This is an optimization exercise on Yosys and OpenROAD, whose aim is small area, a short achievable clock period and few clock cycles per item, not a production implementation. The RTL was checked by simulation tests, not by an equivalence proof against the original design. Some runs may be left out. An edit can pass the tests and still lose a function that they never use.

`flow/config.mk`:
```
export PLATFORM = sky130hd
export DESIGN_NAME = softmax
export DESIGN_NICKNAME = softmax
export VERILOG_FILES = /design/flow/design.v
export SDC_FILE = /design/flow/constraint.sdc
export NUM_CORES = 4
export LEC_CHECK = 0
export CAP_MARGIN = 20
export CORE_MARGIN = 2
export CORE_UTILIZATION = 40
export SLEW_MARGIN = 20
```
`flow/constraint.sdc`:
```
create_clock -name core_clock -period 16.0 [get_ports {clk}]
set_input_delay 3.2000 -clock core_clock [delete_from_list [all_inputs] [get_ports {clk}]]
set_output_delay 3.2000 -clock core_clock [all_outputs]
set_load 0.01 [all_outputs]
```
`flow/design.v`:
```
module add_sub(
    input [31:0] A, B,
    output reg [31:0] s
);
    parameter e = 8'b01111111;
    reg [23:0] x, y, z;
    reg [7:0] expa, expb, expc;
    reg [7:0] shift;
    reg [4:0] count;
    wire [1:0] signs;
    integer shift_amount;
    assign signs = {A[31], B[31]};
    always @(*) begin
        x[23] = 1'b1;
        x[22:0] = A[22:0];
        y[23] = 2'b01;
        y[22:0] = B[22:0];
        expa = A[30:23];
        expb = B[30:23];
        count = 5'd0;
        shift_amount = 5'd0;
        if (expa > expb) begin
            shift = expa - expb;
            y = y >> shift;
            expc = expa;
        end 
        else begin
            shift = expb - expa;
            x = x >> shift;
            expc = expb;
        end
        if (signs == 2'b00 || signs == 2'b11) begin
            z = x + y;
            s[31] = A[31];
        end 
        else begin
            if (expa > expb) begin
                z = x - y;
                s[31] = A[31];
            end
            else if (expa < expb) begin
                z = y - x;
                s[31] = B[31];
            end
            else begin
                if (x >= y) begin
                    z = x - y;
                    s[31] = A[31];
                end 
                else begin
                    z = y - x;
                    s[31] = B[31];
                end
            end
        end
        if (z[23]) shift_amount = 0;
        else if (z[22]) shift_amount = 1;
        else if (z[21]) shift_amount = 2;
        else if (z[20]) shift_amount = 3;
        else if (z[19]) shift_amount = 4;
        else if (z[18]) shift_amount = 5;
        else if (z[17]) shift_amount = 6;
        else if (z[16]) shift_amount = 7;
        else if (z[15]) shift_amount = 8;
        else if (z[14]) shift_amount = 9;
        else if (z[13]) shift_amount = 10;
        else if (z[12]) shift_amount = 11;
        else if (z[11]) shift_amount = 12;
        else if (z[10]) shift_amount = 13;
        else if (z[9]) shift_amount = 14;
        else if (z[8]) shift_amount = 15;
        else if (z[7]) shift_amount = 16;
        else if (z[6]) shift_amount = 17;
        else if (z[5]) shift_amount = 18;
        else if (z[4]) shift_amount = 19;
        else if (z[3]) shift_amount = 20;
        else if (z[2]) shift_amount = 21;
        else if (z[1]) shift_amount = 22;
        else if (z[0]) shift_amount = 23;
        else shift_amount = 24;
        z = z << shift_amount;
        expc = expc - shift_amount;
        s[22:0] = z[22:0];
        s[30:23] = expc;
    end
endmodule
module multi(
    input wire [31:0] a,
    input wire [31:0] b,
    output reg [31:0] result
);
    wire sign_a = a[31];
    wire sign_b = b[31];
    wire [7:0] exp_a = a[30:23];
    wire [7:0] exp_b = b[30:23];
    wire [23:0] mantissa_a = {1'b1, a[22:0]};
    wire [23:0] mantissa_b = {1'b1, b[22:0]};
    wire sign_result = sign_a ^ sign_b;
    wire [47:0] mantissa_product = mantissa_a * mantissa_b;
    reg [7:0] exp_result;
    reg [22:0] mantissa_result;
    always @(*) begin
        if (mantissa_product[47] == 1) begin
            mantissa_result = mantissa_product[46:24];
            exp_result = exp_a + exp_b - 127 + 1;
        end 
        else begin
            mantissa_result = mantissa_product[45:23];
            exp_result = exp_a + exp_b - 127;
        end
        if (exp_a == 8'b0 || exp_b == 8'b0) begin
            result = 32'b0;
        end 
        else if (exp_result >= 255) begin
            result = {sign_result, 8'hFF, 23'b0};
        end 
        else begin
            result = {sign_result, exp_result, mantissa_result};
        end
    end
endmodule
module fp_div_restoring_fsm_32bit (
    input  wire        clk,
    input  wire        rst,
    input  wire        start,
    input  wire [31:0] a,
    input  wire [31:0] b,
    output reg  [31:0] result,
    output reg         done
);
    localparam IDLE      = 3'b000,
               UNPACK    = 3'b001,
               DIVIDE_1  = 3'b010,
               DIVIDE_2  = 3'b011,
               NORMALIZE = 3'b100,
               ROUND     = 3'b101,
               PACK      = 3'b110,
               DONE      = 3'b111;
    reg [2:0] current_state, next_state;
    reg sign_a, sign_b, sign_res;
    reg [7:0] exp_a, exp_b, exp_res;
    reg [24:0] mant_a, mant_b;         
    reg signed [47:0] remainder, divisor;
    reg [24:0] quotient;               
    reg [4:0]  count;
    reg [4:0] shift_amount;
    reg [24:0] normalized_mantissa;   
    reg [7:0] normalized_exp;
    reg sticky_bit;
    reg [22:0] mantissa_bits;
    reg guard_bit, round_bit;
    reg round_up;
    reg [23:0] mantissa_rounded;
    reg signed [47:0] temp_remainder;
    reg [22:0] mant_res;
    always @(posedge clk or posedge rst) begin
        if (rst)
            current_state <= IDLE;
        else
            current_state <= next_state;
    end
    always @(posedge clk or posedge rst) begin
        if (rst) begin
            result      <= 0;
            done        <= 0;
            quotient    <= 0;
            remainder   <= 0;
            divisor     <= 0;
            count       <= 0;
            sign_a      <= 0;
            sign_b      <= 0;
            sign_res    <= 0;
            exp_a       <= 0;
            exp_b       <= 0;
            exp_res     <= 0;
            mant_a      <= 0;
            mant_b      <= 0;
            normalized_mantissa <= 0;
            normalized_exp      <= 0;
            shift_amount <= 0;
            sticky_bit <= 0;
            mantissa_bits <= 0;
            guard_bit <= 0;
            round_bit <= 0;
            round_up <= 0;
            mantissa_rounded <= 0;
            mant_res <= 0;
        end else begin
            case (current_state)
                UNPACK: begin
                    sign_a   <= a[31];
                    sign_b   <= b[31];
                    exp_a    <= a[30:23];
                    exp_b    <= b[30:23];
                    mant_a   <= {1'b1, a[22:0], 1'b0};  
                    mant_b   <= {1'b1, b[22:0], 1'b0};
                    quotient <= 0;
                    remainder <= {{1'b1, a[22:0]},24'd0};  
                    divisor  <= {{1'b1, b[22:0]}, 24'd0};   
                    count    <= 0;
                    done     <= 0;
                    sticky_bit <= 0;
                    shift_amount <= 0;
                end
                DIVIDE_1: begin	 
                    temp_remainder <= remainder - divisor;
			end             
                DIVIDE_2: begin
                    if (temp_remainder[47]) begin
                        remainder <= temp_remainder + divisor;
                        quotient  <= quotient << 1;
                    end else begin
			remainder <= temp_remainder;
                        quotient  <= (quotient << 1) | 1'b1;
                    end
                    divisor <= divisor >> 1;
                    count   <= count + 1;
                end
                NORMALIZE: begin
                    if      (quotient[24]) shift_amount <= 0;
                    else if (quotient[23]) shift_amount <= 1;
                    else if (quotient[22]) shift_amount <= 2;
                    else if (quotient[21]) shift_amount <= 3;
                    else if (quotient[20]) shift_amount <= 4;
                    else if (quotient[19]) shift_amount <= 5;
                    else if (quotient[18]) shift_amount <= 6;
                    else if (quotient[17]) shift_amount <= 7;
                    else if (quotient[16]) shift_amount <= 8;
                    else if (quotient[15]) shift_amount <= 9;
                    else if (quotient[14]) shift_amount <= 10;
                    else if (quotient[13]) shift_amount <= 11;
                    else if (quotient[12]) shift_amount <= 12;
                    else if (quotient[11]) shift_amount <= 13;
                    else if (quotient[10]) shift_amount <= 14;
                    else if (quotient[9])  shift_amount <= 15;
                    else if (quotient[8])  shift_amount <= 16;
                    else if (quotient[7])  shift_amount <= 17;
                    else if (quotient[6])  shift_amount <= 18;
                    else if (quotient[5])  shift_amount <= 19;
                    else if (quotient[4])  shift_amount <= 20;
                    else if (quotient[3])  shift_amount <= 21;
                    else if (quotient[2])  shift_amount <= 22;
                    else if (quotient[1])  shift_amount <= 23;
                    else if (quotient[0])  shift_amount <= 24;
                    else                   shift_amount <= 25;
                    sticky_bit <= |(quotient << (25 - shift_amount));
                end
                ROUND: begin
                    normalized_mantissa <= quotient << shift_amount;
                    if (shift_amount == 0)
                        normalized_exp <= exp_a - exp_b + 8'd127;
                    else
                        normalized_exp <= exp_a - exp_b + 8'd127 - shift_amount + 1'b1;
                    sign_res <= sign_a ^ sign_b;
                end
                PACK: begin
                    mantissa_bits = {normalized_mantissa[23:2],1'b0};
                    guard_bit     = normalized_mantissa[1];
                    round_bit     = normalized_mantissa[0];
                    round_up = (guard_bit && (round_bit || sticky_bit || mantissa_bits[0]));
                    mantissa_rounded = {1'b0, mantissa_bits} + round_up;
                    if (mantissa_rounded[23]) begin
                        mant_res <= mantissa_rounded[23:1];
                        exp_res  <= normalized_exp + 1;
                    end else begin
                        mant_res <= mantissa_rounded[22:0];
                        exp_res  <= normalized_exp;
end
end
DONE: begin
    done <= 1;
    result <= {sign_res, exp_res, mant_res};
end
                IDLE: begin
                    done <= 0;
                end
            endcase
        end
    end
    always @(*) begin
        next_state = current_state;
        case (current_state)
            IDLE:      if (start) next_state = UNPACK;
            UNPACK:    next_state = DIVIDE_1;
            DIVIDE_1:  next_state = DIVIDE_2;
            DIVIDE_2:  next_state = ((count == 5'd23 || remainder == 48'd0)) ? NORMALIZE : DIVIDE_1;
            NORMALIZE: next_state = ROUND;
            ROUND:     next_state = PACK;
            PACK:      next_state = DONE;
            DONE:      if (!start) next_state = IDLE;
        endcase
    end
endmodule
module reg2_fsm_case(
input clk, 
input rstn,
input [31:0]IN_FP32,
input start_compute,
output reg [31:0]composition,
output reg[31:0]ex_temp,
output reg seq_done
);
localparam [31:0] exp_val1 = 32'h4b07975f;  
localparam [31:0] exp_val2 = 32'h453a4f54;  
localparam [31:0] exp_val3 = 32'h425a6481;  
localparam [31:0] exp_val4 = 32'b01000000111011000111001100100110;  
localparam [31:0] exp_val5 = 32'b01000000001011011111100001010100;  
localparam [31:0] exp_val6 = 32'b00111111110100110000100101001100;  
localparam [31:0] exp_val7 = 32'h3fa45af2;  
localparam [31:0] exp_val8 = 32'h3f910b02;  
localparam [31:0] exp_val9 = 32'h3f88415b;  
localparam [31:0] exp_val10 = 32'h3f84102b;  
localparam [31:0] exp_val11 = 32'h3f820405;  
localparam [31:0] exp_val12_neg = 32'h3f475f7d;  
localparam [31:0] exp_val13_neg = 32'h3f61eb51;  
localparam [31:0] exp_val14_neg = 32'h3f707d60;  
localparam [31:0] exp_val15_neg = 32'h3f781fab;  
localparam [31:0] exp_val16_neg = 32'h3f7c07f5;  
parameter 
ST_RESET      = 6'd0,  
ST_READY      = 6'd1,  
ST_CMP_1      = 6'd2,  
ST_CMP_2      = 6'd3,  
ST_CMP_3      = 6'd4,  
ST_CMP_4      = 6'd5,  
ST_CMP_5      = 6'd6,  
ST_CMP_6      = 6'd7,  
ST_CMP_7      = 6'd8,  
ST_CMP_8      = 6'd9,  
ST_CMP_9      = 6'd10,  
ST_CMP_10     = 6'd11,  
ST_CMP_11     = 6'd12,  
ST_CMP_12_NEG = 6'd13,  
ST_CMP_13_NEG = 6'd14,  
ST_CMP_14_NEG = 6'd15,  
ST_CMP_15_NEG = 6'd16,  
ST_CMP_16_NEG = 6'd17,  
ST_CMP_END    = 6'd18;
reg [5:0] ps,ns;
reg [31:0]A,B,FP32_temp,C,D;
wire [31:0]OUT,PRD;
reg update_FP32_temp;
always@(posedge clk, negedge rstn)begin
	if(!rstn)	ps <= ST_RESET;
	else			ps <= ns;		
end
always @(*) begin
	 case (ps)
        ST_RESET: begin
            if (seq_done) begin
                ns = ST_RESET;  
            end 
	    else if (start_compute) begin 	
                case (FP32_temp[30:23])
                    8'd131: ns = ST_CMP_1;
                    8'd130: ns = ST_CMP_2;
                    8'd129: ns = ST_CMP_3;
                    8'd128: ns = ST_CMP_4;
                    8'd127: ns = ST_CMP_5;
                    8'd126: ns = ST_CMP_6;
                    8'd125: ns = (FP32_temp[31]) ? ST_CMP_12_NEG : ST_CMP_7;
                    8'd124: ns = (FP32_temp[31]) ? ST_CMP_13_NEG : ST_CMP_8;
                    8'd123: ns = (FP32_temp[31]) ? ST_CMP_14_NEG : ST_CMP_9;
                    8'd122: ns = (FP32_temp[31]) ? ST_CMP_15_NEG : ST_CMP_10;
                    8'd121: ns = (FP32_temp[31]) ? ST_CMP_16_NEG : ST_CMP_11;
                    8'd120, 8'd119, 8'd118, 8'd117,
8'd116, 8'd115, 8'd114, 8'd113, 8'd112, 8'd111, 8'd110,
8'd109, 8'd108, 8'd107, 8'd106, 8'd105, 8'd104, 8'd103,
8'd102, 8'd101, 8'd100, 8'd99,  8'd98,  8'd97,  8'd96,
8'd95,  8'd94,  8'd93,  8'd92,  8'd91,  8'd90,  8'd89,
8'd88,  8'd87,  8'd86,  8'd85,  8'd84,  8'd83,  8'd82,
8'd81,  8'd80,  8'd79,  8'd78,  8'd77,  8'd76,  8'd75,
8'd74,  8'd73,  8'd72,  8'd71,  8'd70,  8'd69,  8'd68,
8'd67,  8'd66,  8'd65,  8'd64,  8'd63,  8'd62,  8'd61,
8'd60,  8'd59,  8'd58,  8'd57,  8'd56,  8'd55,  8'd54,
8'd53,  8'd52,  8'd51,  8'd50: begin
                        ns = ST_CMP_END;
                    end
        default: begin
			     ns = ps; 
				  end
        endcase
            end else begin
                ns = ST_RESET;
            end
        end
		ST_CMP_END: ns = ST_RESET;
        default: begin
            if (seq_done) begin
                ns = ST_RESET;  
end
         else begin
                case (OUT[30:23])
                    8'd131: ns = ST_CMP_1;
                    8'd130: ns = ST_CMP_2;
                    8'd129: ns = ST_CMP_3;
                    8'd128: ns = ST_CMP_4;
                    8'd127: ns = ST_CMP_5;
                    8'd126: ns = ST_CMP_6;
                    8'd125: ns = (FP32_temp[31]) ? ST_CMP_15_NEG : ST_CMP_7;
                    8'd124: ns = (FP32_temp[31]) ? ST_CMP_13_NEG : ST_CMP_8;
                    8'd123: ns = (FP32_temp[31]) ? ST_CMP_14_NEG : ST_CMP_9;
                    8'd122: ns = (FP32_temp[31]) ? ST_CMP_15_NEG : ST_CMP_10;
                    8'd121: ns = (FP32_temp[31]) ? ST_CMP_16_NEG : ST_CMP_11;
                    8'd120, 8'd119, 8'd118, 8'd117,
8'd116, 8'd115, 8'd114, 8'd113, 8'd112, 8'd111, 8'd110,
8'd109, 8'd108, 8'd107, 8'd106, 8'd105, 8'd104, 8'd103,
8'd102, 8'd101, 8'd100, 8'd99,  8'd98,  8'd97,  8'd96,
8'd95,  8'd94,  8'd93,  8'd92,  8'd91,  8'd90,  8'd89,
8'd88,  8'd87,  8'd86,  8'd85,  8'd84,  8'd83,  8'd82,
8'd81,  8'd80,  8'd79,  8'd78,  8'd77,  8'd76,  8'd75,
8'd74,  8'd73,  8'd72,  8'd71,  8'd70,  8'd69,  8'd68,
8'd67,  8'd66,  8'd65,  8'd64,  8'd63,  8'd62,  8'd61,
8'd60,  8'd59,  8'd58,  8'd57,  8'd56,  8'd55,  8'd54,
8'd53,  8'd52,  8'd51,  8'd50: begin
                        ns = ST_CMP_END;
                    end
                    default: begin 
									ns = ps;
									end
                endcase
            end
        end
    endcase
    end
always@(*)begin
	case(ps)
		ST_RESET:	
				begin	
				A				   = 32'd0;
				B 				   = 32'd0;
				C 				   = 32'd1;
				D 				   = 32'd1;
				composition 	= 32'd0;	
				update_FP32_temp                   = 1'b0;
				seq_done                           = 1'd0;
				end
	ST_CMP_1:
            begin
                A                  = FP32_temp;
                B                  = 32'h41800000; 
                C                  = ex_temp;
                D                  = exp_val1;
                composition        = 32'h41800000;
                update_FP32_temp   = 1'b1;
		seq_done        			     = 1'd0;
            end
        ST_CMP_2:
            begin
                A                  = FP32_temp;
                B                  = 32'h41000000;
                C                  = ex_temp;
                D                  = exp_val2;
                composition        = 32'h41000000;
                update_FP32_temp   = 1'b1;
		seq_done           = 1'd0;
            end
        ST_CMP_3:
            begin
                A                  = FP32_temp;
                B                  = 32'h40800000; 
                C                  = ex_temp;
                D                  = exp_val3;
                composition        = 32'h40800000;
                update_FP32_temp   = 1'b1;
		seq_done           = 1'd0;
            end
        ST_CMP_4:
            begin
                A                  = FP32_temp;
                B                  = 32'h40000000;
                C                  = ex_temp;
                D                  = exp_val4;
                composition        = 32'h40000000;
                update_FP32_temp   = 1'b1;
		seq_done           = 1'd0;
            end
        ST_CMP_5:
            begin
                A                  = FP32_temp;
                B                  = 32'h3f800000;
                C                  = ex_temp;
                D                  = exp_val5;
                composition        = 32'h3f800000;
                update_FP32_temp   = 1'b1;
		seq_done           = 1'd0;
            end
        ST_CMP_6:
            begin
                A                  = FP32_temp;
                B                  = 32'h3f000000;
                C                  = ex_temp;
                D                  = exp_val6;
                composition        = 32'h3f000000;
                update_FP32_temp   = 1'b1;
		seq_done           = 1'd0;
            end
        ST_CMP_7:
            begin
                A                  = FP32_temp;
                B                  = 32'h3e800000;
                C                  = ex_temp;
                D                  = exp_val7;
                composition        = 32'h3e800000;
                update_FP32_temp   = 1'b1;
		seq_done           = 1'd0;
            end
        ST_CMP_8:
            begin
                A                  = FP32_temp;
                B                  = 32'h3e000000;
                C                  = ex_temp;
                D                  = exp_val8;
                composition        = 32'h3e000000;
                update_FP32_temp   = 1'b1;
		seq_done           = 1'd0;
            end
        ST_CMP_9:
            begin
                A                  = FP32_temp;
                B                  = 32'h3d800000;
                C                  = ex_temp;
                D                  = exp_val9;
                composition        = 32'h3d800000;
                update_FP32_temp   = 1'b1;
		seq_done           = 1'd0;
            end
        ST_CMP_10:
            begin
                A                  = FP32_temp;
                B                  = 32'h3d000000;
                C                  = ex_temp;
                D                  = exp_val10;
                composition        = 32'h3d000000;
                update_FP32_temp   = 1'b1;
		seq_done           = 1'd0;
            end
        ST_CMP_11:
            begin
                A                  = FP32_temp;
                B                  = 32'h3c800000;
                C                  = ex_temp;
                D                  = exp_val11;
                composition        = 32'h3c800000;
                update_FP32_temp   = 1'b1;
		seq_done           = 1'd0;
            end
       ST_CMP_12_NEG:
            begin
                A                  = FP32_temp;
                B                  = 32'hbe800000;
                C                  = ex_temp;
                D                  = exp_val12_neg;
                composition        = 32'hbe800000;
                update_FP32_temp   = 1'b1; 
		seq_done           = 1'd0;
            end
	ST_CMP_13_NEG:
            begin
                A                  = FP32_temp;
                B                  = 32'hbe000000;
                C                  = ex_temp;
                D                  = exp_val13_neg;
                composition        = 32'hbe000000;
                update_FP32_temp   = 1'b1; 
		seq_done           = 1'd0;
            end
	ST_CMP_14_NEG:
            begin
                A                  = FP32_temp;
                B                  = 32'hbd800000;
                C                  = ex_temp;
                D                  = exp_val14_neg;
                composition        = 32'hbd800000;
                update_FP32_temp   = 1'b1; 
		seq_done           = 1'd0;
            end
	ST_CMP_15_NEG:
            begin
                A                  = FP32_temp;
                B                  = 32'hbd000000;
                C                  = ex_temp;
                D                  = exp_val15_neg;
                composition        = 32'hbd000000;
                update_FP32_temp   = 1'b1; 
		seq_done           = 1'd0;
            end
	ST_CMP_16_NEG:
            begin
                A                  = FP32_temp;
                B                  = 32'hbc800000;
                C                  = ex_temp;
                D                  = exp_val15_neg;
                composition        = 32'hbc800000;
                update_FP32_temp   = 1'b1; 
		seq_done           = 1'd0;
            end
	ST_CMP_END:
				begin
					A                  = 32'd0;
                B                  = 32'd0;
                C                  = 32'd0;
                D                  = 32'd0;
                composition        = 32'd0;
                update_FP32_temp   = 1'b0;
                seq_done       	  = 1'b1;
					 end
		default: begin
					 A                  = 32'd0;
                B                  = 32'd0;
                C                  = 32'd0;
                D                  = 32'd0;
                composition        = 32'd0;
                update_FP32_temp   = 1'b0;
                seq_done       	  = 1'b1;
					end
	endcase
	end
always@(posedge clk, negedge rstn)begin
	if(!rstn)	begin
		FP32_temp <= 32'd0;
		end
	else if(update_FP32_temp) begin
		FP32_temp <= OUT; 
		end
	else if (start_compute)	begin
		FP32_temp <= IN_FP32; 
		end
	else if(seq_done) begin
		FP32_temp <= 32'd0;
		end
end
always@(posedge clk, negedge rstn)begin
	if(!rstn)	begin
		ex_temp<=32'd0; 
		end
	else if(update_FP32_temp) begin
		ex_temp<=PRD;	
		end
	else if (start_compute)	begin
		ex_temp<=32'h3f800000;
		end
end
add_sub xadd_sub_gpt0( .A(A), .B({!B[31],B[30:0]}), .s(OUT));
multi xexponent(.a(C),.b(D),.result(PRD));
endmodule
module softmax #(
    parameter N = 8
) (
    input  wire        clk,
    input  wire        rst_n,
    input  wire        in_valid,
    input  wire [31:0] in_data,
    output wire        in_ready,
    output wire        out_valid,
    output wire [31:0] out_data,
    output wire        out_last
);
    localparam T_IN     = 3'd0,
               T_EXP_S1 = 3'd1,
               T_EXP_S2 = 3'd2,
               T_EXP_W  = 3'd3,
               T_DIV_S  = 3'd4,
               T_DIV_W  = 3'd5;
    reg  [2:0]  state;
    reg  [2:0]  idx;
    reg  [31:0] x_reg;
    reg  [31:0] sum_exp;
    reg  [31:0] exps [0:N-1];
    wire [31:0] y_exp, y_div, sum_next;
    wire        done_exp, done_div;
    wire        start_exp = (state == T_EXP_S1) || (state == T_EXP_S2);
    wire        start_div = (state == T_DIV_S);
    assign in_ready  = (state == T_IN);
    assign out_valid = (state == T_DIV_W) && done_div;
    assign out_data  = y_div;
    assign out_last  = (idx == N - 1);
    reg2_fsm_case u_exp (
        .clk(clk),
        .rstn(rst_n),
        .IN_FP32(x_reg),
        .start_compute(start_exp),
        .composition(),
        .ex_temp(y_exp),
        .seq_done(done_exp)
    );
    fp_div_restoring_fsm_32bit u_div (
        .clk(clk),
        .rst(~rst_n),
        .start(start_div),
        .a(exps[idx]),
        .b(sum_exp),
        .result(y_div),
        .done(done_div)
    );
    add_sub sum_exponents (
        .A(y_exp),
        .B(sum_exp),
        .s(sum_next)
    );
    integer k;
    always @(posedge clk or negedge rst_n) begin
        if (!rst_n) begin
            state   <= T_IN;
            idx     <= 3'd0;
            x_reg   <= 32'd0;
            sum_exp <= 32'd0;
            for (k = 0; k < N; k = k + 1)
                exps[k] <= 32'd0;
        end else begin
            case (state)
                T_IN: if (in_valid) begin
                    x_reg <= in_data;
                    state <= T_EXP_S1;
                end
                T_EXP_S1: state <= T_EXP_S2;
                T_EXP_S2: state <= T_EXP_W;
                T_EXP_W: if (done_exp) begin
                    exps[idx] <= y_exp;
                    sum_exp   <= sum_next;
                    if (idx == N - 1) begin
                        idx   <= 3'd0;
                        state <= T_DIV_S;
                    end else begin
                        idx   <= idx + 3'd1;
                        state <= T_IN;
                    end
                end
                T_DIV_S: state <= T_DIV_W;
                T_DIV_W: if (done_div) begin
                    if (idx == N - 1) begin
                        idx     <= 3'd0;
                        sum_exp <= 32'd0;
                        state   <= T_IN;
                    end else begin
                        idx   <= idx + 3'd1;
                        state <= T_DIV_S;
                    end
                end
                default: state <= T_IN;
            endcase
        end
    end
endmodule
```
`flow/run.sh`:
```
#!/bin/bash
# synth_recipe.tcl (not shown) runs the flow's synth.tcl, then flattens the netlist and writes it again
# the make line also repeats each setting of config.mk as NAME=value (left out here)
make -C /OpenROAD-flow-scripts/flow DESIGN_CONFIG=/design/flow/config.mk WORK_HOME=/design/flow/orfs CLKGATE_MAP_FILE= SYNTH_SCRIPT=/design/flow/synth_recipe.tcl finish
```
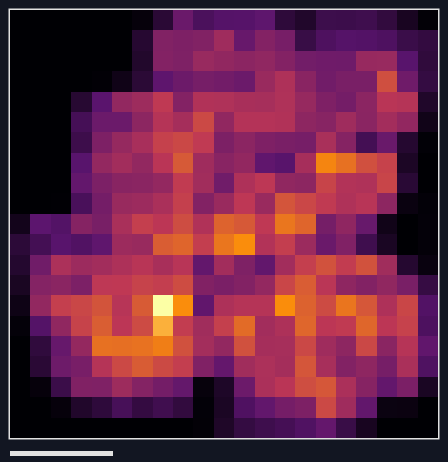
Fig. 1. Wire density map (run 1).
Scale bar: 100 um. 21 x 21 tiles, from black (low) to pale yellow (high), scaled to the fullest tile. Values are wire area over tile area, all layers added.
tiles over half the peak = 19%
emptiest ninth of the die = north-west
nearly empty tiles = 17%
mean over tiles = 0.21
fullest tile = 0.66
densest ninth of the die = centre

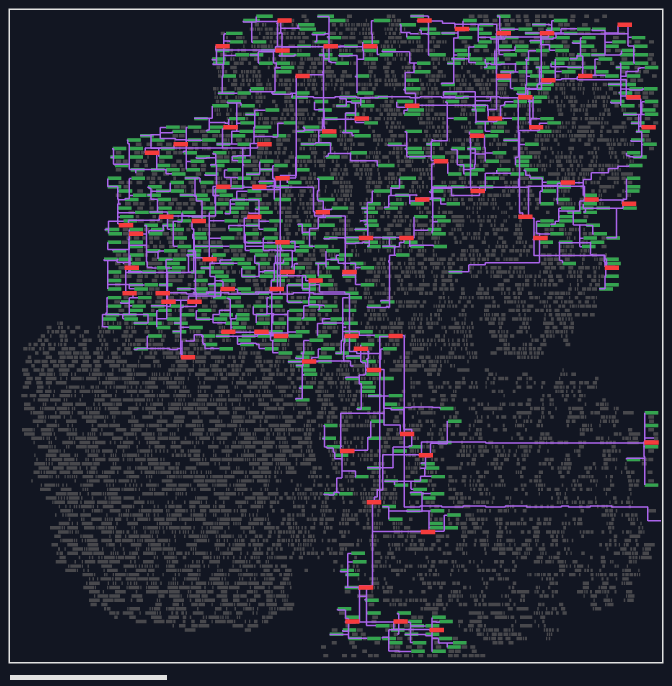
Fig. 2. Clock wires, drivers and flops (run 1).
Scale bar: 100 um.
red -> clock-net drivers  # count 78
purple -> clock wires  # length 9,930 um
green -> flip-flops  # count 679
routed clock nets = 79

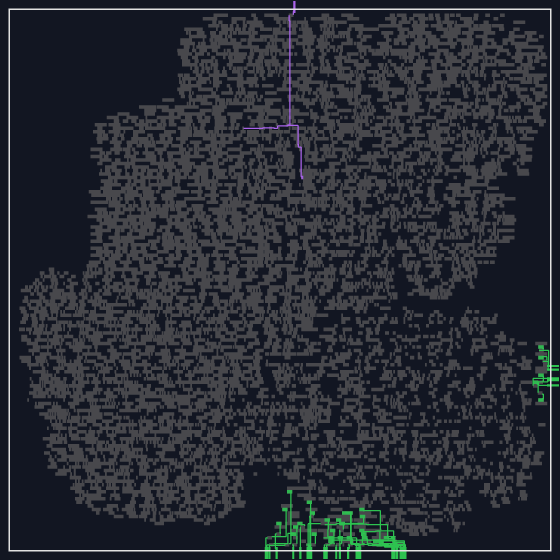
Fig. 3. Wires at chosen ports, followed through buffers (run 1).
green -> `in_data`  # bits 32, direction input, edge 27 south, 5 east, end cells 32, buffers 32, wire 1,020 um
purple -> `out_valid`  # bits 1, direction output, edge north, end cells 1, buffers 1, wire 178 um

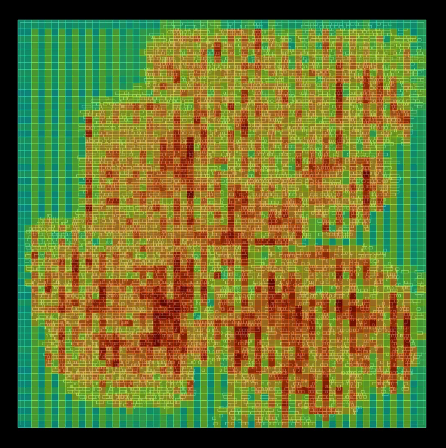
Fig. 4. Routing congestion (run 1).
Final Core Density: 43.5%
met1 usage: 35.3%
Avg WL per Cell: 22.5 um
busiest grt layer: met2

==> results_dict.tcl, run 1 <==
set metrics [dict create \
    status "finished clean" \
    maxCapViolCount 0 \
    dp_slack_ns 2.00 \
    dp_hpwl_mm 164 \
    io_buffers 68 \
    clk_pin_slew_ns 0.06 \
    io_pins 70 \
    viasPerCell 5.86 \
    syn_area_per_cell_um2 8.83 \
    crit_top_cell "a21oi_1" \
    core-area_um2 169000 \
    critical_path_required_ns 16.53 \
    drcViolationCount 0 \
    grt_max_degree 187 \
    critPathMaxFanout 25 \
    drtIter0Drc 5135 \
    htreeDepth 3 \
    finClkSkew_ns 0.0667 \
    dr_total_vias 57400 \
    final_cell_mix "nand2_1, inv_1, dfrtp_1, nor2_1, fa_1" \
]
Testbench counts for the RTL of run 1, summed over its fixed seeds: cycles 94,021, vectors 192.
-- run 1: path summary, 6_finish.rpt --
kind                                                 end  cells after the start  slack, ns
max                                          u_exp.ps[0]                     48       1.69
min                        u_div.normalized_mantissa[17]                      2       0.47
max reg2reg                                  u_exp.ps[0]                     48       1.69
min reg2reg                u_div.normalized_mantissa[17]                      2       0.47
max in group asynchronous                    exps[4][19]                      4      11.11
min in group asynchronous                       x_reg[1]                      1       2.41
-- run 1: synth_stat cells (60+ instances only) --
master    instances
inv_1           766
ha_1            441
o21ai_0         486
a21o_1          121
a211oi_1         66
nand2_1         976
nand2b_1         60
a22o_1           68
buf_1            70
clkbuf_1        384
mux2i_1         201
a31oi_1          65
nor3_1          116
and2_1           79
nor2b_1          61
o22ai_1          82
fa_1            495
nor2_1          571
mux2_2          373
nand3_1         103
dfrtp_1         631
xnor2_1         155
a22oi_1          76
a21oi_1         380
-- run 1: per-layer routing --
| layer | part of all wire, % | vias to the layer above | wire [um] | GRT usage, % |
|---|---|---|---|---|
| met4 | 2.9 | 4 | 6360 | 7.21 |
| met1 | 44 | 28800 | 97700 | 35.3 |
| met3 | 7.1 | 359 | 15700 | 3.90 |
| met5 | 0.015 | - | 32 | 0 |
| li1 | - | 26200 | - | - |
| met2 | 46 | 2037 | 100000 | 40.3 |
-- run 1: per-stage QoR --
| step | instance area (um2) | util (%) | instances |
|---|---|---|---|
| floorplan | 67900 | - | 7698 |
| global placement | 70800 | 41.9 | 9642 |
| detailed placement | 70800 | 41.9 | 9642 |
| CTS | 73500 | 43.5 | 9787 |
| global route | 73500 | 43.5 | 9788 |
| finish | 73500 | 43.5 | 9789 |
-- run 1: cells by family after synthesis --
| logic type | Yosys count | synth area share [%] |
|---|---|---|
| mux | 608 | 10.3 |
| buf+inv | 1264 | 7.07 |
| compound gates | 1783 | 17.3 |
| other cells | 1 | 0.00552 |
| simple gates | 2212 | 14.5 |
| xor+xnor | 215 | 2.78 |
| flops | 679 | 25.4 |
| fa+ha+maj | 936 | 22.7 |
-- run 1: area by class of cell --
type	instances	area, um2
Fill cell	16500	95500
Multi-Input combinational cell	5755	46100
Sequential cell	679	17200
Inverter	783	2940
Tap cell	2218	2780
Clock buffer	106	2180
Timing Repair Buffer	208	1780
Clock inverter	39	528
Antenna cell	1	2.50
==> run 2: a larger rewrite; changed files in full <==
==> flow/design.v <==
module add_sub(
    input [31:0] A, B,
    output reg [31:0] s
);
    parameter e = 8'b01111111;
    reg [23:0] x, y, z;
    reg [7:0] expa, expb, expc;
    reg [7:0] shift;
    reg [4:0] count;
    wire [1:0] signs;
    integer shift_amount;
    assign signs = {A[31], B[31]};
    always @(*) begin
        x[23] = 1'b1;
        x[22:0] = A[22:0];
        y[23] = 2'b01;
        y[22:0] = B[22:0];
        expa = A[30:23];
        expb = B[30:23];
        count = 5'd0;
        shift_amount = 5'd0;
        if (expa > expb) begin
            shift = expa - expb;
            y = y >> shift;
            expc = expa;
        end 
        else begin
            shift = expb - expa;
            x = x >> shift;
            expc = expb;
        end
        if (signs == 2'b00 || signs == 2'b11) begin
            z = x + y;
            s[31] = A[31];
        end 
        else begin
            if (expa > expb) begin
                z = x - y;
                s[31] = A[31];
            end
            else if (expa < expb) begin
                z = y - x;
                s[31] = B[31];
            end
            else begin
                if (x >= y) begin
                    z = x - y;
                    s[31] = A[31];
                end 
                else begin
                    z = y - x;
                    s[31] = B[31];
                end
            end
        end
        if (z[23]) shift_amount = 0;
        else if (z[22]) shift_amount = 1;
        else if (z[21]) shift_amount = 2;
        else if (z[20]) shift_amount = 3;
        else if (z[19]) shift_amount = 4;
        else if (z[18]) shift_amount = 5;
        else if (z[17]) shift_amount = 6;
        else if (z[16]) shift_amount = 7;
        else if (z[15]) shift_amount = 8;
        else if (z[14]) shift_amount = 9;
        else if (z[13]) shift_amount = 10;
        else if (z[12]) shift_amount = 11;
        else if (z[11]) shift_amount = 12;
        else if (z[10]) shift_amount = 13;
        else if (z[9]) shift_amount = 14;
        else if (z[8]) shift_amount = 15;
        else if (z[7]) shift_amount = 16;
        else if (z[6]) shift_amount = 17;
        else if (z[5]) shift_amount = 18;
        else if (z[4]) shift_amount = 19;
        else if (z[3]) shift_amount = 20;
        else if (z[2]) shift_amount = 21;
        else if (z[1]) shift_amount = 22;
        else if (z[0]) shift_amount = 23;
        else shift_amount = 24;
        z = z << shift_amount;
        expc = expc - shift_amount;
        s[22:0] = z[22:0];
        s[30:23] = expc;
    end
endmodule
module multi(
    input wire [31:0] a,
    input wire [31:0] b,
    output reg [31:0] result
);
    wire sign_a = a[31];
    wire sign_b = b[31];
    wire [7:0] exp_a = a[30:23];
    wire [7:0] exp_b = b[30:23];
    wire [23:0] mantissa_a = {1'b1, a[22:0]};
    wire [23:0] mantissa_b = {1'b1, b[22:0]};
    wire sign_result = sign_a ^ sign_b;
    wire [47:0] mantissa_product = mantissa_a * mantissa_b;
    reg [7:0] exp_result;
    reg [22:0] mantissa_result;
    always @(*) begin
        if (mantissa_product[47] == 1) begin
            mantissa_result = mantissa_product[46:24];
            exp_result = exp_a + exp_b - 127 + 1;
        end 
        else begin
            mantissa_result = mantissa_product[45:23];
            exp_result = exp_a + exp_b - 127;
        end
        if (exp_a == 8'b0 || exp_b == 8'b0) begin
            result = 32'b0;
        end 
        else if (exp_result >= 255) begin
            result = {sign_result, 8'hFF, 23'b0};
        end 
        else begin
            result = {sign_result, exp_result, mantissa_result};
        end
    end
endmodule
module fp_div_k #(
    parameter K = 4                  
) (
    input  wire        clk,
    input  wire        rst_n,
    input  wire        start,         
    input  wire [22:0] ma,            
    input  wire [7:0]  ediff,         
    input  wire        last_in,       
    input  wire [22:0] mb,            
    output wire        ready,         
    output reg         out_valid,
    output reg  [30:0] out_data,
    output reg         out_last
);
    localparam NC = 24 / K;
    reg        run;
    reg [4:0]  cyc;
    reg [24:0] r;
    reg [23:0] q;
    reg [7:0]  ed;
    reg        lst;
    wire last_cyc = run && (cyc == NC - 1);
    assign ready = !run;
    reg [24:0] rr;
    reg [23:0] qq;
    reg [25:0] d;
    integer i;
    always @(*) begin
        rr = start ? {2'b01, ma} : r;
        qq = start ? 24'd0 : q;
        for (i = 0; i < K; i = i + 1) begin
            d  = {1'b0, rr} - {2'b01, mb};
            qq = {qq[22:0], ~d[25]};
            rr = d[25] ? {rr[23:0], 1'b0} : {d[23:0], 1'b0};
        end
    end
    reg        f_valid, f_exact, f_last;
    reg [23:0] f_q;
    reg [7:0]  f_ed;
    always @(posedge clk or negedge rst_n) begin
        if (!rst_n) begin
            run     <= 1'b0;
            f_valid <= 1'b0;
            out_valid <= 1'b0;
        end else begin
            run     <= start || (run && !last_cyc);
            f_valid <= last_cyc;
            out_valid <= f_valid;
        end
    end
    always @(posedge clk) begin
        if (start || run) begin
            r   <= rr;
            q   <= qq;
            cyc <= start ? 5'd1 : cyc + 5'd1;
        end
        if (start) begin
            ed  <= ediff;
            lst <= last_in;
        end
        if (last_cyc) begin
            f_q     <= qq;
            f_exact <= (rr == 25'd0);
            f_ed    <= ed;
            f_last  <= lst;
        end
    end
    reg [4:0]  tz;
    reg [7:0]  adj;
    integer j;
    always @(*) begin
        tz = 5'd0;
        for (j = 23; j >= 0; j = j - 1)
            if (f_q[j]) tz = j[4:0];
        adj = (f_exact && tz >= 5'd2) ? {3'd0, tz} - 8'd1 : 8'd0;
    end
    always @(posedge clk) begin
        if (f_valid) begin
            out_data <= f_q[23] ? {f_ed + 8'd127 - adj, f_q[22:1], 1'b0}
                                : {f_ed + 8'd126 - adj, f_q[21:0], 1'b0};
            out_last <= f_last;
        end
    end
endmodule
module exp_step (
    input  wire [31:0] t,       
    input  wire [4:0]  s,       
    output wire [31:0] t_next,  
    output wire [4:0]  s_next   
);
    wire [31:0] negb = (s <= 5'd11) ? {1'b1, 8'd132 - {3'd0, s}, 23'd0}
                                    : {1'b0, 8'd137 - {3'd0, s}, 23'd0};
    add_sub u_sub (.A(t), .B(negb), .s(t_next));
    exp_sel u_sel (.e(t_next[30:23]), .sg(t[31]), .first(1'b0), .cur(s), .s(s_next));
endmodule
module exp_sel (
    input  wire [7:0] e,
    input  wire       sg,
    input  wire       first,
    input  wire [4:0] cur,
    output reg  [4:0] s
);
    always @(*) begin
        if (e >= 8'd50 && e <= 8'd120)       s = 5'd0;
        else if (e >= 8'd126 && e <= 8'd131) s = 5'd4 - e[4:0];
        else if (e >= 8'd121 && e <= 8'd125) s = !sg ? 5'd4 - e[4:0]
                                               : (e == 8'd125 && !first) ? 5'd15
                                               : 5'd9 - e[4:0];
        else                                 s = cur;
    end
endmodule
module exp_const (
    input  wire [4:0]  s,
    output reg  [30:0] d
);
    always @(*) begin
        case (s)
            5'd1:  d = 31'h4b07975f;
            5'd2:  d = 31'h453a4f54;
            5'd3:  d = 31'h425a6481;
            5'd4:  d = 31'h40ec7326;
            5'd5:  d = 31'h402df854;
            5'd6:  d = 31'h3fd3094c;
            5'd7:  d = 31'h3fa45af2;
            5'd8:  d = 31'h3f910b02;
            5'd9:  d = 31'h3f88415b;
            5'd10: d = 31'h3f84102b;
            5'd11: d = 31'h3f820405;
            5'd12: d = 31'h3f475f7d;
            5'd13: d = 31'h3f61eb51;
            5'd14: d = 31'h3f707d60;
            5'd15: d = 31'h3f781fab;
            5'd16: d = 31'h3f781fab;
            default: d = 31'h3f800000;
        endcase
    end
endmodule
module softmax #(
    parameter N = 8
) (
    input  wire        clk,
    input  wire        rst_n,
    input  wire        in_valid,
    input  wire [31:0] in_data,
    output wire        in_ready,
    output wire        out_valid,
    output wire [31:0] out_data,
    output wire        out_last
);
    reg        x_full;
    reg [31:0] x;
    reg [4:0]  x_s0;                  
    wire [4:0] in_s0;
    exp_sel u_sel0 (.e(in_data[30:23]), .sg(in_data[31]), .first(1'b1),
                    .cur(5'd0), .s(in_s0));
    reg        busy;                  
    reg        done;                  
    reg [31:0] t;                     
    reg [30:0] p;                     
    reg [4:0]  s;                     
    reg [30:0] ebuf [0:N-1];
    reg [2:0]  wr_idx;
    reg        pending;               
    reg [30:0] s_acc;                 
    reg [30:0] s_div;                 
    reg [3:0]  rd_cnt;                
    wire slot_ok = !pending && (rd_cnt[3] || (wr_idx < rd_cnt[2:0]));
    wire wb      = done && slot_ok;
    wire free    = (!busy && !done) || wb;
    wire load    = x_full && free;
    assign in_ready = !x_full || load;
    wire take    = in_valid && in_ready;
    wire [31:0] tc = load ? x : t;
    wire [4:0]  sc = load ? x_s0 : s;
    wire [31:0] t_nx;
    wire [4:0]  s_nx;
    exp_step u_step (.t(tc), .s(sc), .t_next(t_nx), .s_next(s_nx));
    wire [30:0] d_cur, d_x;
    exp_const u_dc (.s(s), .d(d_cur));
    exp_const u_dx (.s(x_s0), .d(d_x));
    wire [31:0] prd;
    multi u_mul (.a({1'b0, p}), .b({1'b0, d_cur}), .result(prd));
    wire [31:0] sum_nx;
    add_sub u_sum (.A({1'b0, p}), .B({1'b0, s_acc}), .s(sum_nx));
    wire       dv_ready;
    wire       dv_start = !rd_cnt[3] && dv_ready;
    wire       handoff  = pending && rd_cnt[3] && dv_ready;
    wire [30:0] a_rd = ebuf[rd_cnt[2:0]];
    wire [30:0] dv_out;
    fp_div_k #(.K(4)) u_div (
        .clk(clk), .rst_n(rst_n),
        .start(dv_start),
        .ma(a_rd[22:0]),
        .ediff(a_rd[30:23] - s_div[30:23]),
        .last_in(rd_cnt[2:0] == 3'd7),
        .mb(s_div[22:0]),
        .ready(dv_ready),
        .out_valid(out_valid),
        .out_data(dv_out),
        .out_last(out_last)
    );
    assign out_data = {1'b0, dv_out};
    always @(posedge clk or negedge rst_n) begin
        if (!rst_n) begin
            x_full  <= 1'b0;
            busy    <= 1'b0;
            done    <= 1'b0;
            wr_idx  <= 3'd0;
            pending <= 1'b0;
            rd_cnt  <= 4'd8;
            s_acc   <= 31'd0;
        end else begin
            x_full <= take || (x_full && !load);
            if (load) begin
                busy <= (x_s0 != 5'd0) && (s_nx != 5'd0);
                done <= (x_s0 == 5'd0) || (s_nx == 5'd0);
            end else if (busy) begin
                busy <= (s_nx != 5'd0);
                done <= (s_nx == 5'd0);
            end else if (wb) begin
                done <= 1'b0;
            end
            if (wb) begin
                wr_idx <= wr_idx + 3'd1;
                if (wr_idx == N - 1) pending <= 1'b1;
                s_acc <= sum_nx[30:0];
            end
            if (handoff) begin
                pending <= 1'b0;
                rd_cnt  <= 4'd0;
                s_acc   <= 31'd0;
            end else if (dv_start) begin
                rd_cnt <= rd_cnt + 4'd1;
            end
        end
    end
    always @(posedge clk) begin
        if (take) begin
            x    <= in_data;
            x_s0 <= in_s0;
        end
        if (load || busy) begin
            t <= t_nx;
            s <= s_nx;
        end
        if (load)
            p <= (x_s0 == 5'd0) ? 31'h3f800000 : d_x;
        else if (busy)
            p <= prd[30:0];
        if (wb)
            ebuf[wr_idx] <= p;
        if (handoff)
            s_div <= s_acc;
    end
endmodule
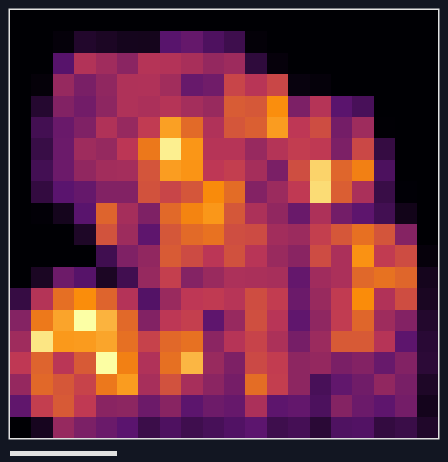
Fig. 5. Wire density map (run 2).
Scale bar: 100 um. 20 x 20 tiles, from black (low) to pale yellow (high), scaled to the fullest tile. Values are wire area over tile area, all layers added.
fullest tile = 0.55
mean over tiles = 0.19
nearly empty tiles = 20%

==> results_dict.tcl, run 2 <==
set metrics [dict create \
    status "finished clean" \
    io_pins 70 \
    detail-route-antenna-nets 0 \
    die-height_um 401 \
    io_buffers 67 \
    drcViolationCount 0 \
    core-area_um2 156000 \
    use_met2_pct 39.8 \
    htreeDepth 3 \
    hold_end "u_div.f_ed[3]" \
    synth.most_common_cell "nand2_1" \
    maxCapViolCount 0 \
    synth_common_cells "nand2_1, inv_1, edfxtp_1" \
    ff_latch_area_um2 17600 \
    post-route-util_pct 43.9 \
    dp_hpwl_mm 140 \
    place_area_um2 66200 \
    top_register "ebuf" \
    dr_total_vias 50000 \
    clk_pin_slew_ns 0.06 \
    r2r_cells 58 \
    syn_area_per_cell_um2 9.41 \
    grt_max_degree 65 \
    grt_use_met1_pct 30.3 \
    finalNonFillerCells 8776 \
    r2r_slack_ns 0.99 \
    fin_crit_ns 15.01 \
    largest_reg_flops 248 \
    viasPerCell 5.70 \
    rows 145 \
    top_usage_layer "met2" \
    met3_usage_pct 2.89 \
    dp_slack_ns 0.673 \
    rr_startpoint "wr_idx[2]" \
    final_area_um2 68500 \
    final_cell_mix "nand2_1, inv_1, edfxtp_1, fa_1, ha_1" \
    place_inst 8652 \
    holdPathStages 0 \
    drtIter0Drc 4316 \
    multi_input_area_um2 41300 \
    wl_per_cell_um 21.6 \
    critical_path_required_ns 16.48 \
    slew_viol_final 0 \
    nFillCells 14900 \
    clk_latency_ns 0.65 \
]
Testbench counts for the RTL of run 2, summed over its fixed seeds: cycles 9,602, vectors 192.
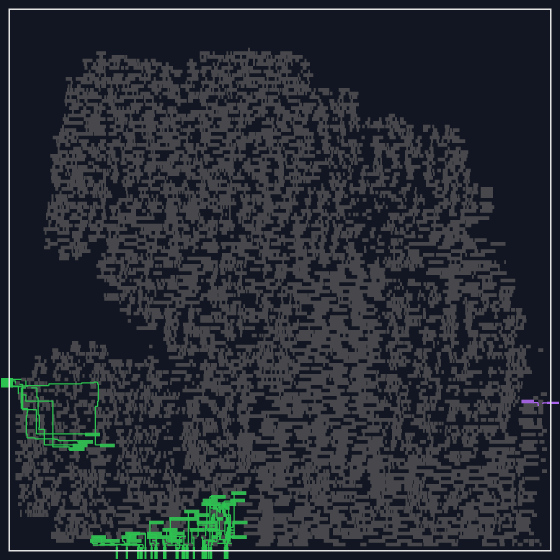
Fig. 6. Wires at chosen ports, followed through buffers (run 2).
green -> `in_data`  # bits 32, direction input, edge 27 south, 5 west, end cells 58, buffers 32, wire 1,440 um
purple -> `out_valid`  # bits 1, direction output, edge east, end cells 1, buffers 1, wire 11.4 um

## run 2: cell count changes after synthesis, sizes merged, moves of 132 or more
cell,delta
mux2,-283
and2,+197
clkbuf,-132
nand2,-143
o21ai,-183
edfxtp,+459
dfrtp,-587
nor2,-194
## run 2: worst max-delay path, delay by kind of cell (launching register included)
kind | cells | cell delay (ns)
mux | 4 | 1.26
buf+inv | 9 | 1.59
flops | 1 | 0.60
simple gates | 11 | 2.27
compound gates | 28 | 6.89
fa+ha+maj | 6 | 2.19
## run 2: per-layer routing
metal | vias up | wire length (um) | part of all wire [%]
met5 | - | 0 | 0
met4 | 0 | 8410 | 4.4
met3 | 423 | 10000 | 5.3
met2 | 1588 | 91600 | 48
met1 | 24900 | 79900 | 42
li1 | 23100 | - | -
## run 2: cell type report
cell class / count / share of cell area [%]
inverters: 831 / 4.55
flip-flops and latches: 612 / 25.6
clock buffers: 84 / 2.60
repair buffers: 213 / 2.61
well taps: 2058 / 3.76
diodes: 1 / 0.00365
clock inverters: 38 / 0.657
multi-input cells: 4939 / 60.2
## run 2: how the worst max path moves through the flow
stage               depth (start not counted)       endpoint  slack (ns)      start
floorplan                                  59  u_div.f_exact        0.22  rd_cnt[0]
global placement                           56       d_cur[5]        0.86  wr_idx[2]
detailed placement                         59  u_div.f_exact        0.67  rd_cnt[1]
CTS                                        59  u_div.f_exact        0.61  rd_cnt[1]
global route                               59      d_cur[21]        0.01  wr_idx[2]
finish                                     58       d_cur[5]        0.99  wr_idx[2]
## run 2: cell families (layout without fill, tap and decap cells)
logic type,after synthesis,in the layout,share of synthesized area (%)
simple gates,1999,1999,14.9
compound gates,1343,1344,13.8
buf+inv,1140,1166,6.88
flops,612,612,27.9
other cells,1,3,0.00596
fa+ha+maj,976,976,25.3
xor+xnor,213,213,3.02
mux,405,405,8.24
## run 2: repair_timing
item | CTS | global route
resized for setup | 0 | 29
hold endpoints to repair | 0 | 0
setup endpoints to repair | 0 | 52
## Run 3: files that changed since run 2, shown whole
==> flow/design.v <==
module add_sub(
    input [31:0] A, B,
    output reg [31:0] s
);
    parameter e = 8'b01111111;
    reg [23:0] x, y, z;
    reg [7:0] expa, expb, expc;
    reg [7:0] shift;
    reg [4:0] count;
    wire [1:0] signs;
    integer shift_amount;
    assign signs = {A[31], B[31]};
    always @(*) begin
        x[23] = 1'b1;
        x[22:0] = A[22:0];
        y[23] = 2'b01;
        y[22:0] = B[22:0];
        expa = A[30:23];
        expb = B[30:23];
        count = 5'd0;
        shift_amount = 5'd0;
        if (expa > expb) begin
            shift = expa - expb;
            y = y >> shift;
            expc = expa;
        end 
        else begin
            shift = expb - expa;
            x = x >> shift;
            expc = expb;
        end
        if (signs == 2'b00 || signs == 2'b11) begin
            z = x + y;
            s[31] = A[31];
        end 
        else begin
            if (expa > expb) begin
                z = x - y;
                s[31] = A[31];
            end
            else if (expa < expb) begin
                z = y - x;
                s[31] = B[31];
            end
            else begin
                if (x >= y) begin
                    z = x - y;
                    s[31] = A[31];
                end 
                else begin
                    z = y - x;
                    s[31] = B[31];
                end
            end
        end
        if (z[23]) shift_amount = 0;
        else if (z[22]) shift_amount = 1;
        else if (z[21]) shift_amount = 2;
        else if (z[20]) shift_amount = 3;
        else if (z[19]) shift_amount = 4;
        else if (z[18]) shift_amount = 5;
        else if (z[17]) shift_amount = 6;
        else if (z[16]) shift_amount = 7;
        else if (z[15]) shift_amount = 8;
        else if (z[14]) shift_amount = 9;
        else if (z[13]) shift_amount = 10;
        else if (z[12]) shift_amount = 11;
        else if (z[11]) shift_amount = 12;
        else if (z[10]) shift_amount = 13;
        else if (z[9]) shift_amount = 14;
        else if (z[8]) shift_amount = 15;
        else if (z[7]) shift_amount = 16;
        else if (z[6]) shift_amount = 17;
        else if (z[5]) shift_amount = 18;
        else if (z[4]) shift_amount = 19;
        else if (z[3]) shift_amount = 20;
        else if (z[2]) shift_amount = 21;
        else if (z[1]) shift_amount = 22;
        else if (z[0]) shift_amount = 23;
        else shift_amount = 24;
        z = z << shift_amount;
        expc = expc - shift_amount;
        s[22:0] = z[22:0];
        s[30:23] = expc;
    end
endmodule
module multi(
    input wire [31:0] a,
    input wire [31:0] b,
    output reg [31:0] result
);
    wire sign_a = a[31];
    wire sign_b = b[31];
    wire [7:0] exp_a = a[30:23];
    wire [7:0] exp_b = b[30:23];
    wire [23:0] mantissa_a = {1'b1, a[22:0]};
    wire [23:0] mantissa_b = {1'b1, b[22:0]};
    wire sign_result = sign_a ^ sign_b;
    wire [47:0] mantissa_product = mantissa_a * mantissa_b;
    reg [7:0] exp_result;
    reg [22:0] mantissa_result;
    always @(*) begin
        if (mantissa_product[47] == 1) begin
            mantissa_result = mantissa_product[46:24];
            exp_result = exp_a + exp_b - 127 + 1;
        end 
        else begin
            mantissa_result = mantissa_product[45:23];
            exp_result = exp_a + exp_b - 127;
        end
        if (exp_a == 8'b0 || exp_b == 8'b0) begin
            result = 32'b0;
        end 
        else if (exp_result >= 255) begin
            result = {sign_result, 8'hFF, 23'b0};
        end 
        else begin
            result = {sign_result, exp_result, mantissa_result};
        end
    end
endmodule
module div_lane #(
    parameter K = 4
) (
    input  wire        clk,
    input  wire        rst_n,
    input  wire        start,
    input  wire [22:0] ma,
    input  wire [22:0] mb,
    input  wire [7:0]  ediff,
    input  wire        last_in,
    output wire        ready,
    output wire        fin,           
    output reg  [23:0] qq,
    output reg  [24:0] rr,
    output reg  [7:0]  ed,
    output reg         lst
);
    localparam NC = 24 / K;
    reg        run;
    reg [2:0]  cyc;
    reg [24:0] r;
    reg [23:0] q;
    reg [22:0] b;
    assign ready = !run || fin;
    assign fin   = run && (cyc == NC - 1);
    reg [25:0] d;
    integer i;
    always @(*) begin
        rr = r;
        qq = q;
        for (i = 0; i < K; i = i + 1) begin
            d  = {1'b0, rr} - {2'b01, b};
            qq = {qq[22:0], ~d[25]};
            rr = d[25] ? {rr[23:0], 1'b0} : {d[23:0], 1'b0};
        end
    end
    always @(posedge clk or negedge rst_n) begin
        if (!rst_n) run <= 1'b0;
        else        run <= start || (run && !fin);
    end
    always @(posedge clk) begin
        if (start) begin
            r   <= {2'b01, ma};
            q   <= 24'd0;
            b   <= mb;
            ed  <= ediff;
            lst <= last_in;
            cyc <= 3'd0;
        end else if (run) begin
            r   <= rr;
            q   <= qq;
            cyc <= cyc + 3'd1;
        end
    end
endmodule
module fp_div_k #(
    parameter K = 4
) (
    input  wire        clk,
    input  wire        rst_n,
    input  wire        start,         
    input  wire        lane,
    input  wire [22:0] ma,
    input  wire [22:0] mb,
    input  wire [7:0]  ediff,         
    input  wire        last_in,       
    output wire [1:0]  ready,
    output reg         out_valid,
    output reg  [30:0] out_data,
    output reg         out_last
);
    wire [1:0]  fin;
    wire [23:0] qq0, qq1;
    wire [24:0] rr0, rr1;
    wire [7:0]  ed0, ed1;
    wire        l0, l1;
    div_lane #(.K(K)) u_l0 (.clk(clk), .rst_n(rst_n), .start(start && !lane),
        .ma(ma), .mb(mb), .ediff(ediff), .last_in(last_in), .ready(ready[0]),
        .fin(fin[0]), .qq(qq0), .rr(rr0), .ed(ed0), .lst(l0));
    div_lane #(.K(K)) u_l1 (.clk(clk), .rst_n(rst_n), .start(start && lane),
        .ma(ma), .mb(mb), .ediff(ediff), .last_in(last_in), .ready(ready[1]),
        .fin(fin[1]), .qq(qq1), .rr(rr1), .ed(ed1), .lst(l1));
    reg        f_valid, f_exact, f_last;
    reg [23:0] f_q;
    reg [7:0]  f_ed;
    always @(posedge clk or negedge rst_n) begin
        if (!rst_n) begin
            f_valid   <= 1'b0;
            out_valid <= 1'b0;
        end else begin
            f_valid   <= |fin;
            out_valid <= f_valid;
        end
    end
    always @(posedge clk) begin
        if (|fin) begin
            f_q     <= fin[1] ? qq1 : qq0;
            f_exact <= fin[1] ? (rr1 == 25'd0) : (rr0 == 25'd0);
            f_ed    <= fin[1] ? ed1 : ed0;
            f_last  <= fin[1] ? l1 : l0;
        end
    end
    reg [4:0]  tz;
    reg [7:0]  adj;
    integer j;
    always @(*) begin
        tz = 5'd0;
        for (j = 23; j >= 0; j = j - 1)
            if (f_q[j]) tz = j[4:0];
        adj = (f_exact && tz >= 5'd2) ? {3'd0, tz} - 8'd1 : 8'd0;
    end
    always @(posedge clk) begin
        if (f_valid) begin
            out_data <= f_q[23] ? {f_ed + 8'd127 - adj, f_q[22:1], 1'b0}
                                : {f_ed + 8'd126 - adj, f_q[21:0], 1'b0};
            out_last <= f_last;
        end
    end
endmodule
module exp_prep (
    input  wire [31:0] x,
    output reg  [10:0] w,
    output reg  [3:0]  lc,
    output wire        neg
);
    wire [7:0]  e  = x[30:23];
    wire [23:0] mt = {1'b1, x[22:0]};
    assign neg = x[31];
    reg [10:0] m;
    always @(*) begin
        m  = 11'd0;
        if (e >= 8'd121 && e <= 8'd131)
            m = mt >> (8'd144 - e);
        w  = m;
        lc = 4'd0;
        if (neg && e >= 8'd126 && m[4]) begin
            w  = {m[10:5], 4'b0111, m[0]};
            lc = {1'b0, m[3:1]} + 4'd1;     
        end
    end
endmodule
module exp_pick (
    input  wire [10:0] w,
    input  wire [3:0]  lc,
    input  wire        neg,
    output reg  [3:0]  c,
    output reg  [10:0] w_n,
    output reg  [3:0]  lc_n
);
    integer i;
    reg found;
    always @(*) begin
        c = 4'd0; w_n = w; lc_n = lc; found = 1'b0;
        for (i = 10; i >= 5; i = i - 1)
            if (!found && w[i]) begin
                found = 1'b1; c = 4'd11 - i[3:0]; w_n[i] = 1'b0;
            end
        if (!found && lc != 4'd0) begin
            found = 1'b1; c = 4'd15; lc_n = lc - 4'd1;
        end
        for (i = 4; i >= 0; i = i - 1)
            if (!found && w[i]) begin
                found = 1'b1; w_n[i] = 1'b0;
                c = !neg ? 4'd11 - i[3:0] : (i == 0) ? 4'd15 : 4'd12 + (4'd4 - i[3:0]);
            end
    end
endmodule
module exp_const (
    input  wire [3:0]  c,
    output reg  [30:0] d
);
    always @(*) begin
        case (c)
            4'd1:  d = 31'h4b07975f;
            4'd2:  d = 31'h453a4f54;
            4'd3:  d = 31'h425a6481;
            4'd4:  d = 31'h40ec7326;
            4'd5:  d = 31'h402df854;
            4'd6:  d = 31'h3fd3094c;
            4'd7:  d = 31'h3fa45af2;
            4'd8:  d = 31'h3f910b02;
            4'd9:  d = 31'h3f88415b;
            4'd10: d = 31'h3f84102b;
            4'd11: d = 31'h3f820405;
            4'd12: d = 31'h3f475f7d;
            4'd13: d = 31'h3f61eb51;
            4'd14: d = 31'h3f707d60;
            4'd15: d = 31'h3f781fab;
            default: d = 31'h3f800000;
        endcase
    end
endmodule
module softmax #(
    parameter N = 8
) (
    input  wire        clk,
    input  wire        rst_n,
    input  wire        in_valid,
    input  wire [31:0] in_data,
    output wire        in_ready,
    output wire        out_valid,
    output wire [31:0] out_data,
    output wire        out_last
);
    reg        x0_full, x1_full;
    reg [31:0] x0;
    reg [3:0]  x1_c1, x1_c2;
    reg [10:0] x1_w;
    reg [3:0]  x1_lc;
    reg        x1_neg;
    wire [10:0] w0, w1, w2;
    wire [3:0]  lc0, lc1, lc2, c1, c2;
    wire        neg0;
    exp_prep u_prep (.x(x0), .w(w0), .lc(lc0), .neg(neg0));
    exp_pick u_pk1 (.w(w0), .lc(lc0), .neg(neg0), .c(c1), .w_n(w1), .lc_n(lc1));
    exp_pick u_pk2 (.w(w1), .lc(lc1), .neg(neg0), .c(c2), .w_n(w2), .lc_n(lc2));
    reg        busy;                  
    reg        done;                  
    reg [30:0] p;                     
    reg [3:0]  sc;                    
    reg [10:0] w;
    reg [3:0]  lc;
    reg        neg;
    reg [30:0] ebuf [0:N-1];
    reg [2:0]  wr_idx;
    reg        pending;               
    reg [30:0] s_acc;                 
    reg [30:0] s_div;                 
    reg [3:0]  rd_cnt;                
    wire slot_ok = !pending && (rd_cnt[3] || (wr_idx < rd_cnt[2:0]));
    wire wb      = done && slot_ok;
    wire free    = (!busy && !done) || wb;
    wire load    = x1_full && free;
    wire mv01    = x0_full && (!x1_full || load);
    assign in_ready = !x0_full || mv01;
    wire take    = in_valid && in_ready;
    wire [30:0] d_c1, d_c2, d_sc;
    exp_const u_d1 (.c(x1_c1), .d(d_c1));
    exp_const u_d2 (.c(x1_c2), .d(d_c2));
    exp_const u_ds (.c(sc), .d(d_sc));
    wire [30:0] ma = load ? d_c1 : p;
    wire [30:0] mb = load ? d_c2 : d_sc;
    wire [31:0] prd;
    multi u_mul (.a({1'b0, ma}), .b({1'b0, mb}), .result(prd));
    wire [3:0]  c3, lc3;
    wire [10:0] w3;
    exp_pick u_pk3 (.w(load ? x1_w : w), .lc(load ? x1_lc : lc), .neg(load ? x1_neg : neg),
                    .c(c3), .w_n(w3), .lc_n(lc3));
    wire [31:0] sum_nx;
    add_sub u_sum (.A({1'b0, p}), .B({1'b0, s_acc}), .s(sum_nx));
    wire [1:0]  dv_ready;
    wire        dv_start = !rd_cnt[3] && dv_ready[rd_cnt[0]];
    wire        handoff  = pending && rd_cnt[3];
    wire [30:0] a_rd = ebuf[rd_cnt[2:0]];
    wire [30:0] dv_out;
    fp_div_k #(.K(4)) u_div (
        .clk(clk), .rst_n(rst_n),
        .start(dv_start),
        .lane(rd_cnt[0]),
        .ma(a_rd[22:0]),
        .mb(s_div[22:0]),
        .ediff(a_rd[30:23] - s_div[30:23]),
        .last_in(rd_cnt[2:0] == 3'd7),
        .ready(dv_ready),
        .out_valid(out_valid),
        .out_data(dv_out),
        .out_last(out_last)
    );
    assign out_data = {1'b0, dv_out};
    always @(posedge clk or negedge rst_n) begin
        if (!rst_n) begin
            x0_full <= 1'b0;
            x1_full <= 1'b0;
            busy    <= 1'b0;
            done    <= 1'b0;
            wr_idx  <= 3'd0;
            pending <= 1'b0;
            rd_cnt  <= 4'd8;
            s_acc   <= 31'd0;
        end else begin
            x0_full <= take || (x0_full && !mv01);
            x1_full <= mv01 || (x1_full && !load);
            if (load) begin
                busy <= (x1_c2 != 4'd0) && (c3 != 4'd0);
                done <= (x1_c2 == 4'd0) || (c3 == 4'd0);
            end else if (busy) begin
                busy <= (c3 != 4'd0);
                done <= (c3 == 4'd0);
            end else if (wb) begin
                done <= 1'b0;
            end
            if (wb) begin
                wr_idx <= wr_idx + 3'd1;
                if (wr_idx == N - 1) pending <= 1'b1;
                s_acc <= sum_nx[30:0];
            end
            if (handoff) begin
                pending <= 1'b0;
                rd_cnt  <= 4'd0;
                s_acc   <= 31'd0;
            end else if (dv_start) begin
                rd_cnt <= rd_cnt + 4'd1;
            end
        end
    end
    always @(posedge clk) begin
        if (take)
            x0 <= in_data;
        if (mv01) begin
            x1_c1  <= c1;
            x1_c2  <= c2;
            x1_w   <= w2;
            x1_lc  <= lc2;
            x1_neg <= neg0;
        end
        if (load || busy) begin
            sc  <= c3;
            w   <= w3;
            lc  <= lc3;
        end
        if (load)
            neg <= x1_neg;
        if (load)
            p <= (x1_c1 == 4'd0) ? 31'h3f800000
               : (x1_c2 == 4'd0) ? d_c1 : prd[30:0];
        else if (busy)
            p <= prd[30:0];
        if (wb)
            ebuf[wr_idx] <= p;
        if (handoff)
            s_div <= s_acc;
    end
endmodule
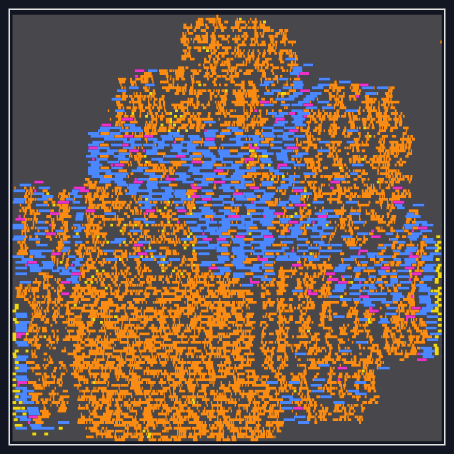
Fig. 7. Cell classes on the final placement (run 3).
Fill, decap, tap and diode cells in grey.
blue -> registers  # cells 685
yellow -> remaining buffers and delay cells  # cells 179
magenta -> clock drivers and dummy loads  # cells 141
orange -> remaining logic cells  # cells 6,086

==> results_dict.tcl, run 3 <==
set metrics [dict create \
    core-area_um2 165000 \
    drtIter0Drc 4516 \
    grt_pass1_wl_mm 321 \
    critical_path_required_ns 16.51 \
    dp_hpwl_mm 161 \
    synth_compound_area_share_pct 14.8 \
    viasPerCell 5.75 \
    ctsResizeCount 0 \
    critPathMaxFanout 25 \
    synth_common_cells "nand2_1, inv_1, nor2_1" \
    dr_total_vias 53400 \
    synth_edf_count 557 \
    nFillCells 15900 \
    wl_per_cell_um 22.6 \
    synth_top_family_by_area "adder cells" \
    io_buffers 67 \
    yosys.area_share.simple_pct 14.3 \
    synth.most_common_cell "nand2_1" \
    yosys_warnings 8 \
    synth_top_area_share_pct 25.0 \
    die-height_um 413 \
    io_pins 70 \
    multi_input_area_um2 43200 \
    ff_latch_area_um2 19500 \
    clk_latency_ns 0.69 \
    grt_max_degree 67 \
    ys_ff_latch 685 \
    clk_pin_slew_ns 0.07 \
    syn_area_per_cell_um2 9.44 \
    synthMuxAreaShare_pct 8.00 \
    maxCapViolCount 0 \
    nets 8033 \
    status "finished clean" \
    cts_root_buffer "clkbuf_16" \
    ys_top_cells_by_area "edfxtp_1, fa_1, ha_1" \
    fin_crit_ns 14.11 \
    top_register "ebuf" \
    drcViolationCount 0 \
    slew_viol_final 0 \
    synthXorXnorAreaFrac_pct 3.41 \
    largest_reg_flops 248 \
    htreeDepth 3 \
]
Testbench counts for the RTL of run 3, summed over its fixed seeds: cycles 5,200, vectors 192.
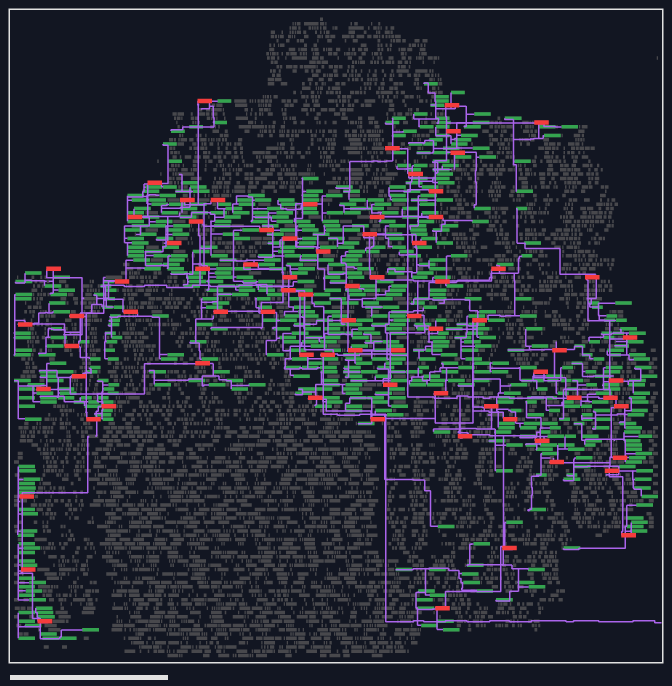
Fig. 8. Clock wires, drivers and flops (run 3).
Scale bar: 100 um.
green -> flip-flops  # count 685
red -> clock-net drivers  # count 77
purple -> clock wires  # length 9,860 um
routed clock nets = 78

-- run 3: cell types whose count changed in the layout (fill, tap and decap cells not counted), sizes merged, moves of 25 or more --
cell,previous run,this run
xor2,62,93
nor2,379,611
buf,146,113
and3,15,40
inv,832,791
edfxtp,507,557
and2,277,60
a21o,92,124
a211oi,48,83
nand2,833,900
o21ai,314,371
a21oi,344,387
mux2i,234,174
-- run 3: worst max-delay path, delay by kind of cell, from the launching register on --
kind                       cells  cell delay [ns]
adders and majority gates      4             1.19
muxes                          4             1.42
buffers and inverters          3             0.68
and+or+nand+nor                9             2.73
DFF                            1             0.45
AOI/OAI and AO/OA             25             7.39
-- run 3: metrics by stage --
| stage | setup slack, ns | instances | utilization, % | area, um2 |
|---|---|---|---|---|
| 6_report | 1.89 | 9286 | 43.8 | 72500 |
| 5_1_grt | 0.802 | 9280 | 43.8 | 72500 |
| 4_1_cts | 2.08 | 9280 | 43.8 | 72500 |
| 3_5_place_dp | 2.15 | 9139 | 42.3 | 70000 |
| 3_3_place_gp | 2.27 | 9139 | 42.3 | 70000 |
| 2_1_floorplan | 4.25 | 7078 | - | 66800 |
-- run 3: cell type report --
class | count | area share, %
multi-input combinational | 5280 | 59.6
sequential | 685 | 26.9
inverter | 806 | 4.18
tap | 2189 | 3.78
clock buffer | 99 | 2.82
timing repair buffer | 179 | 2.08
clock inverter | 42 | 0.623
antenna | 6 | 0.0207
-- run 3: per-layer routing --
| metal | vias to the layer above | routed length [um] | global-route usage [%] | share of wire [%] |
|---|---|---|---|---|
| met1 | 26400 | 86200 | 31.5 | 41 |
| met2 | 1997 | 98900 | 41.0 | 47 |
| met5 | - | 27 | 0 | 0.013 |
| met3 | 399 | 13800 | 3.61 | 6.6 |
| met4 | 4 | 10600 | 11.2 | 5.1 |
| li1 | 24600 | - | - | - |
-- run 3: final timing paths --
kind	slack (ns)	start	endpoint	cells past startpoint
setup / recovery	1.89	u_div.u_l0.b[1]	u_div.f_exact	45
hold / removal	0.47	s_acc[30]	s_div[30]	0
setup reg to reg	1.89	u_div.u_l0.b[1]	u_div.f_exact	45
hold reg to reg	0.47	s_acc[30]	s_div[30]	0
max in group asynchronous	12.66	rst_n	rd_cnt[0]	2
min in group asynchronous	2.64	rst_n	u_div.out_valid	2
## Run 4: files that changed since run 3, shown whole
==> flow/design.v <==
module add_pos (
    input  wire [30:0] a,
    input  wire [30:0] b,
    output wire [30:0] s
);
    wire [7:0]  ea = a[30:23];
    wire [7:0]  eb = b[30:23];
    wire [23:0] ma = {1'b1, a[22:0]};
    wire [23:0] mb = {1'b1, b[22:0]};
    wire [8:0]  dab = {1'b0, ea} - {1'b0, eb};    
    wire [7:0]  dba = eb - ea;
    wire        gt  = !dab[8] && (dab[7:0] != 8'd0);
    wire [23:0] mbs = mb >> dab[7:0];
    wire [23:0] mas = ma >> dba;
    wire [23:0] x   = gt ? ma : mas;
    wire [23:0] y   = gt ? mbs : mb;
    wire [7:0]  ec  = gt ? ea : eb;
    wire [23:0] z   = x + y;
    reg  [4:0]  lz;
    integer i;
    always @(*) begin
        lz = 5'd24;
        for (i = 0; i < 24; i = i + 1)
            if (z[i]) lz = 5'd23 - i[4:0];
    end
    wire [23:0] zn = z << lz;
    assign s = {ec - {3'd0, lz}, zn[22:0]};
endmodule
module multi(
    input wire [31:0] a,
    input wire [31:0] b,
    output reg [31:0] result
);
    wire sign_a = a[31];
    wire sign_b = b[31];
    wire [7:0] exp_a = a[30:23];
    wire [7:0] exp_b = b[30:23];
    wire [23:0] mantissa_a = {1'b1, a[22:0]};
    wire [23:0] mantissa_b = {1'b1, b[22:0]};
    wire sign_result = sign_a ^ sign_b;
    wire [47:0] mantissa_product = mantissa_a * mantissa_b;
    reg [7:0] exp_result;
    reg [22:0] mantissa_result;
    always @(*) begin
        if (mantissa_product[47] == 1) begin
            mantissa_result = mantissa_product[46:24];
            exp_result = exp_a + exp_b - 127 + 1;
        end 
        else begin
            mantissa_result = mantissa_product[45:23];
            exp_result = exp_a + exp_b - 127;
        end
        if (exp_a == 8'b0 || exp_b == 8'b0) begin
            result = 32'b0;
        end 
        else if (exp_result >= 255) begin
            result = {sign_result, 8'hFF, 23'b0};
        end 
        else begin
            result = {sign_result, exp_result, mantissa_result};
        end
    end
endmodule
module div_lane #(
    parameter K = 2
) (
    input  wire        clk,
    input  wire        rst_n,
    input  wire        start,
    input  wire [22:0] ma,
    input  wire [22:0] mb,
    input  wire [7:0]  ediff,
    input  wire        last_in,
    output wire        ready,
    output wire        fin,           
    output reg  [23:0] qq,
    output reg  [24:0] rr,
    output reg  [7:0]  ed,
    output reg         lst
);
    localparam NC = 24 / K;
    reg        run;
    reg [4:0]  cyc;
    reg [24:0] r;
    reg [23:0] q;
    reg [22:0] b;
    assign ready = !run || fin;
    assign fin   = run && (cyc == NC - 1);
    reg [25:0] d;
    integer i;
    always @(*) begin
        rr = r;
        qq = q;
        for (i = 0; i < K; i = i + 1) begin
            d  = {1'b0, rr} - {2'b01, b};
            qq = {qq[22:0], ~d[25]};
            rr = d[25] ? {rr[23:0], 1'b0} : {d[23:0], 1'b0};
        end
    end
    always @(posedge clk or negedge rst_n) begin
        if (!rst_n) run <= 1'b0;
        else        run <= start || (run && !fin);
    end
    always @(posedge clk) begin
        r   <= start ? {2'b01, ma} : rr;
        q   <= start ? 24'd0 : qq;
        cyc <= start ? 5'd0 : cyc + 5'd1;
        if (start) begin
            b   <= mb;
            ed  <= ediff;
            lst <= last_in;
        end
    end
endmodule
module fp_div_k #(
    parameter K = 2,
    parameter L = 4
) (
    input  wire         clk,
    input  wire         rst_n,
    input  wire [L-1:0] start,        
    input  wire [22:0]  ma,
    input  wire [22:0]  mb,
    input  wire [7:0]   ediff,        
    input  wire         last_in,      
    output wire [L-1:0] ready,
    output reg          out_valid,
    output reg  [30:0]  out_data,
    output reg          out_last
);
    wire [L-1:0]    fin;
    wire [24*L-1:0] qq;
    wire [25*L-1:0] rr;
    wire [8*L-1:0]  ed;
    wire [L-1:0]    lst;
    genvar g;
    generate
        for (g = 0; g < L; g = g + 1) begin : lane
            div_lane #(.K(K)) u (.clk(clk), .rst_n(rst_n), .start(start[g]),
                .ma(ma), .mb(mb), .ediff(ediff), .last_in(last_in),
                .ready(ready[g]), .fin(fin[g]), .qq(qq[24*g +: 24]),
                .rr(rr[25*g +: 25]), .ed(ed[8*g +: 8]), .lst(lst[g]));
        end
    endgenerate
    reg        f_valid, f_exact, f_last;
    reg [23:0] f_q;
    reg [7:0]  f_ed;
    reg [23:0] m_q;
    reg [24:0] m_r;
    reg [7:0]  m_ed;
    reg        m_l;
    integer j;
    always @(*) begin
        m_q = 24'd0; m_r = 25'd0; m_ed = 8'd0; m_l = 1'b0;
        for (j = 0; j < L; j = j + 1)
            if (fin[j]) begin
                m_q  = m_q  | qq[24*j +: 24];
                m_r  = m_r  | rr[25*j +: 25];
                m_ed = m_ed | ed[8*j +: 8];
                m_l  = m_l  | lst[j];
            end
    end
    always @(posedge clk or negedge rst_n) begin
        if (!rst_n) begin
            f_valid   <= 1'b0;
            out_valid <= 1'b0;
        end else begin
            f_valid   <= |fin;
            out_valid <= f_valid;
        end
    end
    always @(posedge clk) begin
        if (|fin) begin
            f_q     <= m_q;
            f_exact <= (m_r == 25'd0);
            f_ed    <= m_ed;
            f_last  <= m_l;
        end
    end
    reg [4:0]  tz;
    reg [7:0]  adj;
    integer k;
    always @(*) begin
        tz = 5'd0;
        for (k = 23; k >= 0; k = k - 1)
            if (f_q[k]) tz = k[4:0];
        adj = (f_exact && tz >= 5'd2) ? {3'd0, tz} - 8'd1 : 8'd0;
    end
    always @(posedge clk) begin
        if (f_valid) begin
            out_data <= f_q[23] ? {f_ed + 8'd127 - adj, f_q[22:1], 1'b0}
                                : {f_ed + 8'd126 - adj, f_q[21:0], 1'b0};
            out_last <= f_last;
        end
    end
endmodule
module exp_prep (
    input  wire [31:0] x,
    output reg  [10:0] w,
    output reg  [3:0]  lc,
    output wire        neg
);
    wire [7:0]  e  = x[30:23];
    wire [23:0] mt = {1'b1, x[22:0]};
    assign neg = x[31];
    reg [10:0] m;
    always @(*) begin
        m  = 11'd0;
        if (e >= 8'd121 && e <= 8'd131)
            m = mt >> (8'd144 - e);
        w  = m;
        lc = 4'd0;
        if (neg && e >= 8'd126 && m[4]) begin
            w  = {m[10:5], 4'b0111, m[0]};
            lc = {1'b0, m[3:1]} + 4'd1;     
        end
    end
endmodule
module exp_pick (
    input  wire [10:0] w,
    input  wire [3:0]  lc,
    input  wire        neg,
    output reg  [3:0]  c,
    output reg  [10:0] w_n,
    output reg  [3:0]  lc_n
);
    integer i;
    reg found;
    always @(*) begin
        c = 4'd0; w_n = w; lc_n = lc; found = 1'b0;
        for (i = 10; i >= 5; i = i - 1)
            if (!found && w[i]) begin
                found = 1'b1; c = 4'd11 - i[3:0]; w_n[i] = 1'b0;
            end
        if (!found && lc != 4'd0) begin
            found = 1'b1; c = 4'd15; lc_n = lc - 4'd1;
        end
        for (i = 4; i >= 0; i = i - 1)
            if (!found && w[i]) begin
                found = 1'b1; w_n[i] = 1'b0;
                c = !neg ? 4'd11 - i[3:0] : (i == 0) ? 4'd15 : 4'd12 + (4'd4 - i[3:0]);
            end
    end
endmodule
module exp_const (
    input  wire [3:0]  c,
    output reg  [30:0] d
);
    always @(*) begin
        case (c)
            4'd1:  d = 31'h4b07975f;
            4'd2:  d = 31'h453a4f54;
            4'd3:  d = 31'h425a6481;
            4'd4:  d = 31'h40ec7326;
            4'd5:  d = 31'h402df854;
            4'd6:  d = 31'h3fd3094c;
            4'd7:  d = 31'h3fa45af2;
            4'd8:  d = 31'h3f910b02;
            4'd9:  d = 31'h3f88415b;
            4'd10: d = 31'h3f84102b;
            4'd11: d = 31'h3f820405;
            4'd12: d = 31'h3f475f7d;
            4'd13: d = 31'h3f61eb51;
            4'd14: d = 31'h3f707d60;
            4'd15: d = 31'h3f781fab;
            default: d = 31'h3f800000;
        endcase
    end
endmodule
module softmax #(
    parameter N = 8,
    parameter L = 4                   
) (
    input  wire        clk,
    input  wire        rst_n,
    input  wire        in_valid,
    input  wire [31:0] in_data,
    output wire        in_ready,
    output wire        out_valid,
    output wire [31:0] out_data,
    output wire        out_last
);
    reg        x0_full, x1_full;
    reg [31:0] x0;
    reg [3:0]  x1_c1, x1_c2;
    reg [10:0] x1_w;
    reg [3:0]  x1_lc;
    reg        x1_neg;
    wire [10:0] w0, w1, w2;
    wire [3:0]  lc0, lc1, lc2, c1, c2;
    wire        neg0;
    exp_prep u_prep (.x(x0), .w(w0), .lc(lc0), .neg(neg0));
    exp_pick u_pk1 (.w(w0), .lc(lc0), .neg(neg0), .c(c1), .w_n(w1), .lc_n(lc1));
    exp_pick u_pk2 (.w(w1), .lc(lc1), .neg(neg0), .c(c2), .w_n(w2), .lc_n(lc2));
    reg        busy;                  
    reg [30:0] p;                     
    reg [3:0]  sc;
    reg [10:0] w;
    reg [3:0]  lc;
    reg        neg;
    reg        e_full;
    reg [30:0] e;                     
    reg [30:0] ebuf [0:N-1];
    reg [2:0]  wr_idx;
    reg        pending;               
    reg [30:0] s_acc;                 
    reg [30:0] s_div;                 
    reg [3:0]  rd_cnt;                
    reg [L-1:0] lane;                 
    wire slot_ok = !pending && (rd_cnt[3] || (wr_idx < rd_cnt[2:0]));
    wire wb      = e_full && slot_ok;
    wire e_free  = !e_full || wb;
    wire [3:0]  pc, plc;
    wire [10:0] pw;
    exp_pick u_pk3 (.w(w), .lc(lc), .neg(neg), .c(pc), .w_n(pw), .lc_n(plc));
    wire last   = busy && (pc == 4'd0);
    wire stall  = last && !e_free;
    wire ufree  = !busy || (last && e_free);
    wire x1_big = (x1_c2 != 4'd0);
    wire iss_big   = x1_full && x1_big && ufree;
    wire iss_small = x1_full && !x1_big && !busy && e_free;
    wire x1_go  = iss_big || iss_small;
    wire mv01   = x0_full && (!x1_full || x1_go);
    assign in_ready = !(x0_full && x1_full);
    wire take   = in_valid && in_ready;
    wire [30:0] d_sc, d_c1;
    exp_const u_ds (.c(sc), .d(d_sc));
    exp_const u_d1 (.c(x1_c1), .d(d_c1));
    wire [31:0] prd;
    multi u_mul (.a({1'b0, p}), .b({1'b0, d_sc}), .result(prd));
    wire [30:0] sum_nx;
    add_pos u_sum (.a(e), .b(s_acc), .s(sum_nx));
    wire [L-1:0] dv_ready;
    wire        dv_go    = !rd_cnt[3] && |(dv_ready & lane);
    wire        handoff  = pending && rd_cnt[3];
    wire [30:0] a_rd = ebuf[rd_cnt[2:0]];
    wire [30:0] dv_out;
    fp_div_k #(.K(2), .L(L)) u_div (
        .clk(clk), .rst_n(rst_n),
        .start(dv_go ? lane : {L{1'b0}}),
        .ma(a_rd[22:0]),
        .mb(s_div[22:0]),
        .ediff(a_rd[30:23] - s_div[30:23]),
        .last_in(rd_cnt[2:0] == 3'd7),
        .ready(dv_ready),
        .out_valid(out_valid),
        .out_data(dv_out),
        .out_last(out_last)
    );
    assign out_data = {1'b0, dv_out};
    always @(posedge clk or negedge rst_n) begin
        if (!rst_n) begin
            x0_full <= 1'b0;
            x1_full <= 1'b0;
            busy    <= 1'b0;
            e_full  <= 1'b0;
            wr_idx  <= 3'd0;
            pending <= 1'b0;
            rd_cnt  <= 4'd8;
            lane    <= {{(L-1){1'b0}}, 1'b1};
            s_acc   <= 31'd0;
        end else begin
            x0_full <= take || (x0_full && !mv01);
            x1_full <= mv01 || (x1_full && !x1_go);
            if (!stall)
                busy <= iss_big || (busy && !last);
            e_full <= (last && e_free) || iss_small || (e_full && !wb);
            if (wb) begin
                wr_idx <= wr_idx + 3'd1;
                if (wr_idx == N - 1) pending <= 1'b1;
                s_acc <= sum_nx;
            end
            if (handoff) begin
                pending <= 1'b0;
                rd_cnt  <= 4'd0;
                s_acc   <= 31'd0;
            end else if (dv_go) begin
                rd_cnt <= rd_cnt + 4'd1;
                lane   <= {lane[L-2:0], lane[L-1]};
            end
        end
    end
    always @(posedge clk) begin
        if (take)
            x0 <= in_data;
        if (mv01) begin
            x1_c1  <= c1;
            x1_c2  <= c2;
            x1_w   <= w2;
            x1_lc  <= lc2;
            x1_neg <= neg0;
        end
        if (iss_big) begin
            p   <= d_c1;
            sc  <= x1_c2;
            w   <= x1_w;
            lc  <= x1_lc;
            neg <= x1_neg;
        end else if (busy && !last) begin
            p   <= prd[30:0];
            sc  <= pc;
            w   <= pw;
            lc  <= plc;
        end
        if (last && e_free)
            e <= prd[30:0];
        else if (iss_small)
            e <= (x1_c1 == 4'd0) ? 31'h3f800000 : d_c1;
        if (wb)
            ebuf[wr_idx] <= e;
        if (handoff)
            s_div <= s_acc;
    end
endmodule
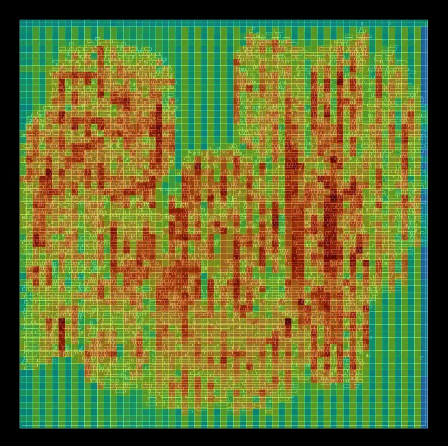
Fig. 9. Routing congestion (run 4).
routing usage on met2: 38.7%
Total GRT Usage: 23.0%
routing usage on met3: 2.86%
met1 usage: 29.6%

==> results_dict.tcl, run 4 <==
set metrics [dict create \
    largest_reg_flops 248 \
    synth_compound_area_share_pct 15.4 \
    status "finished clean" \
    nFillCells 17600 \
    synthAdderAreaFrac_pct 21.5 \
    rows 158 \
    multi_input_area_um2 45600 \
    syn_area_per_cell_um2 9.66 \
    slew_viol_final 0 \
    grt_max_degree 69 \
    dp_hpwl_mm 164 \
    place_inst 10000 \
    clk_pin_slew_ns 0.06 \
    detail-route-antenna-nets 0 \
    clk_latency_ns 0.76 \
    ctsResizeCount 0 \
    finClkSkew_ns 0.0646 \
    top_register "ebuf" \
    htreeDepth 3 \
    cts_root_buffer "clkbuf_16" \
    ff_latch_area_um2 24300 \
    synth_common_cells "nand2_1, inv_1, edfxtp_1" \
    viasPerCell 5.65 \
    maxCapViolCount 0 \
    core-area_um2 185000 \
    grt_pass1_wl_mm 342 \
    critical_path_required_ns 16.62 \
    critPathMaxFanout 24 \
    drtIter0Drc 4366 \
    nets 8640 \
    synth.most_common_cell "nand2_1" \
    fin_crit_ns 10.08 \
    wl_per_cell_um 21.6 \
    synth_top_area_share_pct 24.5 \
    synthMuxAreaShare_pct 5.97 \
    dr_total_vias 57600 \
    die-height_um 435 \
    cp-start-kind "flip-flop" \
    post-route-util_pct 44.0 \
    drcViolationCount 0 \
    yosys_warnings 8 \
]
Testbench counts for the RTL of run 4, summed over its fixed seeds: cycles 5,189, vectors 192.
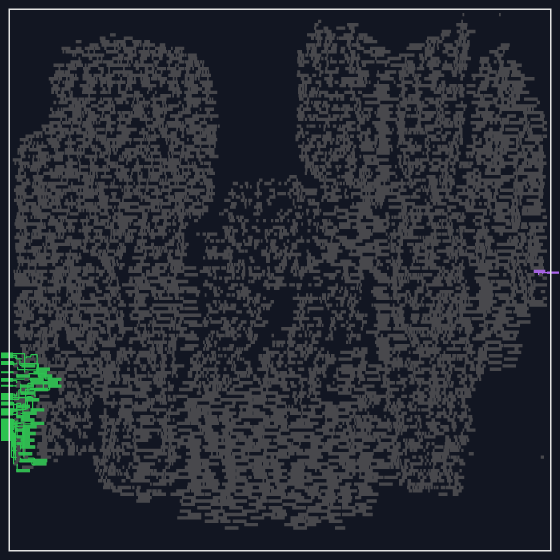
Fig. 10. Wires at chosen ports, followed through buffers (run 4).
purple -> `out_valid`  # bits 1, direction output, edge east, end cells 1, buffers 1, wire 13.7 um
green -> `in_data`  # bits 32, direction input, edge west, end cells 32, buffers 32, wire 738 um

==> run 4: cell types whose count changed after synthesis, sizes merged, moves of 29 or more <==
| cell | change |
|---|---|
| nor2 | -214 |
| a21o | -29 |
| edfxtp | +49 |
| clkbuf | +65 |
| a221o | +35 |
| inv | +53 |
| dfxtp | +157 |
| o211ai | +34 |
| mux2i | -34 |
| and2 | +311 |
| o32ai | +44 |
| o21ai | +31 |
==> run 4: worst max-delay path: cells and delay by family (launching register included) <==
family                   cells  cell delay (ns)
AO/OA/AOI/OAI               14             4.48
XOR/XNOR                     2             0.51
adder cells (fa/ha/maj)      5             2.00
buffers and inverters        4             0.92
flip-flops                   1             0.58
AND/OR/NAND/NOR              7             1.43
==> run 4: final timing paths <==
| check | from | to | slack [ns] | depth (start not counted) |
|---|---|---|---|---|
| min | x1_neg | neg | 0.40 | 0 |
| min reg2reg | x1_neg | neg | 0.40 | 0 |
| max reg2reg | e[24] | s_acc[29] | 5.92 | 32 |
| max in group asynchronous | rst_n | rd_cnt[0] | 12.68 | 1 |
| min in group asynchronous | rst_n | u_div.lane[0].u.run | 2.59 | 1 |
| max | e[24] | s_acc[29] | 5.92 | 32 |
==> run 4: area by class of cell <==
cell class / count / share of cell area (%)
inverters: 846 / 3.91
clock buffers: 120 / 3.22
well taps: 2480 / 3.82
clock inverters: 68 / 1.01
diodes: 4 / 0.0123
repair buffers: 197 / 2.02
multi-input cells: 5590 / 56.1
flip-flops and latches: 897 / 29.9
==> run 4: routing by layer <==
layer	track usage, %	vias to the layer above	routed length (um)
met1	29.6	28500	92700
met5	0	-	27
met4	10.1	4	10600
met3	2.86	365	11500
met2	38.7	1724	105000
li1	-	27000	-
==> run 4: stage by stage <==
step | setup slack, ns | area [um2] | hold slack (ns)
after global placement | 5.88 | 77800 | 0.405
after detailed placement | 5.70 | 77800 | 0.405
after CTS | 5.65 | 81300 | 0.395
after floorplan | 7.35 | 74300 | 0.400
after global routing | 5.02 | 81300 | 0.395
final | 5.92 | 81300 | 0.400
--- run 5 (changed files replaced; the others as in run 4) ---
==> flow/design.v <==
module add_pos_a (
    input  wire [30:0] a,
    input  wire [30:0] b,
    output wire [23:0] x,             
    output wire [23:0] y,
    output wire [7:0]  ec             
);
    wire [7:0]  ea = a[30:23];
    wire [7:0]  eb = b[30:23];
    wire [23:0] ma = {1'b1, a[22:0]};
    wire [23:0] mb = {1'b1, b[22:0]};
    wire [8:0]  dab = {1'b0, ea} - {1'b0, eb};    
    wire [7:0]  dba = eb - ea;
    wire        gt  = !dab[8] && (dab[7:0] != 8'd0);
    wire [23:0] mbs = mb >> dab[7:0];
    wire [23:0] mas = ma >> dba;
    assign x  = gt ? ma : mas;
    assign y  = gt ? mbs : mb;
    assign ec = gt ? ea : eb;
endmodule
module add_pos_b (
    input  wire [23:0] x,
    input  wire [23:0] y,
    input  wire [7:0]  ec,
    output wire [30:0] s
);
    wire [23:0] z = x + y;
    reg  [4:0]  lz;
    integer i;
    always @(*) begin
        lz = 5'd24;
        for (i = 0; i < 24; i = i + 1)
            if (z[i]) lz = 5'd23 - i[4:0];
    end
    wire [23:0] zn = z << lz;
    assign s = {ec - {3'd0, lz}, zn[22:0]};
endmodule
module mul_a (
    input  wire [30:0] a,
    input  wire [30:0] b,             
    output wire [35:0] ph,            
    output wire [35:0] pl,            
    output wire [7:0]  e0,            
    output wire [7:0]  e1,            
    output wire        z              
);
    wire [23:0] ma = {1'b1, a[22:0]};
    wire [23:0] mb = {1'b1, b[22:0]};
    assign ph = ma * mb[23:12];
    assign pl = ma * mb[11:0];
    assign e0 = a[30:23] + b[30:23] - 8'd127;
    assign e1 = a[30:23] + b[30:23] - 8'd126;
    assign z  = (a[30:23] == 8'd0);
endmodule
module mul_b (
    input  wire [35:0] ph,
    input  wire [35:0] pl,
    input  wire [7:0]  e0,
    input  wire [7:0]  e1,
    input  wire        z,
    output wire [30:0] r
);
    wire [47:0] p = {ph, 12'd0} + {12'd0, pl};
    wire [7:0]  e = p[47] ? e1 : e0;
    assign r = z ? 31'd0
             : (e == 8'hff) ? {8'hff, 23'd0}
             : {e, p[47] ? p[46:24] : p[45:23]};
endmodule
module div_lane (
    input  wire        clk,
    input  wire        rst_n,
    input  wire        start,
    input  wire [22:0] ma,
    input  wire [22:0] mb,
    input  wire [25:0] mb3,           
    input  wire [7:0]  ediff,
    input  wire        last_in,
    output wire        ready,
    output wire        fin,           
    output reg  [23:0] qq,
    output reg  [24:0] rr,
    output reg  [7:0]  ed,
    output reg         lst
);
    localparam NC = 6;
    reg        run;
    reg [2:0]  cyc;
    reg [24:0] r;                     
    reg [23:0] q;
    reg [23:0] b;
    reg [25:0] b3;
    assign ready = !run || fin;
    assign fin   = run && (cyc == NC - 1);
    reg [25:0] t;
    reg [26:0] d1, d2, d3;
    integer i;
    always @(*) begin
        rr = r;
        qq = q;
        for (i = 0; i < 2; i = i + 1) begin
            t  = {rr, 1'b0};
            d1 = {1'b0, t} - {3'b000, b};
            d2 = {1'b0, t} - {2'b00, b, 1'b0};
            d3 = {1'b0, t} - {1'b0, b3};
            if (!d3[26]) begin
                qq = {qq[21:0], 2'd3}; rr = {d3[23:0], 1'b0};
            end else if (!d2[26]) begin
                qq = {qq[21:0], 2'd2}; rr = {d2[23:0], 1'b0};
            end else if (!d1[26]) begin
                qq = {qq[21:0], 2'd1}; rr = {d1[23:0], 1'b0};
            end else begin
                qq = {qq[21:0], 2'd0}; rr = {t[23:0], 1'b0};
            end
        end
    end
    always @(posedge clk or negedge rst_n) begin
        if (!rst_n) run <= 1'b0;
        else        run <= start || (run && !fin);
    end
    always @(posedge clk) begin
        r   <= start ? {2'b01, ma} : rr;
        q   <= start ? 24'd0 : qq;
        cyc <= start ? 3'd0 : cyc + 3'd1;
        if (start) begin
            b   <= {1'b1, mb};
            b3  <= mb3;
            ed  <= ediff;
            lst <= last_in;
        end
    end
endmodule
module fp_div_r4 #(
    parameter L = 2
) (
    input  wire         clk,
    input  wire         rst_n,
    input  wire [L-1:0] start,        
    input  wire [22:0]  ma,
    input  wire [22:0]  mb,
    input  wire [25:0]  mb3,
    input  wire [7:0]   ediff,        
    input  wire         last_in,      
    output wire [L-1:0] ready,
    output reg          out_valid,
    output reg  [30:0]  out_data,
    output reg          out_last
);
    wire [L-1:0]    fin;
    wire [24*L-1:0] qq;
    wire [25*L-1:0] rr;
    wire [8*L-1:0]  ed;
    wire [L-1:0]    lst;
    genvar g;
    generate
        for (g = 0; g < L; g = g + 1) begin : ln
            div_lane u (.clk(clk), .rst_n(rst_n), .start(start[g]), .ma(ma),
                .mb(mb), .mb3(mb3), .ediff(ediff), .last_in(last_in),
                .ready(ready[g]), .fin(fin[g]), .qq(qq[24*g +: 24]),
                .rr(rr[25*g +: 25]), .ed(ed[8*g +: 8]), .lst(lst[g]));
        end
    endgenerate
    reg        f_valid, f_last;
    reg [23:0] f_q;
    reg [24:0] f_r;
    reg [7:0]  f_ed;
    reg [23:0] m_q;
    reg [24:0] m_r;
    reg [7:0]  m_ed;
    reg        m_l;
    integer j;
    always @(*) begin
        m_q = 24'd0; m_r = 25'd0; m_ed = 8'd0; m_l = 1'b0;
        for (j = 0; j < L; j = j + 1)
            if (fin[j]) begin
                m_q  = m_q  | qq[24*j +: 24];
                m_r  = m_r  | rr[25*j +: 25];
                m_ed = m_ed | ed[8*j +: 8];
                m_l  = m_l  | lst[j];
            end
    end
    always @(posedge clk or negedge rst_n) begin
        if (!rst_n) begin
            f_valid   <= 1'b0;
            out_valid <= 1'b0;
        end else begin
            f_valid   <= |fin;
            out_valid <= f_valid;
        end
    end
    always @(posedge clk) begin
        if (|fin) begin
            f_q     <= m_q;
            f_r     <= m_r;
            f_ed    <= m_ed;
            f_last  <= m_l;
        end
    end
    reg  [4:0]  tz;
    reg         seen;                           
    integer k;
    always @(*) begin
        tz = 5'd0;
        seen = f_q[0];
        for (k = 1; k < 24; k = k + 1) begin
            tz = tz | ((f_q[k] && !seen) ? k[4:0] : 5'd0);
            seen = seen | f_q[k];
        end
    end
    wire        f_exact = (f_r == 25'd0);
    wire [7:0]  adj = (f_exact && tz >= 5'd2) ? {3'd0, tz} - 8'd1 : 8'd0;
    always @(posedge clk) begin
        if (f_valid) begin
            out_data <= f_q[23] ? {f_ed + 8'd127 - adj, f_q[22:1], 1'b0}
                                : {f_ed + 8'd126 - adj, f_q[21:0], 1'b0};
            out_last <= f_last;
        end
    end
endmodule
module exp_prep (
    input  wire [31:0] x,
    output reg  [10:0] w,
    output reg  [3:0]  lc,
    output wire        neg
);
    wire [7:0]  e  = x[30:23];
    wire [23:0] mt = {1'b1, x[22:0]};
    assign neg = x[31];
    reg [10:0] m;
    always @(*) begin
        m  = 11'd0;
        if (e >= 8'd121 && e <= 8'd131)
            m = mt >> (8'd144 - e);
        w  = m;
        lc = 4'd0;
        if (neg && e >= 8'd126 && m[4]) begin
            w  = {m[10:5], 4'b0111, m[0]};
            lc = {1'b0, m[3:1]} + 4'd1;     
        end
    end
endmodule
module exp_pick (
    input  wire [10:0] w,
    input  wire [3:0]  lc,
    input  wire        neg,
    output reg  [3:0]  c,
    output reg  [10:0] w_n,
    output reg  [3:0]  lc_n
);
    integer i;
    reg found;
    always @(*) begin
        c = 4'd0; w_n = w; lc_n = lc; found = 1'b0;
        for (i = 10; i >= 5; i = i - 1)
            if (!found && w[i]) begin
                found = 1'b1; c = 4'd11 - i[3:0]; w_n[i] = 1'b0;
            end
        if (!found && lc != 4'd0) begin
            found = 1'b1; c = 4'd15; lc_n = lc - 4'd1;
        end
        for (i = 4; i >= 0; i = i - 1)
            if (!found && w[i]) begin
                found = 1'b1; w_n[i] = 1'b0;
                c = !neg ? 4'd11 - i[3:0] : (i == 0) ? 4'd15 : 4'd12 + (4'd4 - i[3:0]);
            end
    end
endmodule
module exp_const (
    input  wire [3:0]  c,
    output reg  [30:0] d
);
    always @(*) begin
        case (c)
            4'd1:  d = 31'h4b07975f;
            4'd2:  d = 31'h453a4f54;
            4'd3:  d = 31'h425a6481;
            4'd4:  d = 31'h40ec7326;
            4'd5:  d = 31'h402df854;
            4'd6:  d = 31'h3fd3094c;
            4'd7:  d = 31'h3fa45af2;
            4'd8:  d = 31'h3f910b02;
            4'd9:  d = 31'h3f88415b;
            4'd10: d = 31'h3f84102b;
            4'd11: d = 31'h3f820405;
            4'd12: d = 31'h3f475f7d;
            4'd13: d = 31'h3f61eb51;
            4'd14: d = 31'h3f707d60;
            4'd15: d = 31'h3f781fab;
            default: d = 31'h3f800000;
        endcase
    end
endmodule
module softmax #(
    parameter N  = 8,
    parameter NS = 12,                
    parameter L  = 2                  
) (
    input  wire        clk,
    input  wire        rst_n,
    input  wire        in_valid,
    input  wire [31:0] in_data,
    output wire        in_ready,
    output wire        out_valid,
    output wire [31:0] out_data,
    output wire        out_last
);
    localparam EMPTY = 2'd0, MUL = 2'd1, LAST = 2'd2, DONE = 2'd3;
    function automatic [3:0] inc(input [3:0] v);
        inc = (v == NS - 1) ? 4'd0 : v + 4'd1;
    endfunction
    reg        x0_full, x1_full;
    reg [31:0] x0;
    reg [3:0]  x1_c1, x1_c2;
    reg [10:0] x1_w;
    reg [3:0]  x1_lc;
    reg        x1_neg;
    reg [3:0]  ei;                    
    wire [10:0] w0, w1, w2;
    wire [3:0]  lc0, lc1, lc2, c1, c2;
    wire        neg0;
    exp_prep u_prep (.x(x0), .w(w0), .lc(lc0), .neg(neg0));
    exp_pick u_pk1 (.w(w0), .lc(lc0), .neg(neg0), .c(c1), .w_n(w1), .lc_n(lc1));
    exp_pick u_pk2 (.w(w1), .lc(lc1), .neg(neg0), .c(c2), .w_n(w2), .lc_n(lc2));
    reg [30:0] a1, b1;                
    reg [10:0] w1x;
    reg [3:0]  lc1x;
    reg        neg1x;
    reg [3:0]  id1;                   
    reg [1:0]  st1;                   
    reg [35:0] m_ph, m_pl;
    reg [7:0]  m_e0, m_e1;
    reg        m_z;
    reg [30:0] h2;                    
    reg [3:0]  sc2;                   
    reg [10:0] w2x;
    reg [3:0]  lc2x;
    reg        neg2x;
    reg [3:0]  id2;
    reg [1:0]  st2;                   
    reg [30:0]  ebuf [0:NS-1];
    reg [NS-1:0] full;                
    reg [NS-1:0] nf;                  
    reg [3:0]  sp;                    
    reg        se_v;                  
    reg [30:0] se;
    reg        sb;                    
    reg [23:0] sx, sy;
    reg [7:0]  sec;
    reg [2:0]  scnt;                  
    reg        pending;               
    reg [30:0] s_acc;                 
    reg [30:0] s_div;                 
    reg [25:0] s_div3;                
    reg [3:0]  rp;                    
    reg [3:0]  rd_cnt;                
    reg [L-1:0] lane;                 
    wire        s1 = (st1 == MUL);
    wire [3:0]  pc, plc;
    wire [10:0] pw;
    exp_pick u_pk3 (.w(w1x), .lc(lc1x), .neg(neg1x), .c(pc), .w_n(pw), .lc_n(plc));
    wire [35:0] ph_nx, pl_nx;
    wire [7:0]  e0_nx, e1_nx;
    wire        z_nx;
    mul_a u_ma (.a(a1), .b(b1), .ph(ph_nx), .pl(pl_nx), .e0(e0_nx), .e1(e1_nx), .z(z_nx));
    wire [30:0] prd;
    mul_b u_mb (.ph(m_ph), .pl(m_pl), .e0(m_e0), .e1(m_e1), .z(m_z), .r(prd));
    wire        fin2 = (st2 == LAST) || (st2 == DONE);
    wire [30:0] v2   = (st2 == DONE) ? h2 : prd;
    wire [30:0] d_c1, d_c2, d_s2;
    exp_const u_d1 (.c(x1_c1), .d(d_c1));
    exp_const u_d2 (.c(x1_c2), .d(d_c2));
    exp_const u_ds (.c(sc2), .d(d_s2));
    wire x1_blk = ((st1 != EMPTY) && (id1 == ei)) || ((st2 != EMPTY) && (id2 == ei));
    wire x1_ok  = x1_full && !x1_blk;
    wire x1_big = (x1_c2 != 4'd0);
    wire w_p   = fin2 && !full[id2];
    wire w_x   = x1_ok && !x1_big && !full[ei];
    wire g_p   = w_p;
    wire g_x   = w_x && !w_p;
    wire       wen  = g_p || g_x;
    wire [3:0] widx = g_p ? id2 : ei;
    wire [30:0] wdat = g_p ? v2 : (x1_c1 == 4'd0) ? 31'h3f800000 : d_c1;
    wire fr1   = (st2 == EMPTY) || g_p;
    wire ld    = x1_ok && x1_big && fr1;
    wire x1_go = ld || g_x;
    wire mv01  = x0_full && (!x1_full || x1_go);
    assign in_ready = !(x0_full && x1_full);
    wire take  = in_valid && in_ready;
    wire        fetch = nf[sp] && (!se_v || (sa_go));
    wire        sa_go = se_v && !sb && !pending;
    wire [23:0] sx_nx, sy_nx;
    wire [7:0]  sec_nx;
    add_pos_a u_sa (.a(se), .b(s_acc), .x(sx_nx), .y(sy_nx), .ec(sec_nx));
    wire [30:0] sum_nx;
    add_pos_b u_sb (.x(sx), .y(sy), .ec(sec), .s(sum_nx));
    wire [L-1:0] dv_ready;
    wire        dv_go   = !rd_cnt[3] && |(dv_ready & lane);
    wire        handoff = pending && rd_cnt[3];
    wire [30:0] a_rd = ebuf[rp];
    wire [30:0] dv_out;
    fp_div_r4 #(.L(L)) u_div (
        .clk(clk), .rst_n(rst_n),
        .start(dv_go ? lane : {L{1'b0}}),
        .ma(a_rd[22:0]),
        .mb(s_div[22:0]),
        .mb3(s_div3),
        .ediff(a_rd[30:23] - s_div[30:23]),
        .last_in(rd_cnt[2:0] == 3'd7),
        .ready(dv_ready),
        .out_valid(out_valid),
        .out_data(dv_out),
        .out_last(out_last)
    );
    assign out_data = {1'b0, dv_out};
    integer k;
    always @(posedge clk or negedge rst_n) begin
        if (!rst_n) begin
            x0_full <= 1'b0;
            x1_full <= 1'b0;
            ei      <= 4'd0;
            st1     <= EMPTY;
            st2     <= EMPTY;
            full    <= {NS{1'b0}};
            nf      <= {NS{1'b0}};
            sp      <= 4'd0;
            se_v    <= 1'b0;
            sb      <= 1'b0;
            scnt    <= 3'd0;
            pending <= 1'b0;
            rp      <= 4'd0;
            rd_cnt  <= 4'd8;
            lane    <= {{(L-1){1'b0}}, 1'b1};
            s_acc   <= 31'd0;
        end else begin
            x0_full <= take || (x0_full && !mv01);
            x1_full <= mv01 || (x1_full && !x1_go);
            if (x1_go) ei <= inc(ei);
            st2 <= (st1 == MUL) ? ((pc == 4'd0) ? LAST : MUL) : st1;
            st1 <= (st2 == MUL) ? MUL : (fin2 && !g_p) ? DONE : ld ? MUL : EMPTY;
            for (k = 0; k < NS; k = k + 1) begin
                if (wen && widx == k) begin
                    full[k] <= 1'b1;
                    nf[k]   <= 1'b1;
                end
                if (dv_go && rp == k)    full[k] <= 1'b0;
                if (fetch && sp == k)    nf[k]   <= 1'b0;
            end
            if (fetch) begin
                sp   <= inc(sp);
                se_v <= 1'b1;
            end else if (sa_go) begin
                se_v <= 1'b0;
            end
            sb <= sa_go;
            if (sb) begin
                s_acc <= sum_nx;
                scnt  <= scnt + 3'd1;
                if (scnt == N - 1) pending <= 1'b1;
            end
            if (handoff) begin
                pending <= 1'b0;
                rd_cnt  <= 4'd0;
                s_acc   <= 31'd0;
            end else if (dv_go) begin
                rd_cnt <= rd_cnt + 4'd1;
                rp     <= inc(rp);
                lane   <= {lane[L-2:0], lane[L-1]};
            end
        end
    end
    always @(posedge clk) begin
        if (take)
            x0 <= in_data;
        if (mv01) begin
            x1_c1  <= c1;
            x1_c2  <= c2;
            x1_w   <= w2;
            x1_lc  <= lc2;
            x1_neg <= neg0;
        end
        m_ph  <= ph_nx;
        m_pl  <= pl_nx;
        m_e0  <= e0_nx;
        m_e1  <= e1_nx;
        m_z   <= z_nx;
        h2    <= a1;
        sc2   <= pc;
        w2x   <= pw;
        lc2x  <= plc;
        neg2x <= neg1x;
        id2   <= id1;
        if (st2 == MUL) begin
            a1 <= prd; b1 <= d_s2; w1x <= w2x; lc1x <= lc2x; neg1x <= neg2x; id1 <= id2;
        end else if (fin2 && !g_p) begin
            a1 <= v2; id1 <= id2;
        end else begin
            a1 <= d_c1; b1 <= d_c2; w1x <= x1_w; lc1x <= x1_lc; neg1x <= x1_neg; id1 <= ei;
        end
        if (wen)
            ebuf[widx] <= wdat;
        if (fetch)
            se <= ebuf[sp];
        sx  <= sx_nx;
        sy  <= sy_nx;
        sec <= sec_nx;
        if (handoff) begin
            s_div  <= s_acc;
            s_div3 <= {2'b00, 1'b1, s_acc[22:0]} + {1'b0, 1'b1, s_acc[22:0], 1'b0};
        end
    end
endmodule
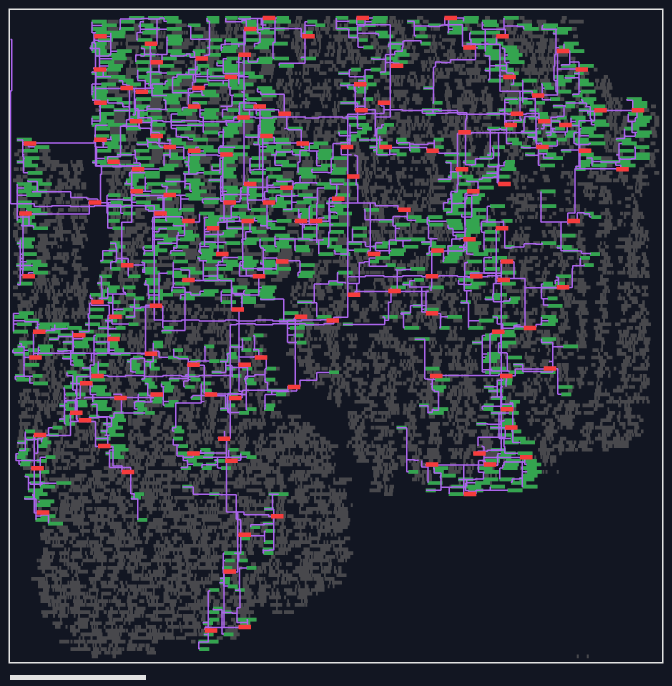
Fig. 11. Clock wires, drivers and flops (run 5).
Scale bar: 100 um.
red -> clock-net drivers  # count 141
green -> flip-flops  # count 1,193
purple -> clock wires  # length 16,300 um
routed clock nets = 142

==> results_dict.tcl, run 5 <==
set metrics [dict create \
    status "finished clean" \
    clk_latency_ns 0.83 \
    viasPerCell 5.80 \
    yosys_warnings 7 \
    post-route-util_pct 44.4 \
    ys_ff_latch 1193 \
    hold_end "h2[5]" \
    fin_crit_ns 8.88 \
    finalNonFillerCells 12200 \
    die-height_um 480 \
    crit_family "compound AO/OA/AOI/OAI gates" \
    cts_root_buffer "clkbuf_16" \
    critical_path_required_ns 16.62 \
    maxCapViolCount 0 \
    io_buffers 67 \
    rr_startpoint "u_div.ln[0].u.b3[0]" \
    final_cell_mix "nand2_1, inv_1, edfxtp_1, ha_1, nor2_1" \
    critPathMaxFanout 26 \
    ctsResizeCount 0 \
    whs_ns 0.360 \
    dp_hpwl_mm 207 \
    largest_reg_flops 372 \
    worstHoldStart "a1[5]" \
    wl_per_cell_um 22.8 \
    grt.total_usage_pct 23.8 \
    finClkSkew_ns 0.0601 \
    synth_edf_count 760 \
    place_inst 11900 \
    rows 174 \
    synth_common_cells "nand2_1, inv_1, edfxtp_1" \
    syn_area_per_cell_um2 9.98 \
    drcViolationCount 0 \
    cp-start-kind "flip-flop" \
    ys_top_cells_by_area "edfxtp_1, fa_1, ha_1" \
    io_pins 70 \
    holdPathStages 0 \
    grt_pass1_wl_mm 426 \
    worst_slack_ns 7.12 \
    slew_viol_final 0 \
    r2r_cells 25 \
    nets 10200 \
    htreeDepth 4 \
    drtIter0Drc 5721 \
    synth_top_area_share_pct 25.1 \
    worstReg2RegEnd "u_div.ln[0].u.r[4]" \
    r2r_slack_ns 7.12 \
]
Testbench counts for the RTL of run 5, summed over its fixed seeds: cycles 5,195, vectors 192.
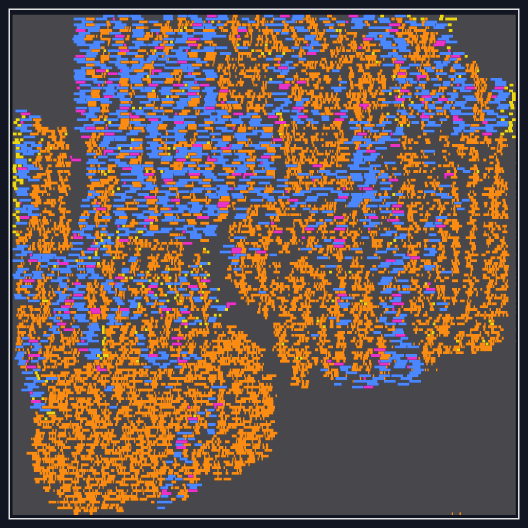
Fig. 12. Cell classes on the final placement (run 5).
Fill, decap, tap and diode cells in grey.
blue -> registers  # cells 1,193
orange -> remaining logic cells  # cells 7,495
yellow -> remaining buffers and delay cells  # cells 246
magenta -> clock drivers and dummy loads  # cells 262

==> run 5: per-layer routing <==
layer	track usage, %	vias up	routed length [um]
met5	0	-	93
met4	7.52	14	8560
met3	3.30	468	16800
met2	39.5	2301	132000
met1	32.1	35400	121000
li1	-	32500	-
==> run 5: worst max path at each step <==
stage                             start                 end  slack, ns  depth (start not counted)
finish              u_div.ln[0].u.b3[0]  u_div.ln[0].u.r[4]       7.12                         25
global placement    u_div.ln[1].u.b3[0]       u_div.f_r[13]       7.26                         26
global route        u_div.ln[1].u.b3[0]        u_div.f_r[4]       6.64                         28
floorplan           u_div.ln[1].u.b3[0]       u_div.f_r[13]       9.26                         29
CTS                 u_div.ln[1].u.b3[0]       u_div.f_r[13]       7.14                         26
detailed placement  u_div.ln[1].u.b3[0]       u_div.f_r[13]       7.28                         26
==> run 5: worst reg2reg max path: stages (launching register included) <==
cell	delay, ns
edfxtp_1	0.69
fa_1	0.31
nand2b_1	0.16
a21oi_1	0.13
o211ai_1	0.51
o211ai_1	0.28
o21ai_0	0.40
o21ai_2	0.10
buf_4	0.23
a21oi_1	0.76
nor2_1	0.30
ha_1	0.43
a211oi_1	0.37
o211ai_1	0.20
o2111ai_1	0.22
a31oi_1	0.26
nand4_1	0.15
and3_1	0.17
a21oi_1	0.12
a211o_1	0.32
o211ai_1	0.28
and3_1	0.61
buf_4	0.38
mux2_2	0.39
a21oi_1	0.60
mux2i_1	0.29
==> run 5: layout make-up <==
class / instances / area, um2
inverters: 778 / 2920
repair buffers: 246 / 2010
clock inverters: 86 / 1000
fillers: 21300 / 125000
multi-input cells: 6717 / 54600
clock buffers: 176 / 3800
diodes: 3 / 7.51
flip-flops and latches: 1193 / 32000
well taps: 2992 / 3740
==> run 5: cell families (layout without fill, tap and decap cells) <==
kind of cell	count (synthesis)	count (layout)	synth area share [%]
compound gates	2113	2113	15.4
flops	1193	1193	35.2
xor+xnor	388	388	3.75
simple gates	2675	2675	13.8
mux	480	480	8.53
other cells	1	6	0.00413
fa+ha+maj	1058	1058	18.3
buf+inv	1192	1286	5.01
--- run 6: outline of the changes from run 5 ---
flow/design.v: 510 -> 1467 lines; modules unchanged: 5
  add_pos_b: edited, 17 -> 14 lines
  add_norm: new, 9 lines
  exp_booth: new, 21 lines
  mul_fin: new, 14 lines
  mul_pp: new, 919 lines
  div_lane: edited, 63 -> 63 lines
  softmax: edited, 219 -> 247 lines
  removed: mul_a, mul_b
==> module add_norm as of run 6 <==
module add_norm (
    input  wire [23:0] z,
    input  wire [7:0]  ec,
    input  wire [4:0]  lz,
    output wire [30:0] s
);
    wire [23:0] zn = z << lz;
    assign s = {ec - {3'd0, lz}, zn[22:0]};
endmodule
==> module add_pos_b as of run 6 <==
module add_pos_b (
    input  wire [23:0] x,
    input  wire [23:0] y,
    output wire [23:0] z,
    output reg  [4:0]  lz             
);
    assign z = x + y;
    integer i;
    always @(*) begin
        lz = 5'd24;
        for (i = 0; i < 24; i = i + 1)
            if (z[i]) lz = 5'd23 - i[4:0];
    end
endmodule
==> module mul_fin as of run 6 <==
module mul_fin (
    input  wire [47:0] s,
    input  wire [47:0] c,
    input  wire [7:0]  e0,            
    input  wire        z,             
    output wire [30:0] r
);
    wire [47:0] p  = s + c;
    wire [7:0]  e1 = e0 + 8'd1;
    wire [7:0]  e  = p[47] ? e1 : e0;
    assign r = z ? 31'd0
             : (e == 8'hff) ? {8'hff, 23'd0}
             : {e, p[47] ? p[46:24] : p[45:23]};
endmodule
==> module div_lane as of run 6 <==
module div_lane (
    input  wire        clk,
    input  wire        rst_n,
    input  wire        start,
    input  wire [22:0] ma,
    input  wire [22:0] mb,
    input  wire [25:0] mb3,           
    input  wire [7:0]  ediff,
    input  wire        last_in,
    output wire        ready,
    output wire        fin,           
    output reg  [23:0] qq,
    output reg  [24:0] rr,
    output reg  [7:0]  ed,
    output reg         lst
);
    localparam NC = 12;
    reg        run;
    reg [3:0]  cyc;
    reg [24:0] r;                     
    reg [23:0] q;
    reg [23:0] b;
    reg [25:0] b3;
    assign ready = !run || fin;
    assign fin   = run && (cyc == NC - 1);
    reg [25:0] t;
    reg [26:0] d1, d2, d3;
    integer i;
    always @(*) begin
        rr = r;
        qq = q;
        for (i = 0; i < 1; i = i + 1) begin
            t  = {rr, 1'b0};
            d1 = {1'b0, t} - {3'b000, b};
            d2 = {1'b0, t} - {2'b00, b, 1'b0};
            d3 = {1'b0, t} - {1'b0, b3};
            if (!d3[26]) begin
                qq = {qq[21:0], 2'd3}; rr = {d3[23:0], 1'b0};
            end else if (!d2[26]) begin
                qq = {qq[21:0], 2'd2}; rr = {d2[23:0], 1'b0};
            end else if (!d1[26]) begin
                qq = {qq[21:0], 2'd1}; rr = {d1[23:0], 1'b0};
            end else begin
                qq = {qq[21:0], 2'd0}; rr = {t[23:0], 1'b0};
            end
        end
    end
    always @(posedge clk or negedge rst_n) begin
        if (!rst_n) run <= 1'b0;
        else        run <= start || (run && !fin);
    end
    always @(posedge clk) begin
        r   <= start ? {2'b01, ma} : rr;
        q   <= start ? 24'd0 : qq;
        cyc <= start ? 4'd0 : cyc + 4'd1;
        if (start) begin
            b   <= {1'b1, mb};
            b3  <= mb3;
            ed  <= ediff;
            lst <= last_in;
        end
    end
endmodule
==> module exp_booth as of run 6 <==
module exp_booth (
    input  wire [3:0]  c,
    output wire [11:0] neg,
    output wire [11:0] one,
    output wire [11:0] two,
    output wire [7:0]  e
);
    wire [30:0] d;
    exp_const u_d (.c(c), .d(d));
    wire [26:0] bx = {2'b00, 1'b1, d[22:0], 1'b0};
    assign e = d[30:23];
    genvar k;
    generate
        for (k = 0; k < 12; k = k + 1) begin : dg
            assign neg[k] = bx[2*k+2];
            assign one[k] = bx[2*k+1] ^ bx[2*k];
            assign two[k] = (bx[2*k+2] & ~bx[2*k+1] & ~bx[2*k]) |
                            (~bx[2*k+2] & bx[2*k+1] & bx[2*k]);
        end
    endgenerate
endmodule
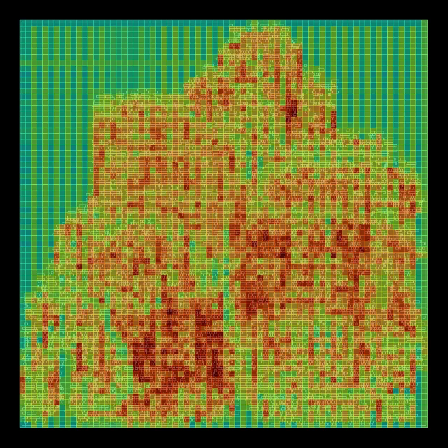
Fig. 13. Routing congestion (run 6).
routing usage on met2: 39.5%
routing usage on met3: 3.33%
Total GRT Usage: 23.7%
Final Core Density: 44.4%

==> results_dict.tcl, run 6 <==
set metrics [dict create \
    yosys.area_share.simple_pct 10.9 \
    synth_compound_area_share_pct 17.0 \
    htreeDepth 4 \
    clk_pin_slew_ns 0.06 \
    wl_met1_mm 125 \
    r2r_slack_ns 9.58 \
    synthXorXnorAreaFrac_pct 5.57 \
    slew_viol_final 0 \
    detail-route-antenna-nets 0 \
    maxCapViolCount 0 \
    wl_per_cell_um 23.6 \
    nFillCells 22800 \
    cp-start-kind "flip-flop" \
    grt_max_degree 71 \
    hold_end "h2[2]" \
    cts_root_buffer "clkbuf_16" \
    worst-path-buf-inv 3 \
    ys_top_cells_by_area "edfxtp_1, dfxtp_1, ha_1" \
    synth_top_family_by_area "compound AO/OA/AOI/OAI gates" \
    finalNonFillerCells 12700 \
    drtIter0Drc 7323 \
    critical_path_required_ns 16.72 \
    fin_crit_ns 6.42 \
    wl_met2_mm 142 \
    largest_reg_flops 372 \
    synth_common_cells "edfxtp_1, nand2_1, inv_1" \
    critPathMaxFanout 25 \
    status "finished clean" \
    dp_hpwl_mm 216 \
    finClkSkew_ns 0.0724 \
]
Testbench counts for the RTL of run 6, summed over its fixed seeds: cycles 5,182, vectors 192.
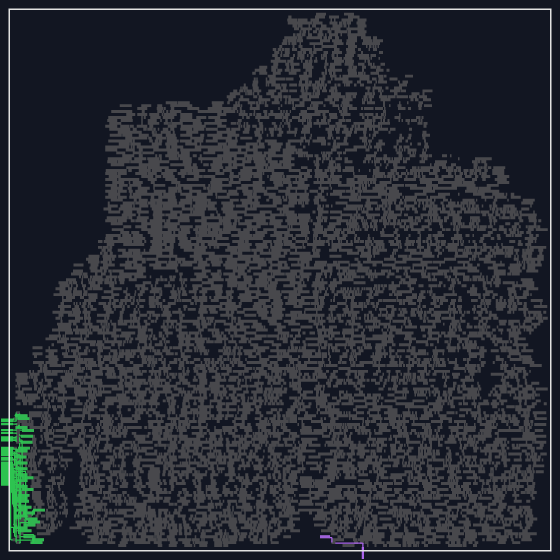
Fig. 14. Wires at chosen ports, followed through buffers (run 6).
purple -> `out_valid`  # bits 1, direction output, edge south, end cells 1, buffers 1, wire 37.5 um
green -> `in_data`  # bits 32, direction input, edge west, end cells 32, buffers 32, wire 1,190 um

[run 6: metal layers]
metal | vias up | GRT usage, %
met4 | 4 | 11.2
met1 | 36900 | 30.5
met2 | 2768 | 39.5
met3 | 680 | 3.33
met5 | - | 0
li1 | 34300 | -
[run 6: cell type report]
type / count / area [um2] / share of cell area, %
antenna: 3 / 7.51 / 0.00696
clock buffer: 232 / 4950 / 4.59
clock inverter: 95 / 1140 / 1.06
inverter: 708 / 2660 / 2.47
multi-input combinational: 6721 / 53100 / 49.2
sequential: 1516 / 39900 / 37.0
tap: 3202 / 4010 / 3.71
timing repair buffer: 253 / 2080 / 1.93
[run 6: cell families (layout without fill, tap and decap cells)]
| family | count (synthesis) | in the layout |
|---|---|---|
| AO/OA/AOI/OAI | 2487 | 2487 |
| XOR/XNOR | 620 | 620 |
| adder cells (fa/ha/maj) | 795 | 795 |
| buffers and inverters | 1216 | 1288 |
| flip-flops | 1516 | 1516 |
| multiplexers | 528 | 528 |
| other | 1 | 6 |
| AND/OR/NAND/NOR | 2288 | 2288 |
[run 6: worst max-delay path by stage]
stage | startpoint | end | slack [ns] | depth (start not counted)
final | acc_lz[2] | sx[20] | 9.58 | 16
after global routing | acc_lz[2] | sx[22] | 9.06 | 16
after CTS | acc_lz[2] | sx[20] | 9.64 | 16
after detailed placement | acc_lz[2] | sx[20] | 9.63 | 16
after global placement | acc_lz[2] | sx[21] | 9.67 | 17
after floorplan | u_div.f_q[8] | u_div.out_data[30] | 11.26 | 22
[run 6: per-stage QoR]
stage                     setup WS (ns)  area [um2]  utilization (%)  hold WS [ns]
after detailed placement           9.63      102000             41.9         0.340
after floorplan                   11.26       97400                -         0.329
after CTS                          9.64      108000             44.4         0.353
after global routing               9.06      108000             44.4         0.369
after global placement             9.67      102000             41.9         0.335
final                              9.58      108000             44.4         0.353
[run 6: worst register-to-register path, delay by kind of cell (launching register included)]
| family | cells | cell delay, ns |
|---|---|---|
| compound gates | 6 | 1.97 |
| xor+xnor | 1 | 0.20 |
| fa+ha+maj | 2 | 0.99 |
| buf+inv | 3 | 1.28 |
| flops | 1 | 0.59 |
| simple gates | 4 | 1.33 |
==> run 6 -> run 7 <==
==> flow/flow/run.sh (new file) <==
#!/bin/bash
# The standard layout (standard.sh), with ORFS's repair_timing asked for a
# larger setup margin so that it also works on paths that already meet the
# clock period. The SDC (clock period and I/O delays) is the design's.
set -e
export SETUP_SLACK_MARGIN=${MARGIN:-10.5}
bash standard.sh > standard.log 2>&1
==> flow/standard.sh (new file) <==
#!/bin/bash
# synth_recipe.tcl (not shown) runs the flow's synth.tcl, then flattens the netlist and writes it again
# the make line also repeats each setting of config.mk as NAME=value (left out here)
make -C /OpenROAD-flow-scripts/flow DESIGN_CONFIG=/design/flow/config.mk WORK_HOME=/design/flow/orfs CLKGATE_MAP_FILE= SYNTH_SCRIPT=/design/flow/synth_recipe.tcl "${@:-finish}"
removed: flow/run.sh
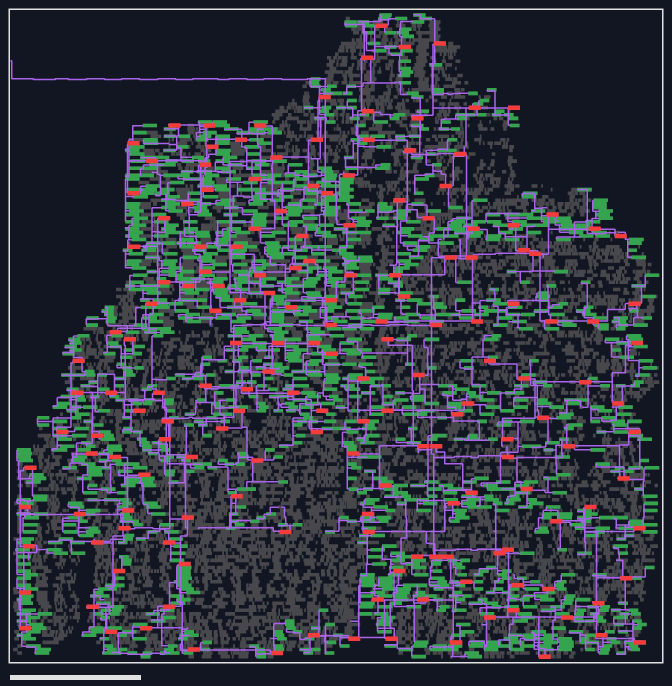
Fig. 15. Clock wires, drivers and flops (run 7).
Scale bar: 100 um.
green -> flip-flops  # count 1,516
purple -> clock wires  # length 20.9 mm
red -> clock-net drivers  # count 175
flops lie = spread over the die

==> results_dict.tcl, run 7 <==
set metrics [dict create \
    synth_top_family_by_area "compound AO/OA/AOI/OAI gates" \
    nFillCells 22800 \
    slew_viol_final 0 \
    final_cell_mix "edfxtp_1, nand2_1, inv_1, nor2_1, a21oi_1" \
    wl_met1_mm 124 \
    clk_pin_slew_ns 0.06 \
    top_layer "met5" \
    top_usage_layer "met2" \
    synth_edf_count 902 \
    die-height_um 497 \
    clk_latency_ns 0.85 \
    critPathMaxFanout 20 \
    dr_total_vias 74600 \
    synth_common_cells "edfxtp_1, nand2_1, inv_1" \
    crit_family "compound AO/OA/AOI/OAI gates" \
    cp-start-kind "flip-flop" \
    syn_area_per_cell_um2 10.3 \
    nets 10200 \
    worst-path-buf-inv 2 \
    crit_top_cell "ha_1" \
    yosys_warnings 7 \
    wl_met2_mm 142 \
    synthAdderAreaFrac_pct 12.3 \
    status "finished clean" \
    dr_wl_met3_mm 19.5 \
    drtIter0Drc 7410 \
    grt_pass1_wl_mm 457 \
    synthXorXnorAreaFrac_pct 5.57 \
    synth_top_area_share_pct 27.8 \
    grt_use_met1_pct 30.5 \
    cts_root_buffer "clkbuf_16" \
    use_met2_pct 39.5 \
    maxCapViolCount 0 \
    core-area_um2 243000 \
]
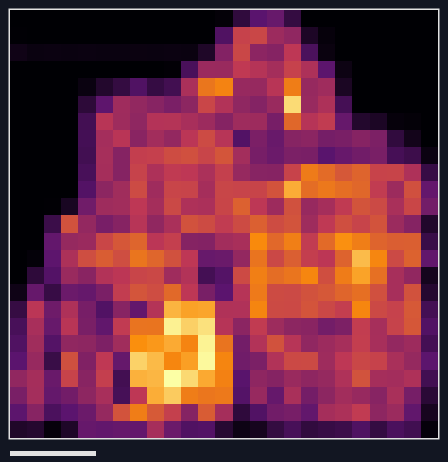
Fig. 16. Wire density map (run 7).
Scale bar: 100 um. 25 x 25 tiles, from black (low) to pale yellow (high), scaled to the fullest tile. Values are wire area over tile area, all layers added.
emptiest ninth of the die = north-west
tiles over half the peak = 29%
mean over tiles = 0.20
nearly empty tiles = 18%
fullest tile = 0.57

-- run 7: through the flow --
step	util [%]	worst slack (ns)	area, um2	hold WS (ns)
final	44.5	10.80	108000	0.353
after global routing	44.5	10.51	108000	0.369
after CTS	44.4	10.56	108000	0.353
after detailed placement	41.9	9.63	102000	0.340
after global placement	41.9	9.67	102000	0.335
after floorplan	-	11.26	97400	0.329
-- run 7: kinds of logic (layout without fill, tap and decap cells) --
kind of cell	count (synthesis)	in the layout
flip-flops	1516	1516
adder cells (fa/ha/maj)	795	795
multiplexers	528	528
AO/OA/AOI/OAI	2487	2487
AND/OR/NAND/NOR	2288	2288
other	1	8
buffers and inverters	1216	1290
XOR/XNOR	620	620
-- run 7: final timing paths --
path                       startpoint        end  slack [ns]  cells after the start
max in group asynchronous       rst_n      rp[1]       12.13                      2
max reg2reg                 acc_lz[3]      sy[0]       10.80                     15
min reg2reg                     a1[2]      h2[2]        0.35                      0
min                             a1[2]      h2[2]        0.35                      0
min in group asynchronous       rst_n  acc_z[21]        2.47                      1
max                         acc_lz[3]      sy[0]       10.80                     15
-- run 7: cell type report --
| type | count | area, um2 | share of cell area (%) |
|---|---|---|---|
| antenna | 5 | 12.5 | 0.0116 |
| clock buffer | 232 | 4950 | 4.59 |
| clock inverter | 95 | 1140 | 1.06 |
| inverter | 708 | 2680 | 2.48 |
| multi-input combinational | 6721 | 53200 | 49.3 |
| sequential | 1516 | 39900 | 36.9 |
| tap | 3202 | 4010 | 3.71 |
| timing repair buffer | 255 | 2110 | 1.95 |
-- run 7: what timing repair did --
action                     CTS  global route
setup buffers                0             2
gates resized for setup      6            23
pin swaps                    0             2
setup endpoints to repair   56            46
-- run 7: worst reg2reg max path, stage by stage (launching register included) --
cell	delay [ns]
dfrtp_1	0.56
clkinvlp_4	0.48
ha_1	0.48
a21o_1	0.19
nand2_1	0.09
nand3b_1	0.10
xnor2_1	0.21
inv_1	0.09
ha_1	0.35
or4b_2	0.70
o31a_2	0.44
a221oi_1	0.51
a22oi_1	0.25
mux2_2	0.38
mux2i_1	0.14
a311o_1	0.18

## static timing again, ports no longer ideal
In the flow no input, the clock included, has a driving cell. The finished layouts below were timed again as built, in two steps.
Step 1: set_driving_cell puts a clkbuf_16 on clk and a buf_2 on each other input, an assumption about the parent block.
Step 2 moves the port delays by t, midway between the first and last clock arrival at a register: inputs arrive t later, outputs are due t later. That takes back most of the time a late clock gives input paths.
Three values: no drivers, after step 1, after step 2; two values: the first two.
run | t, ns | setup slack, ns | worst hold slack (ns) | latest minus earliest clock arrival (ns)
run 1 | 0.754 | 1.692 / 1.692 / 1.692 | 0.474 / 0.474 / 0.474 | 0.067 / 0.067
run 2 | 0.698 | 0.992 / 0.992 / 0.992 | 0.420 / 0.420 / 0.420 | 0.039 / 0.039
run 3 | 0.747 | 1.887 / 1.887 / 1.887 | 0.473 / 0.473 / 0.473 | 0.069 / 0.068
run 4 | 0.819 | 5.919 / 5.919 / 5.919 | 0.400 / 0.400 / 0.400 | 0.065 / 0.065
run 5 | 0.893 | 7.122 / 7.122 / 7.122 | 0.360 / 0.360 / 0.360 | 0.064 / 0.063
run 6 | 0.899 | 9.582 / 9.582 / 9.582 | 0.353 / 0.353 / 0.353 | 0.087 / 0.088
run 7 | 0.901 | 10.795 / 10.716 / 10.795 | 0.353 / 0.353 / 0.353 | 0.089 / 0.089
After both steps every run listed still meets setup and hold.
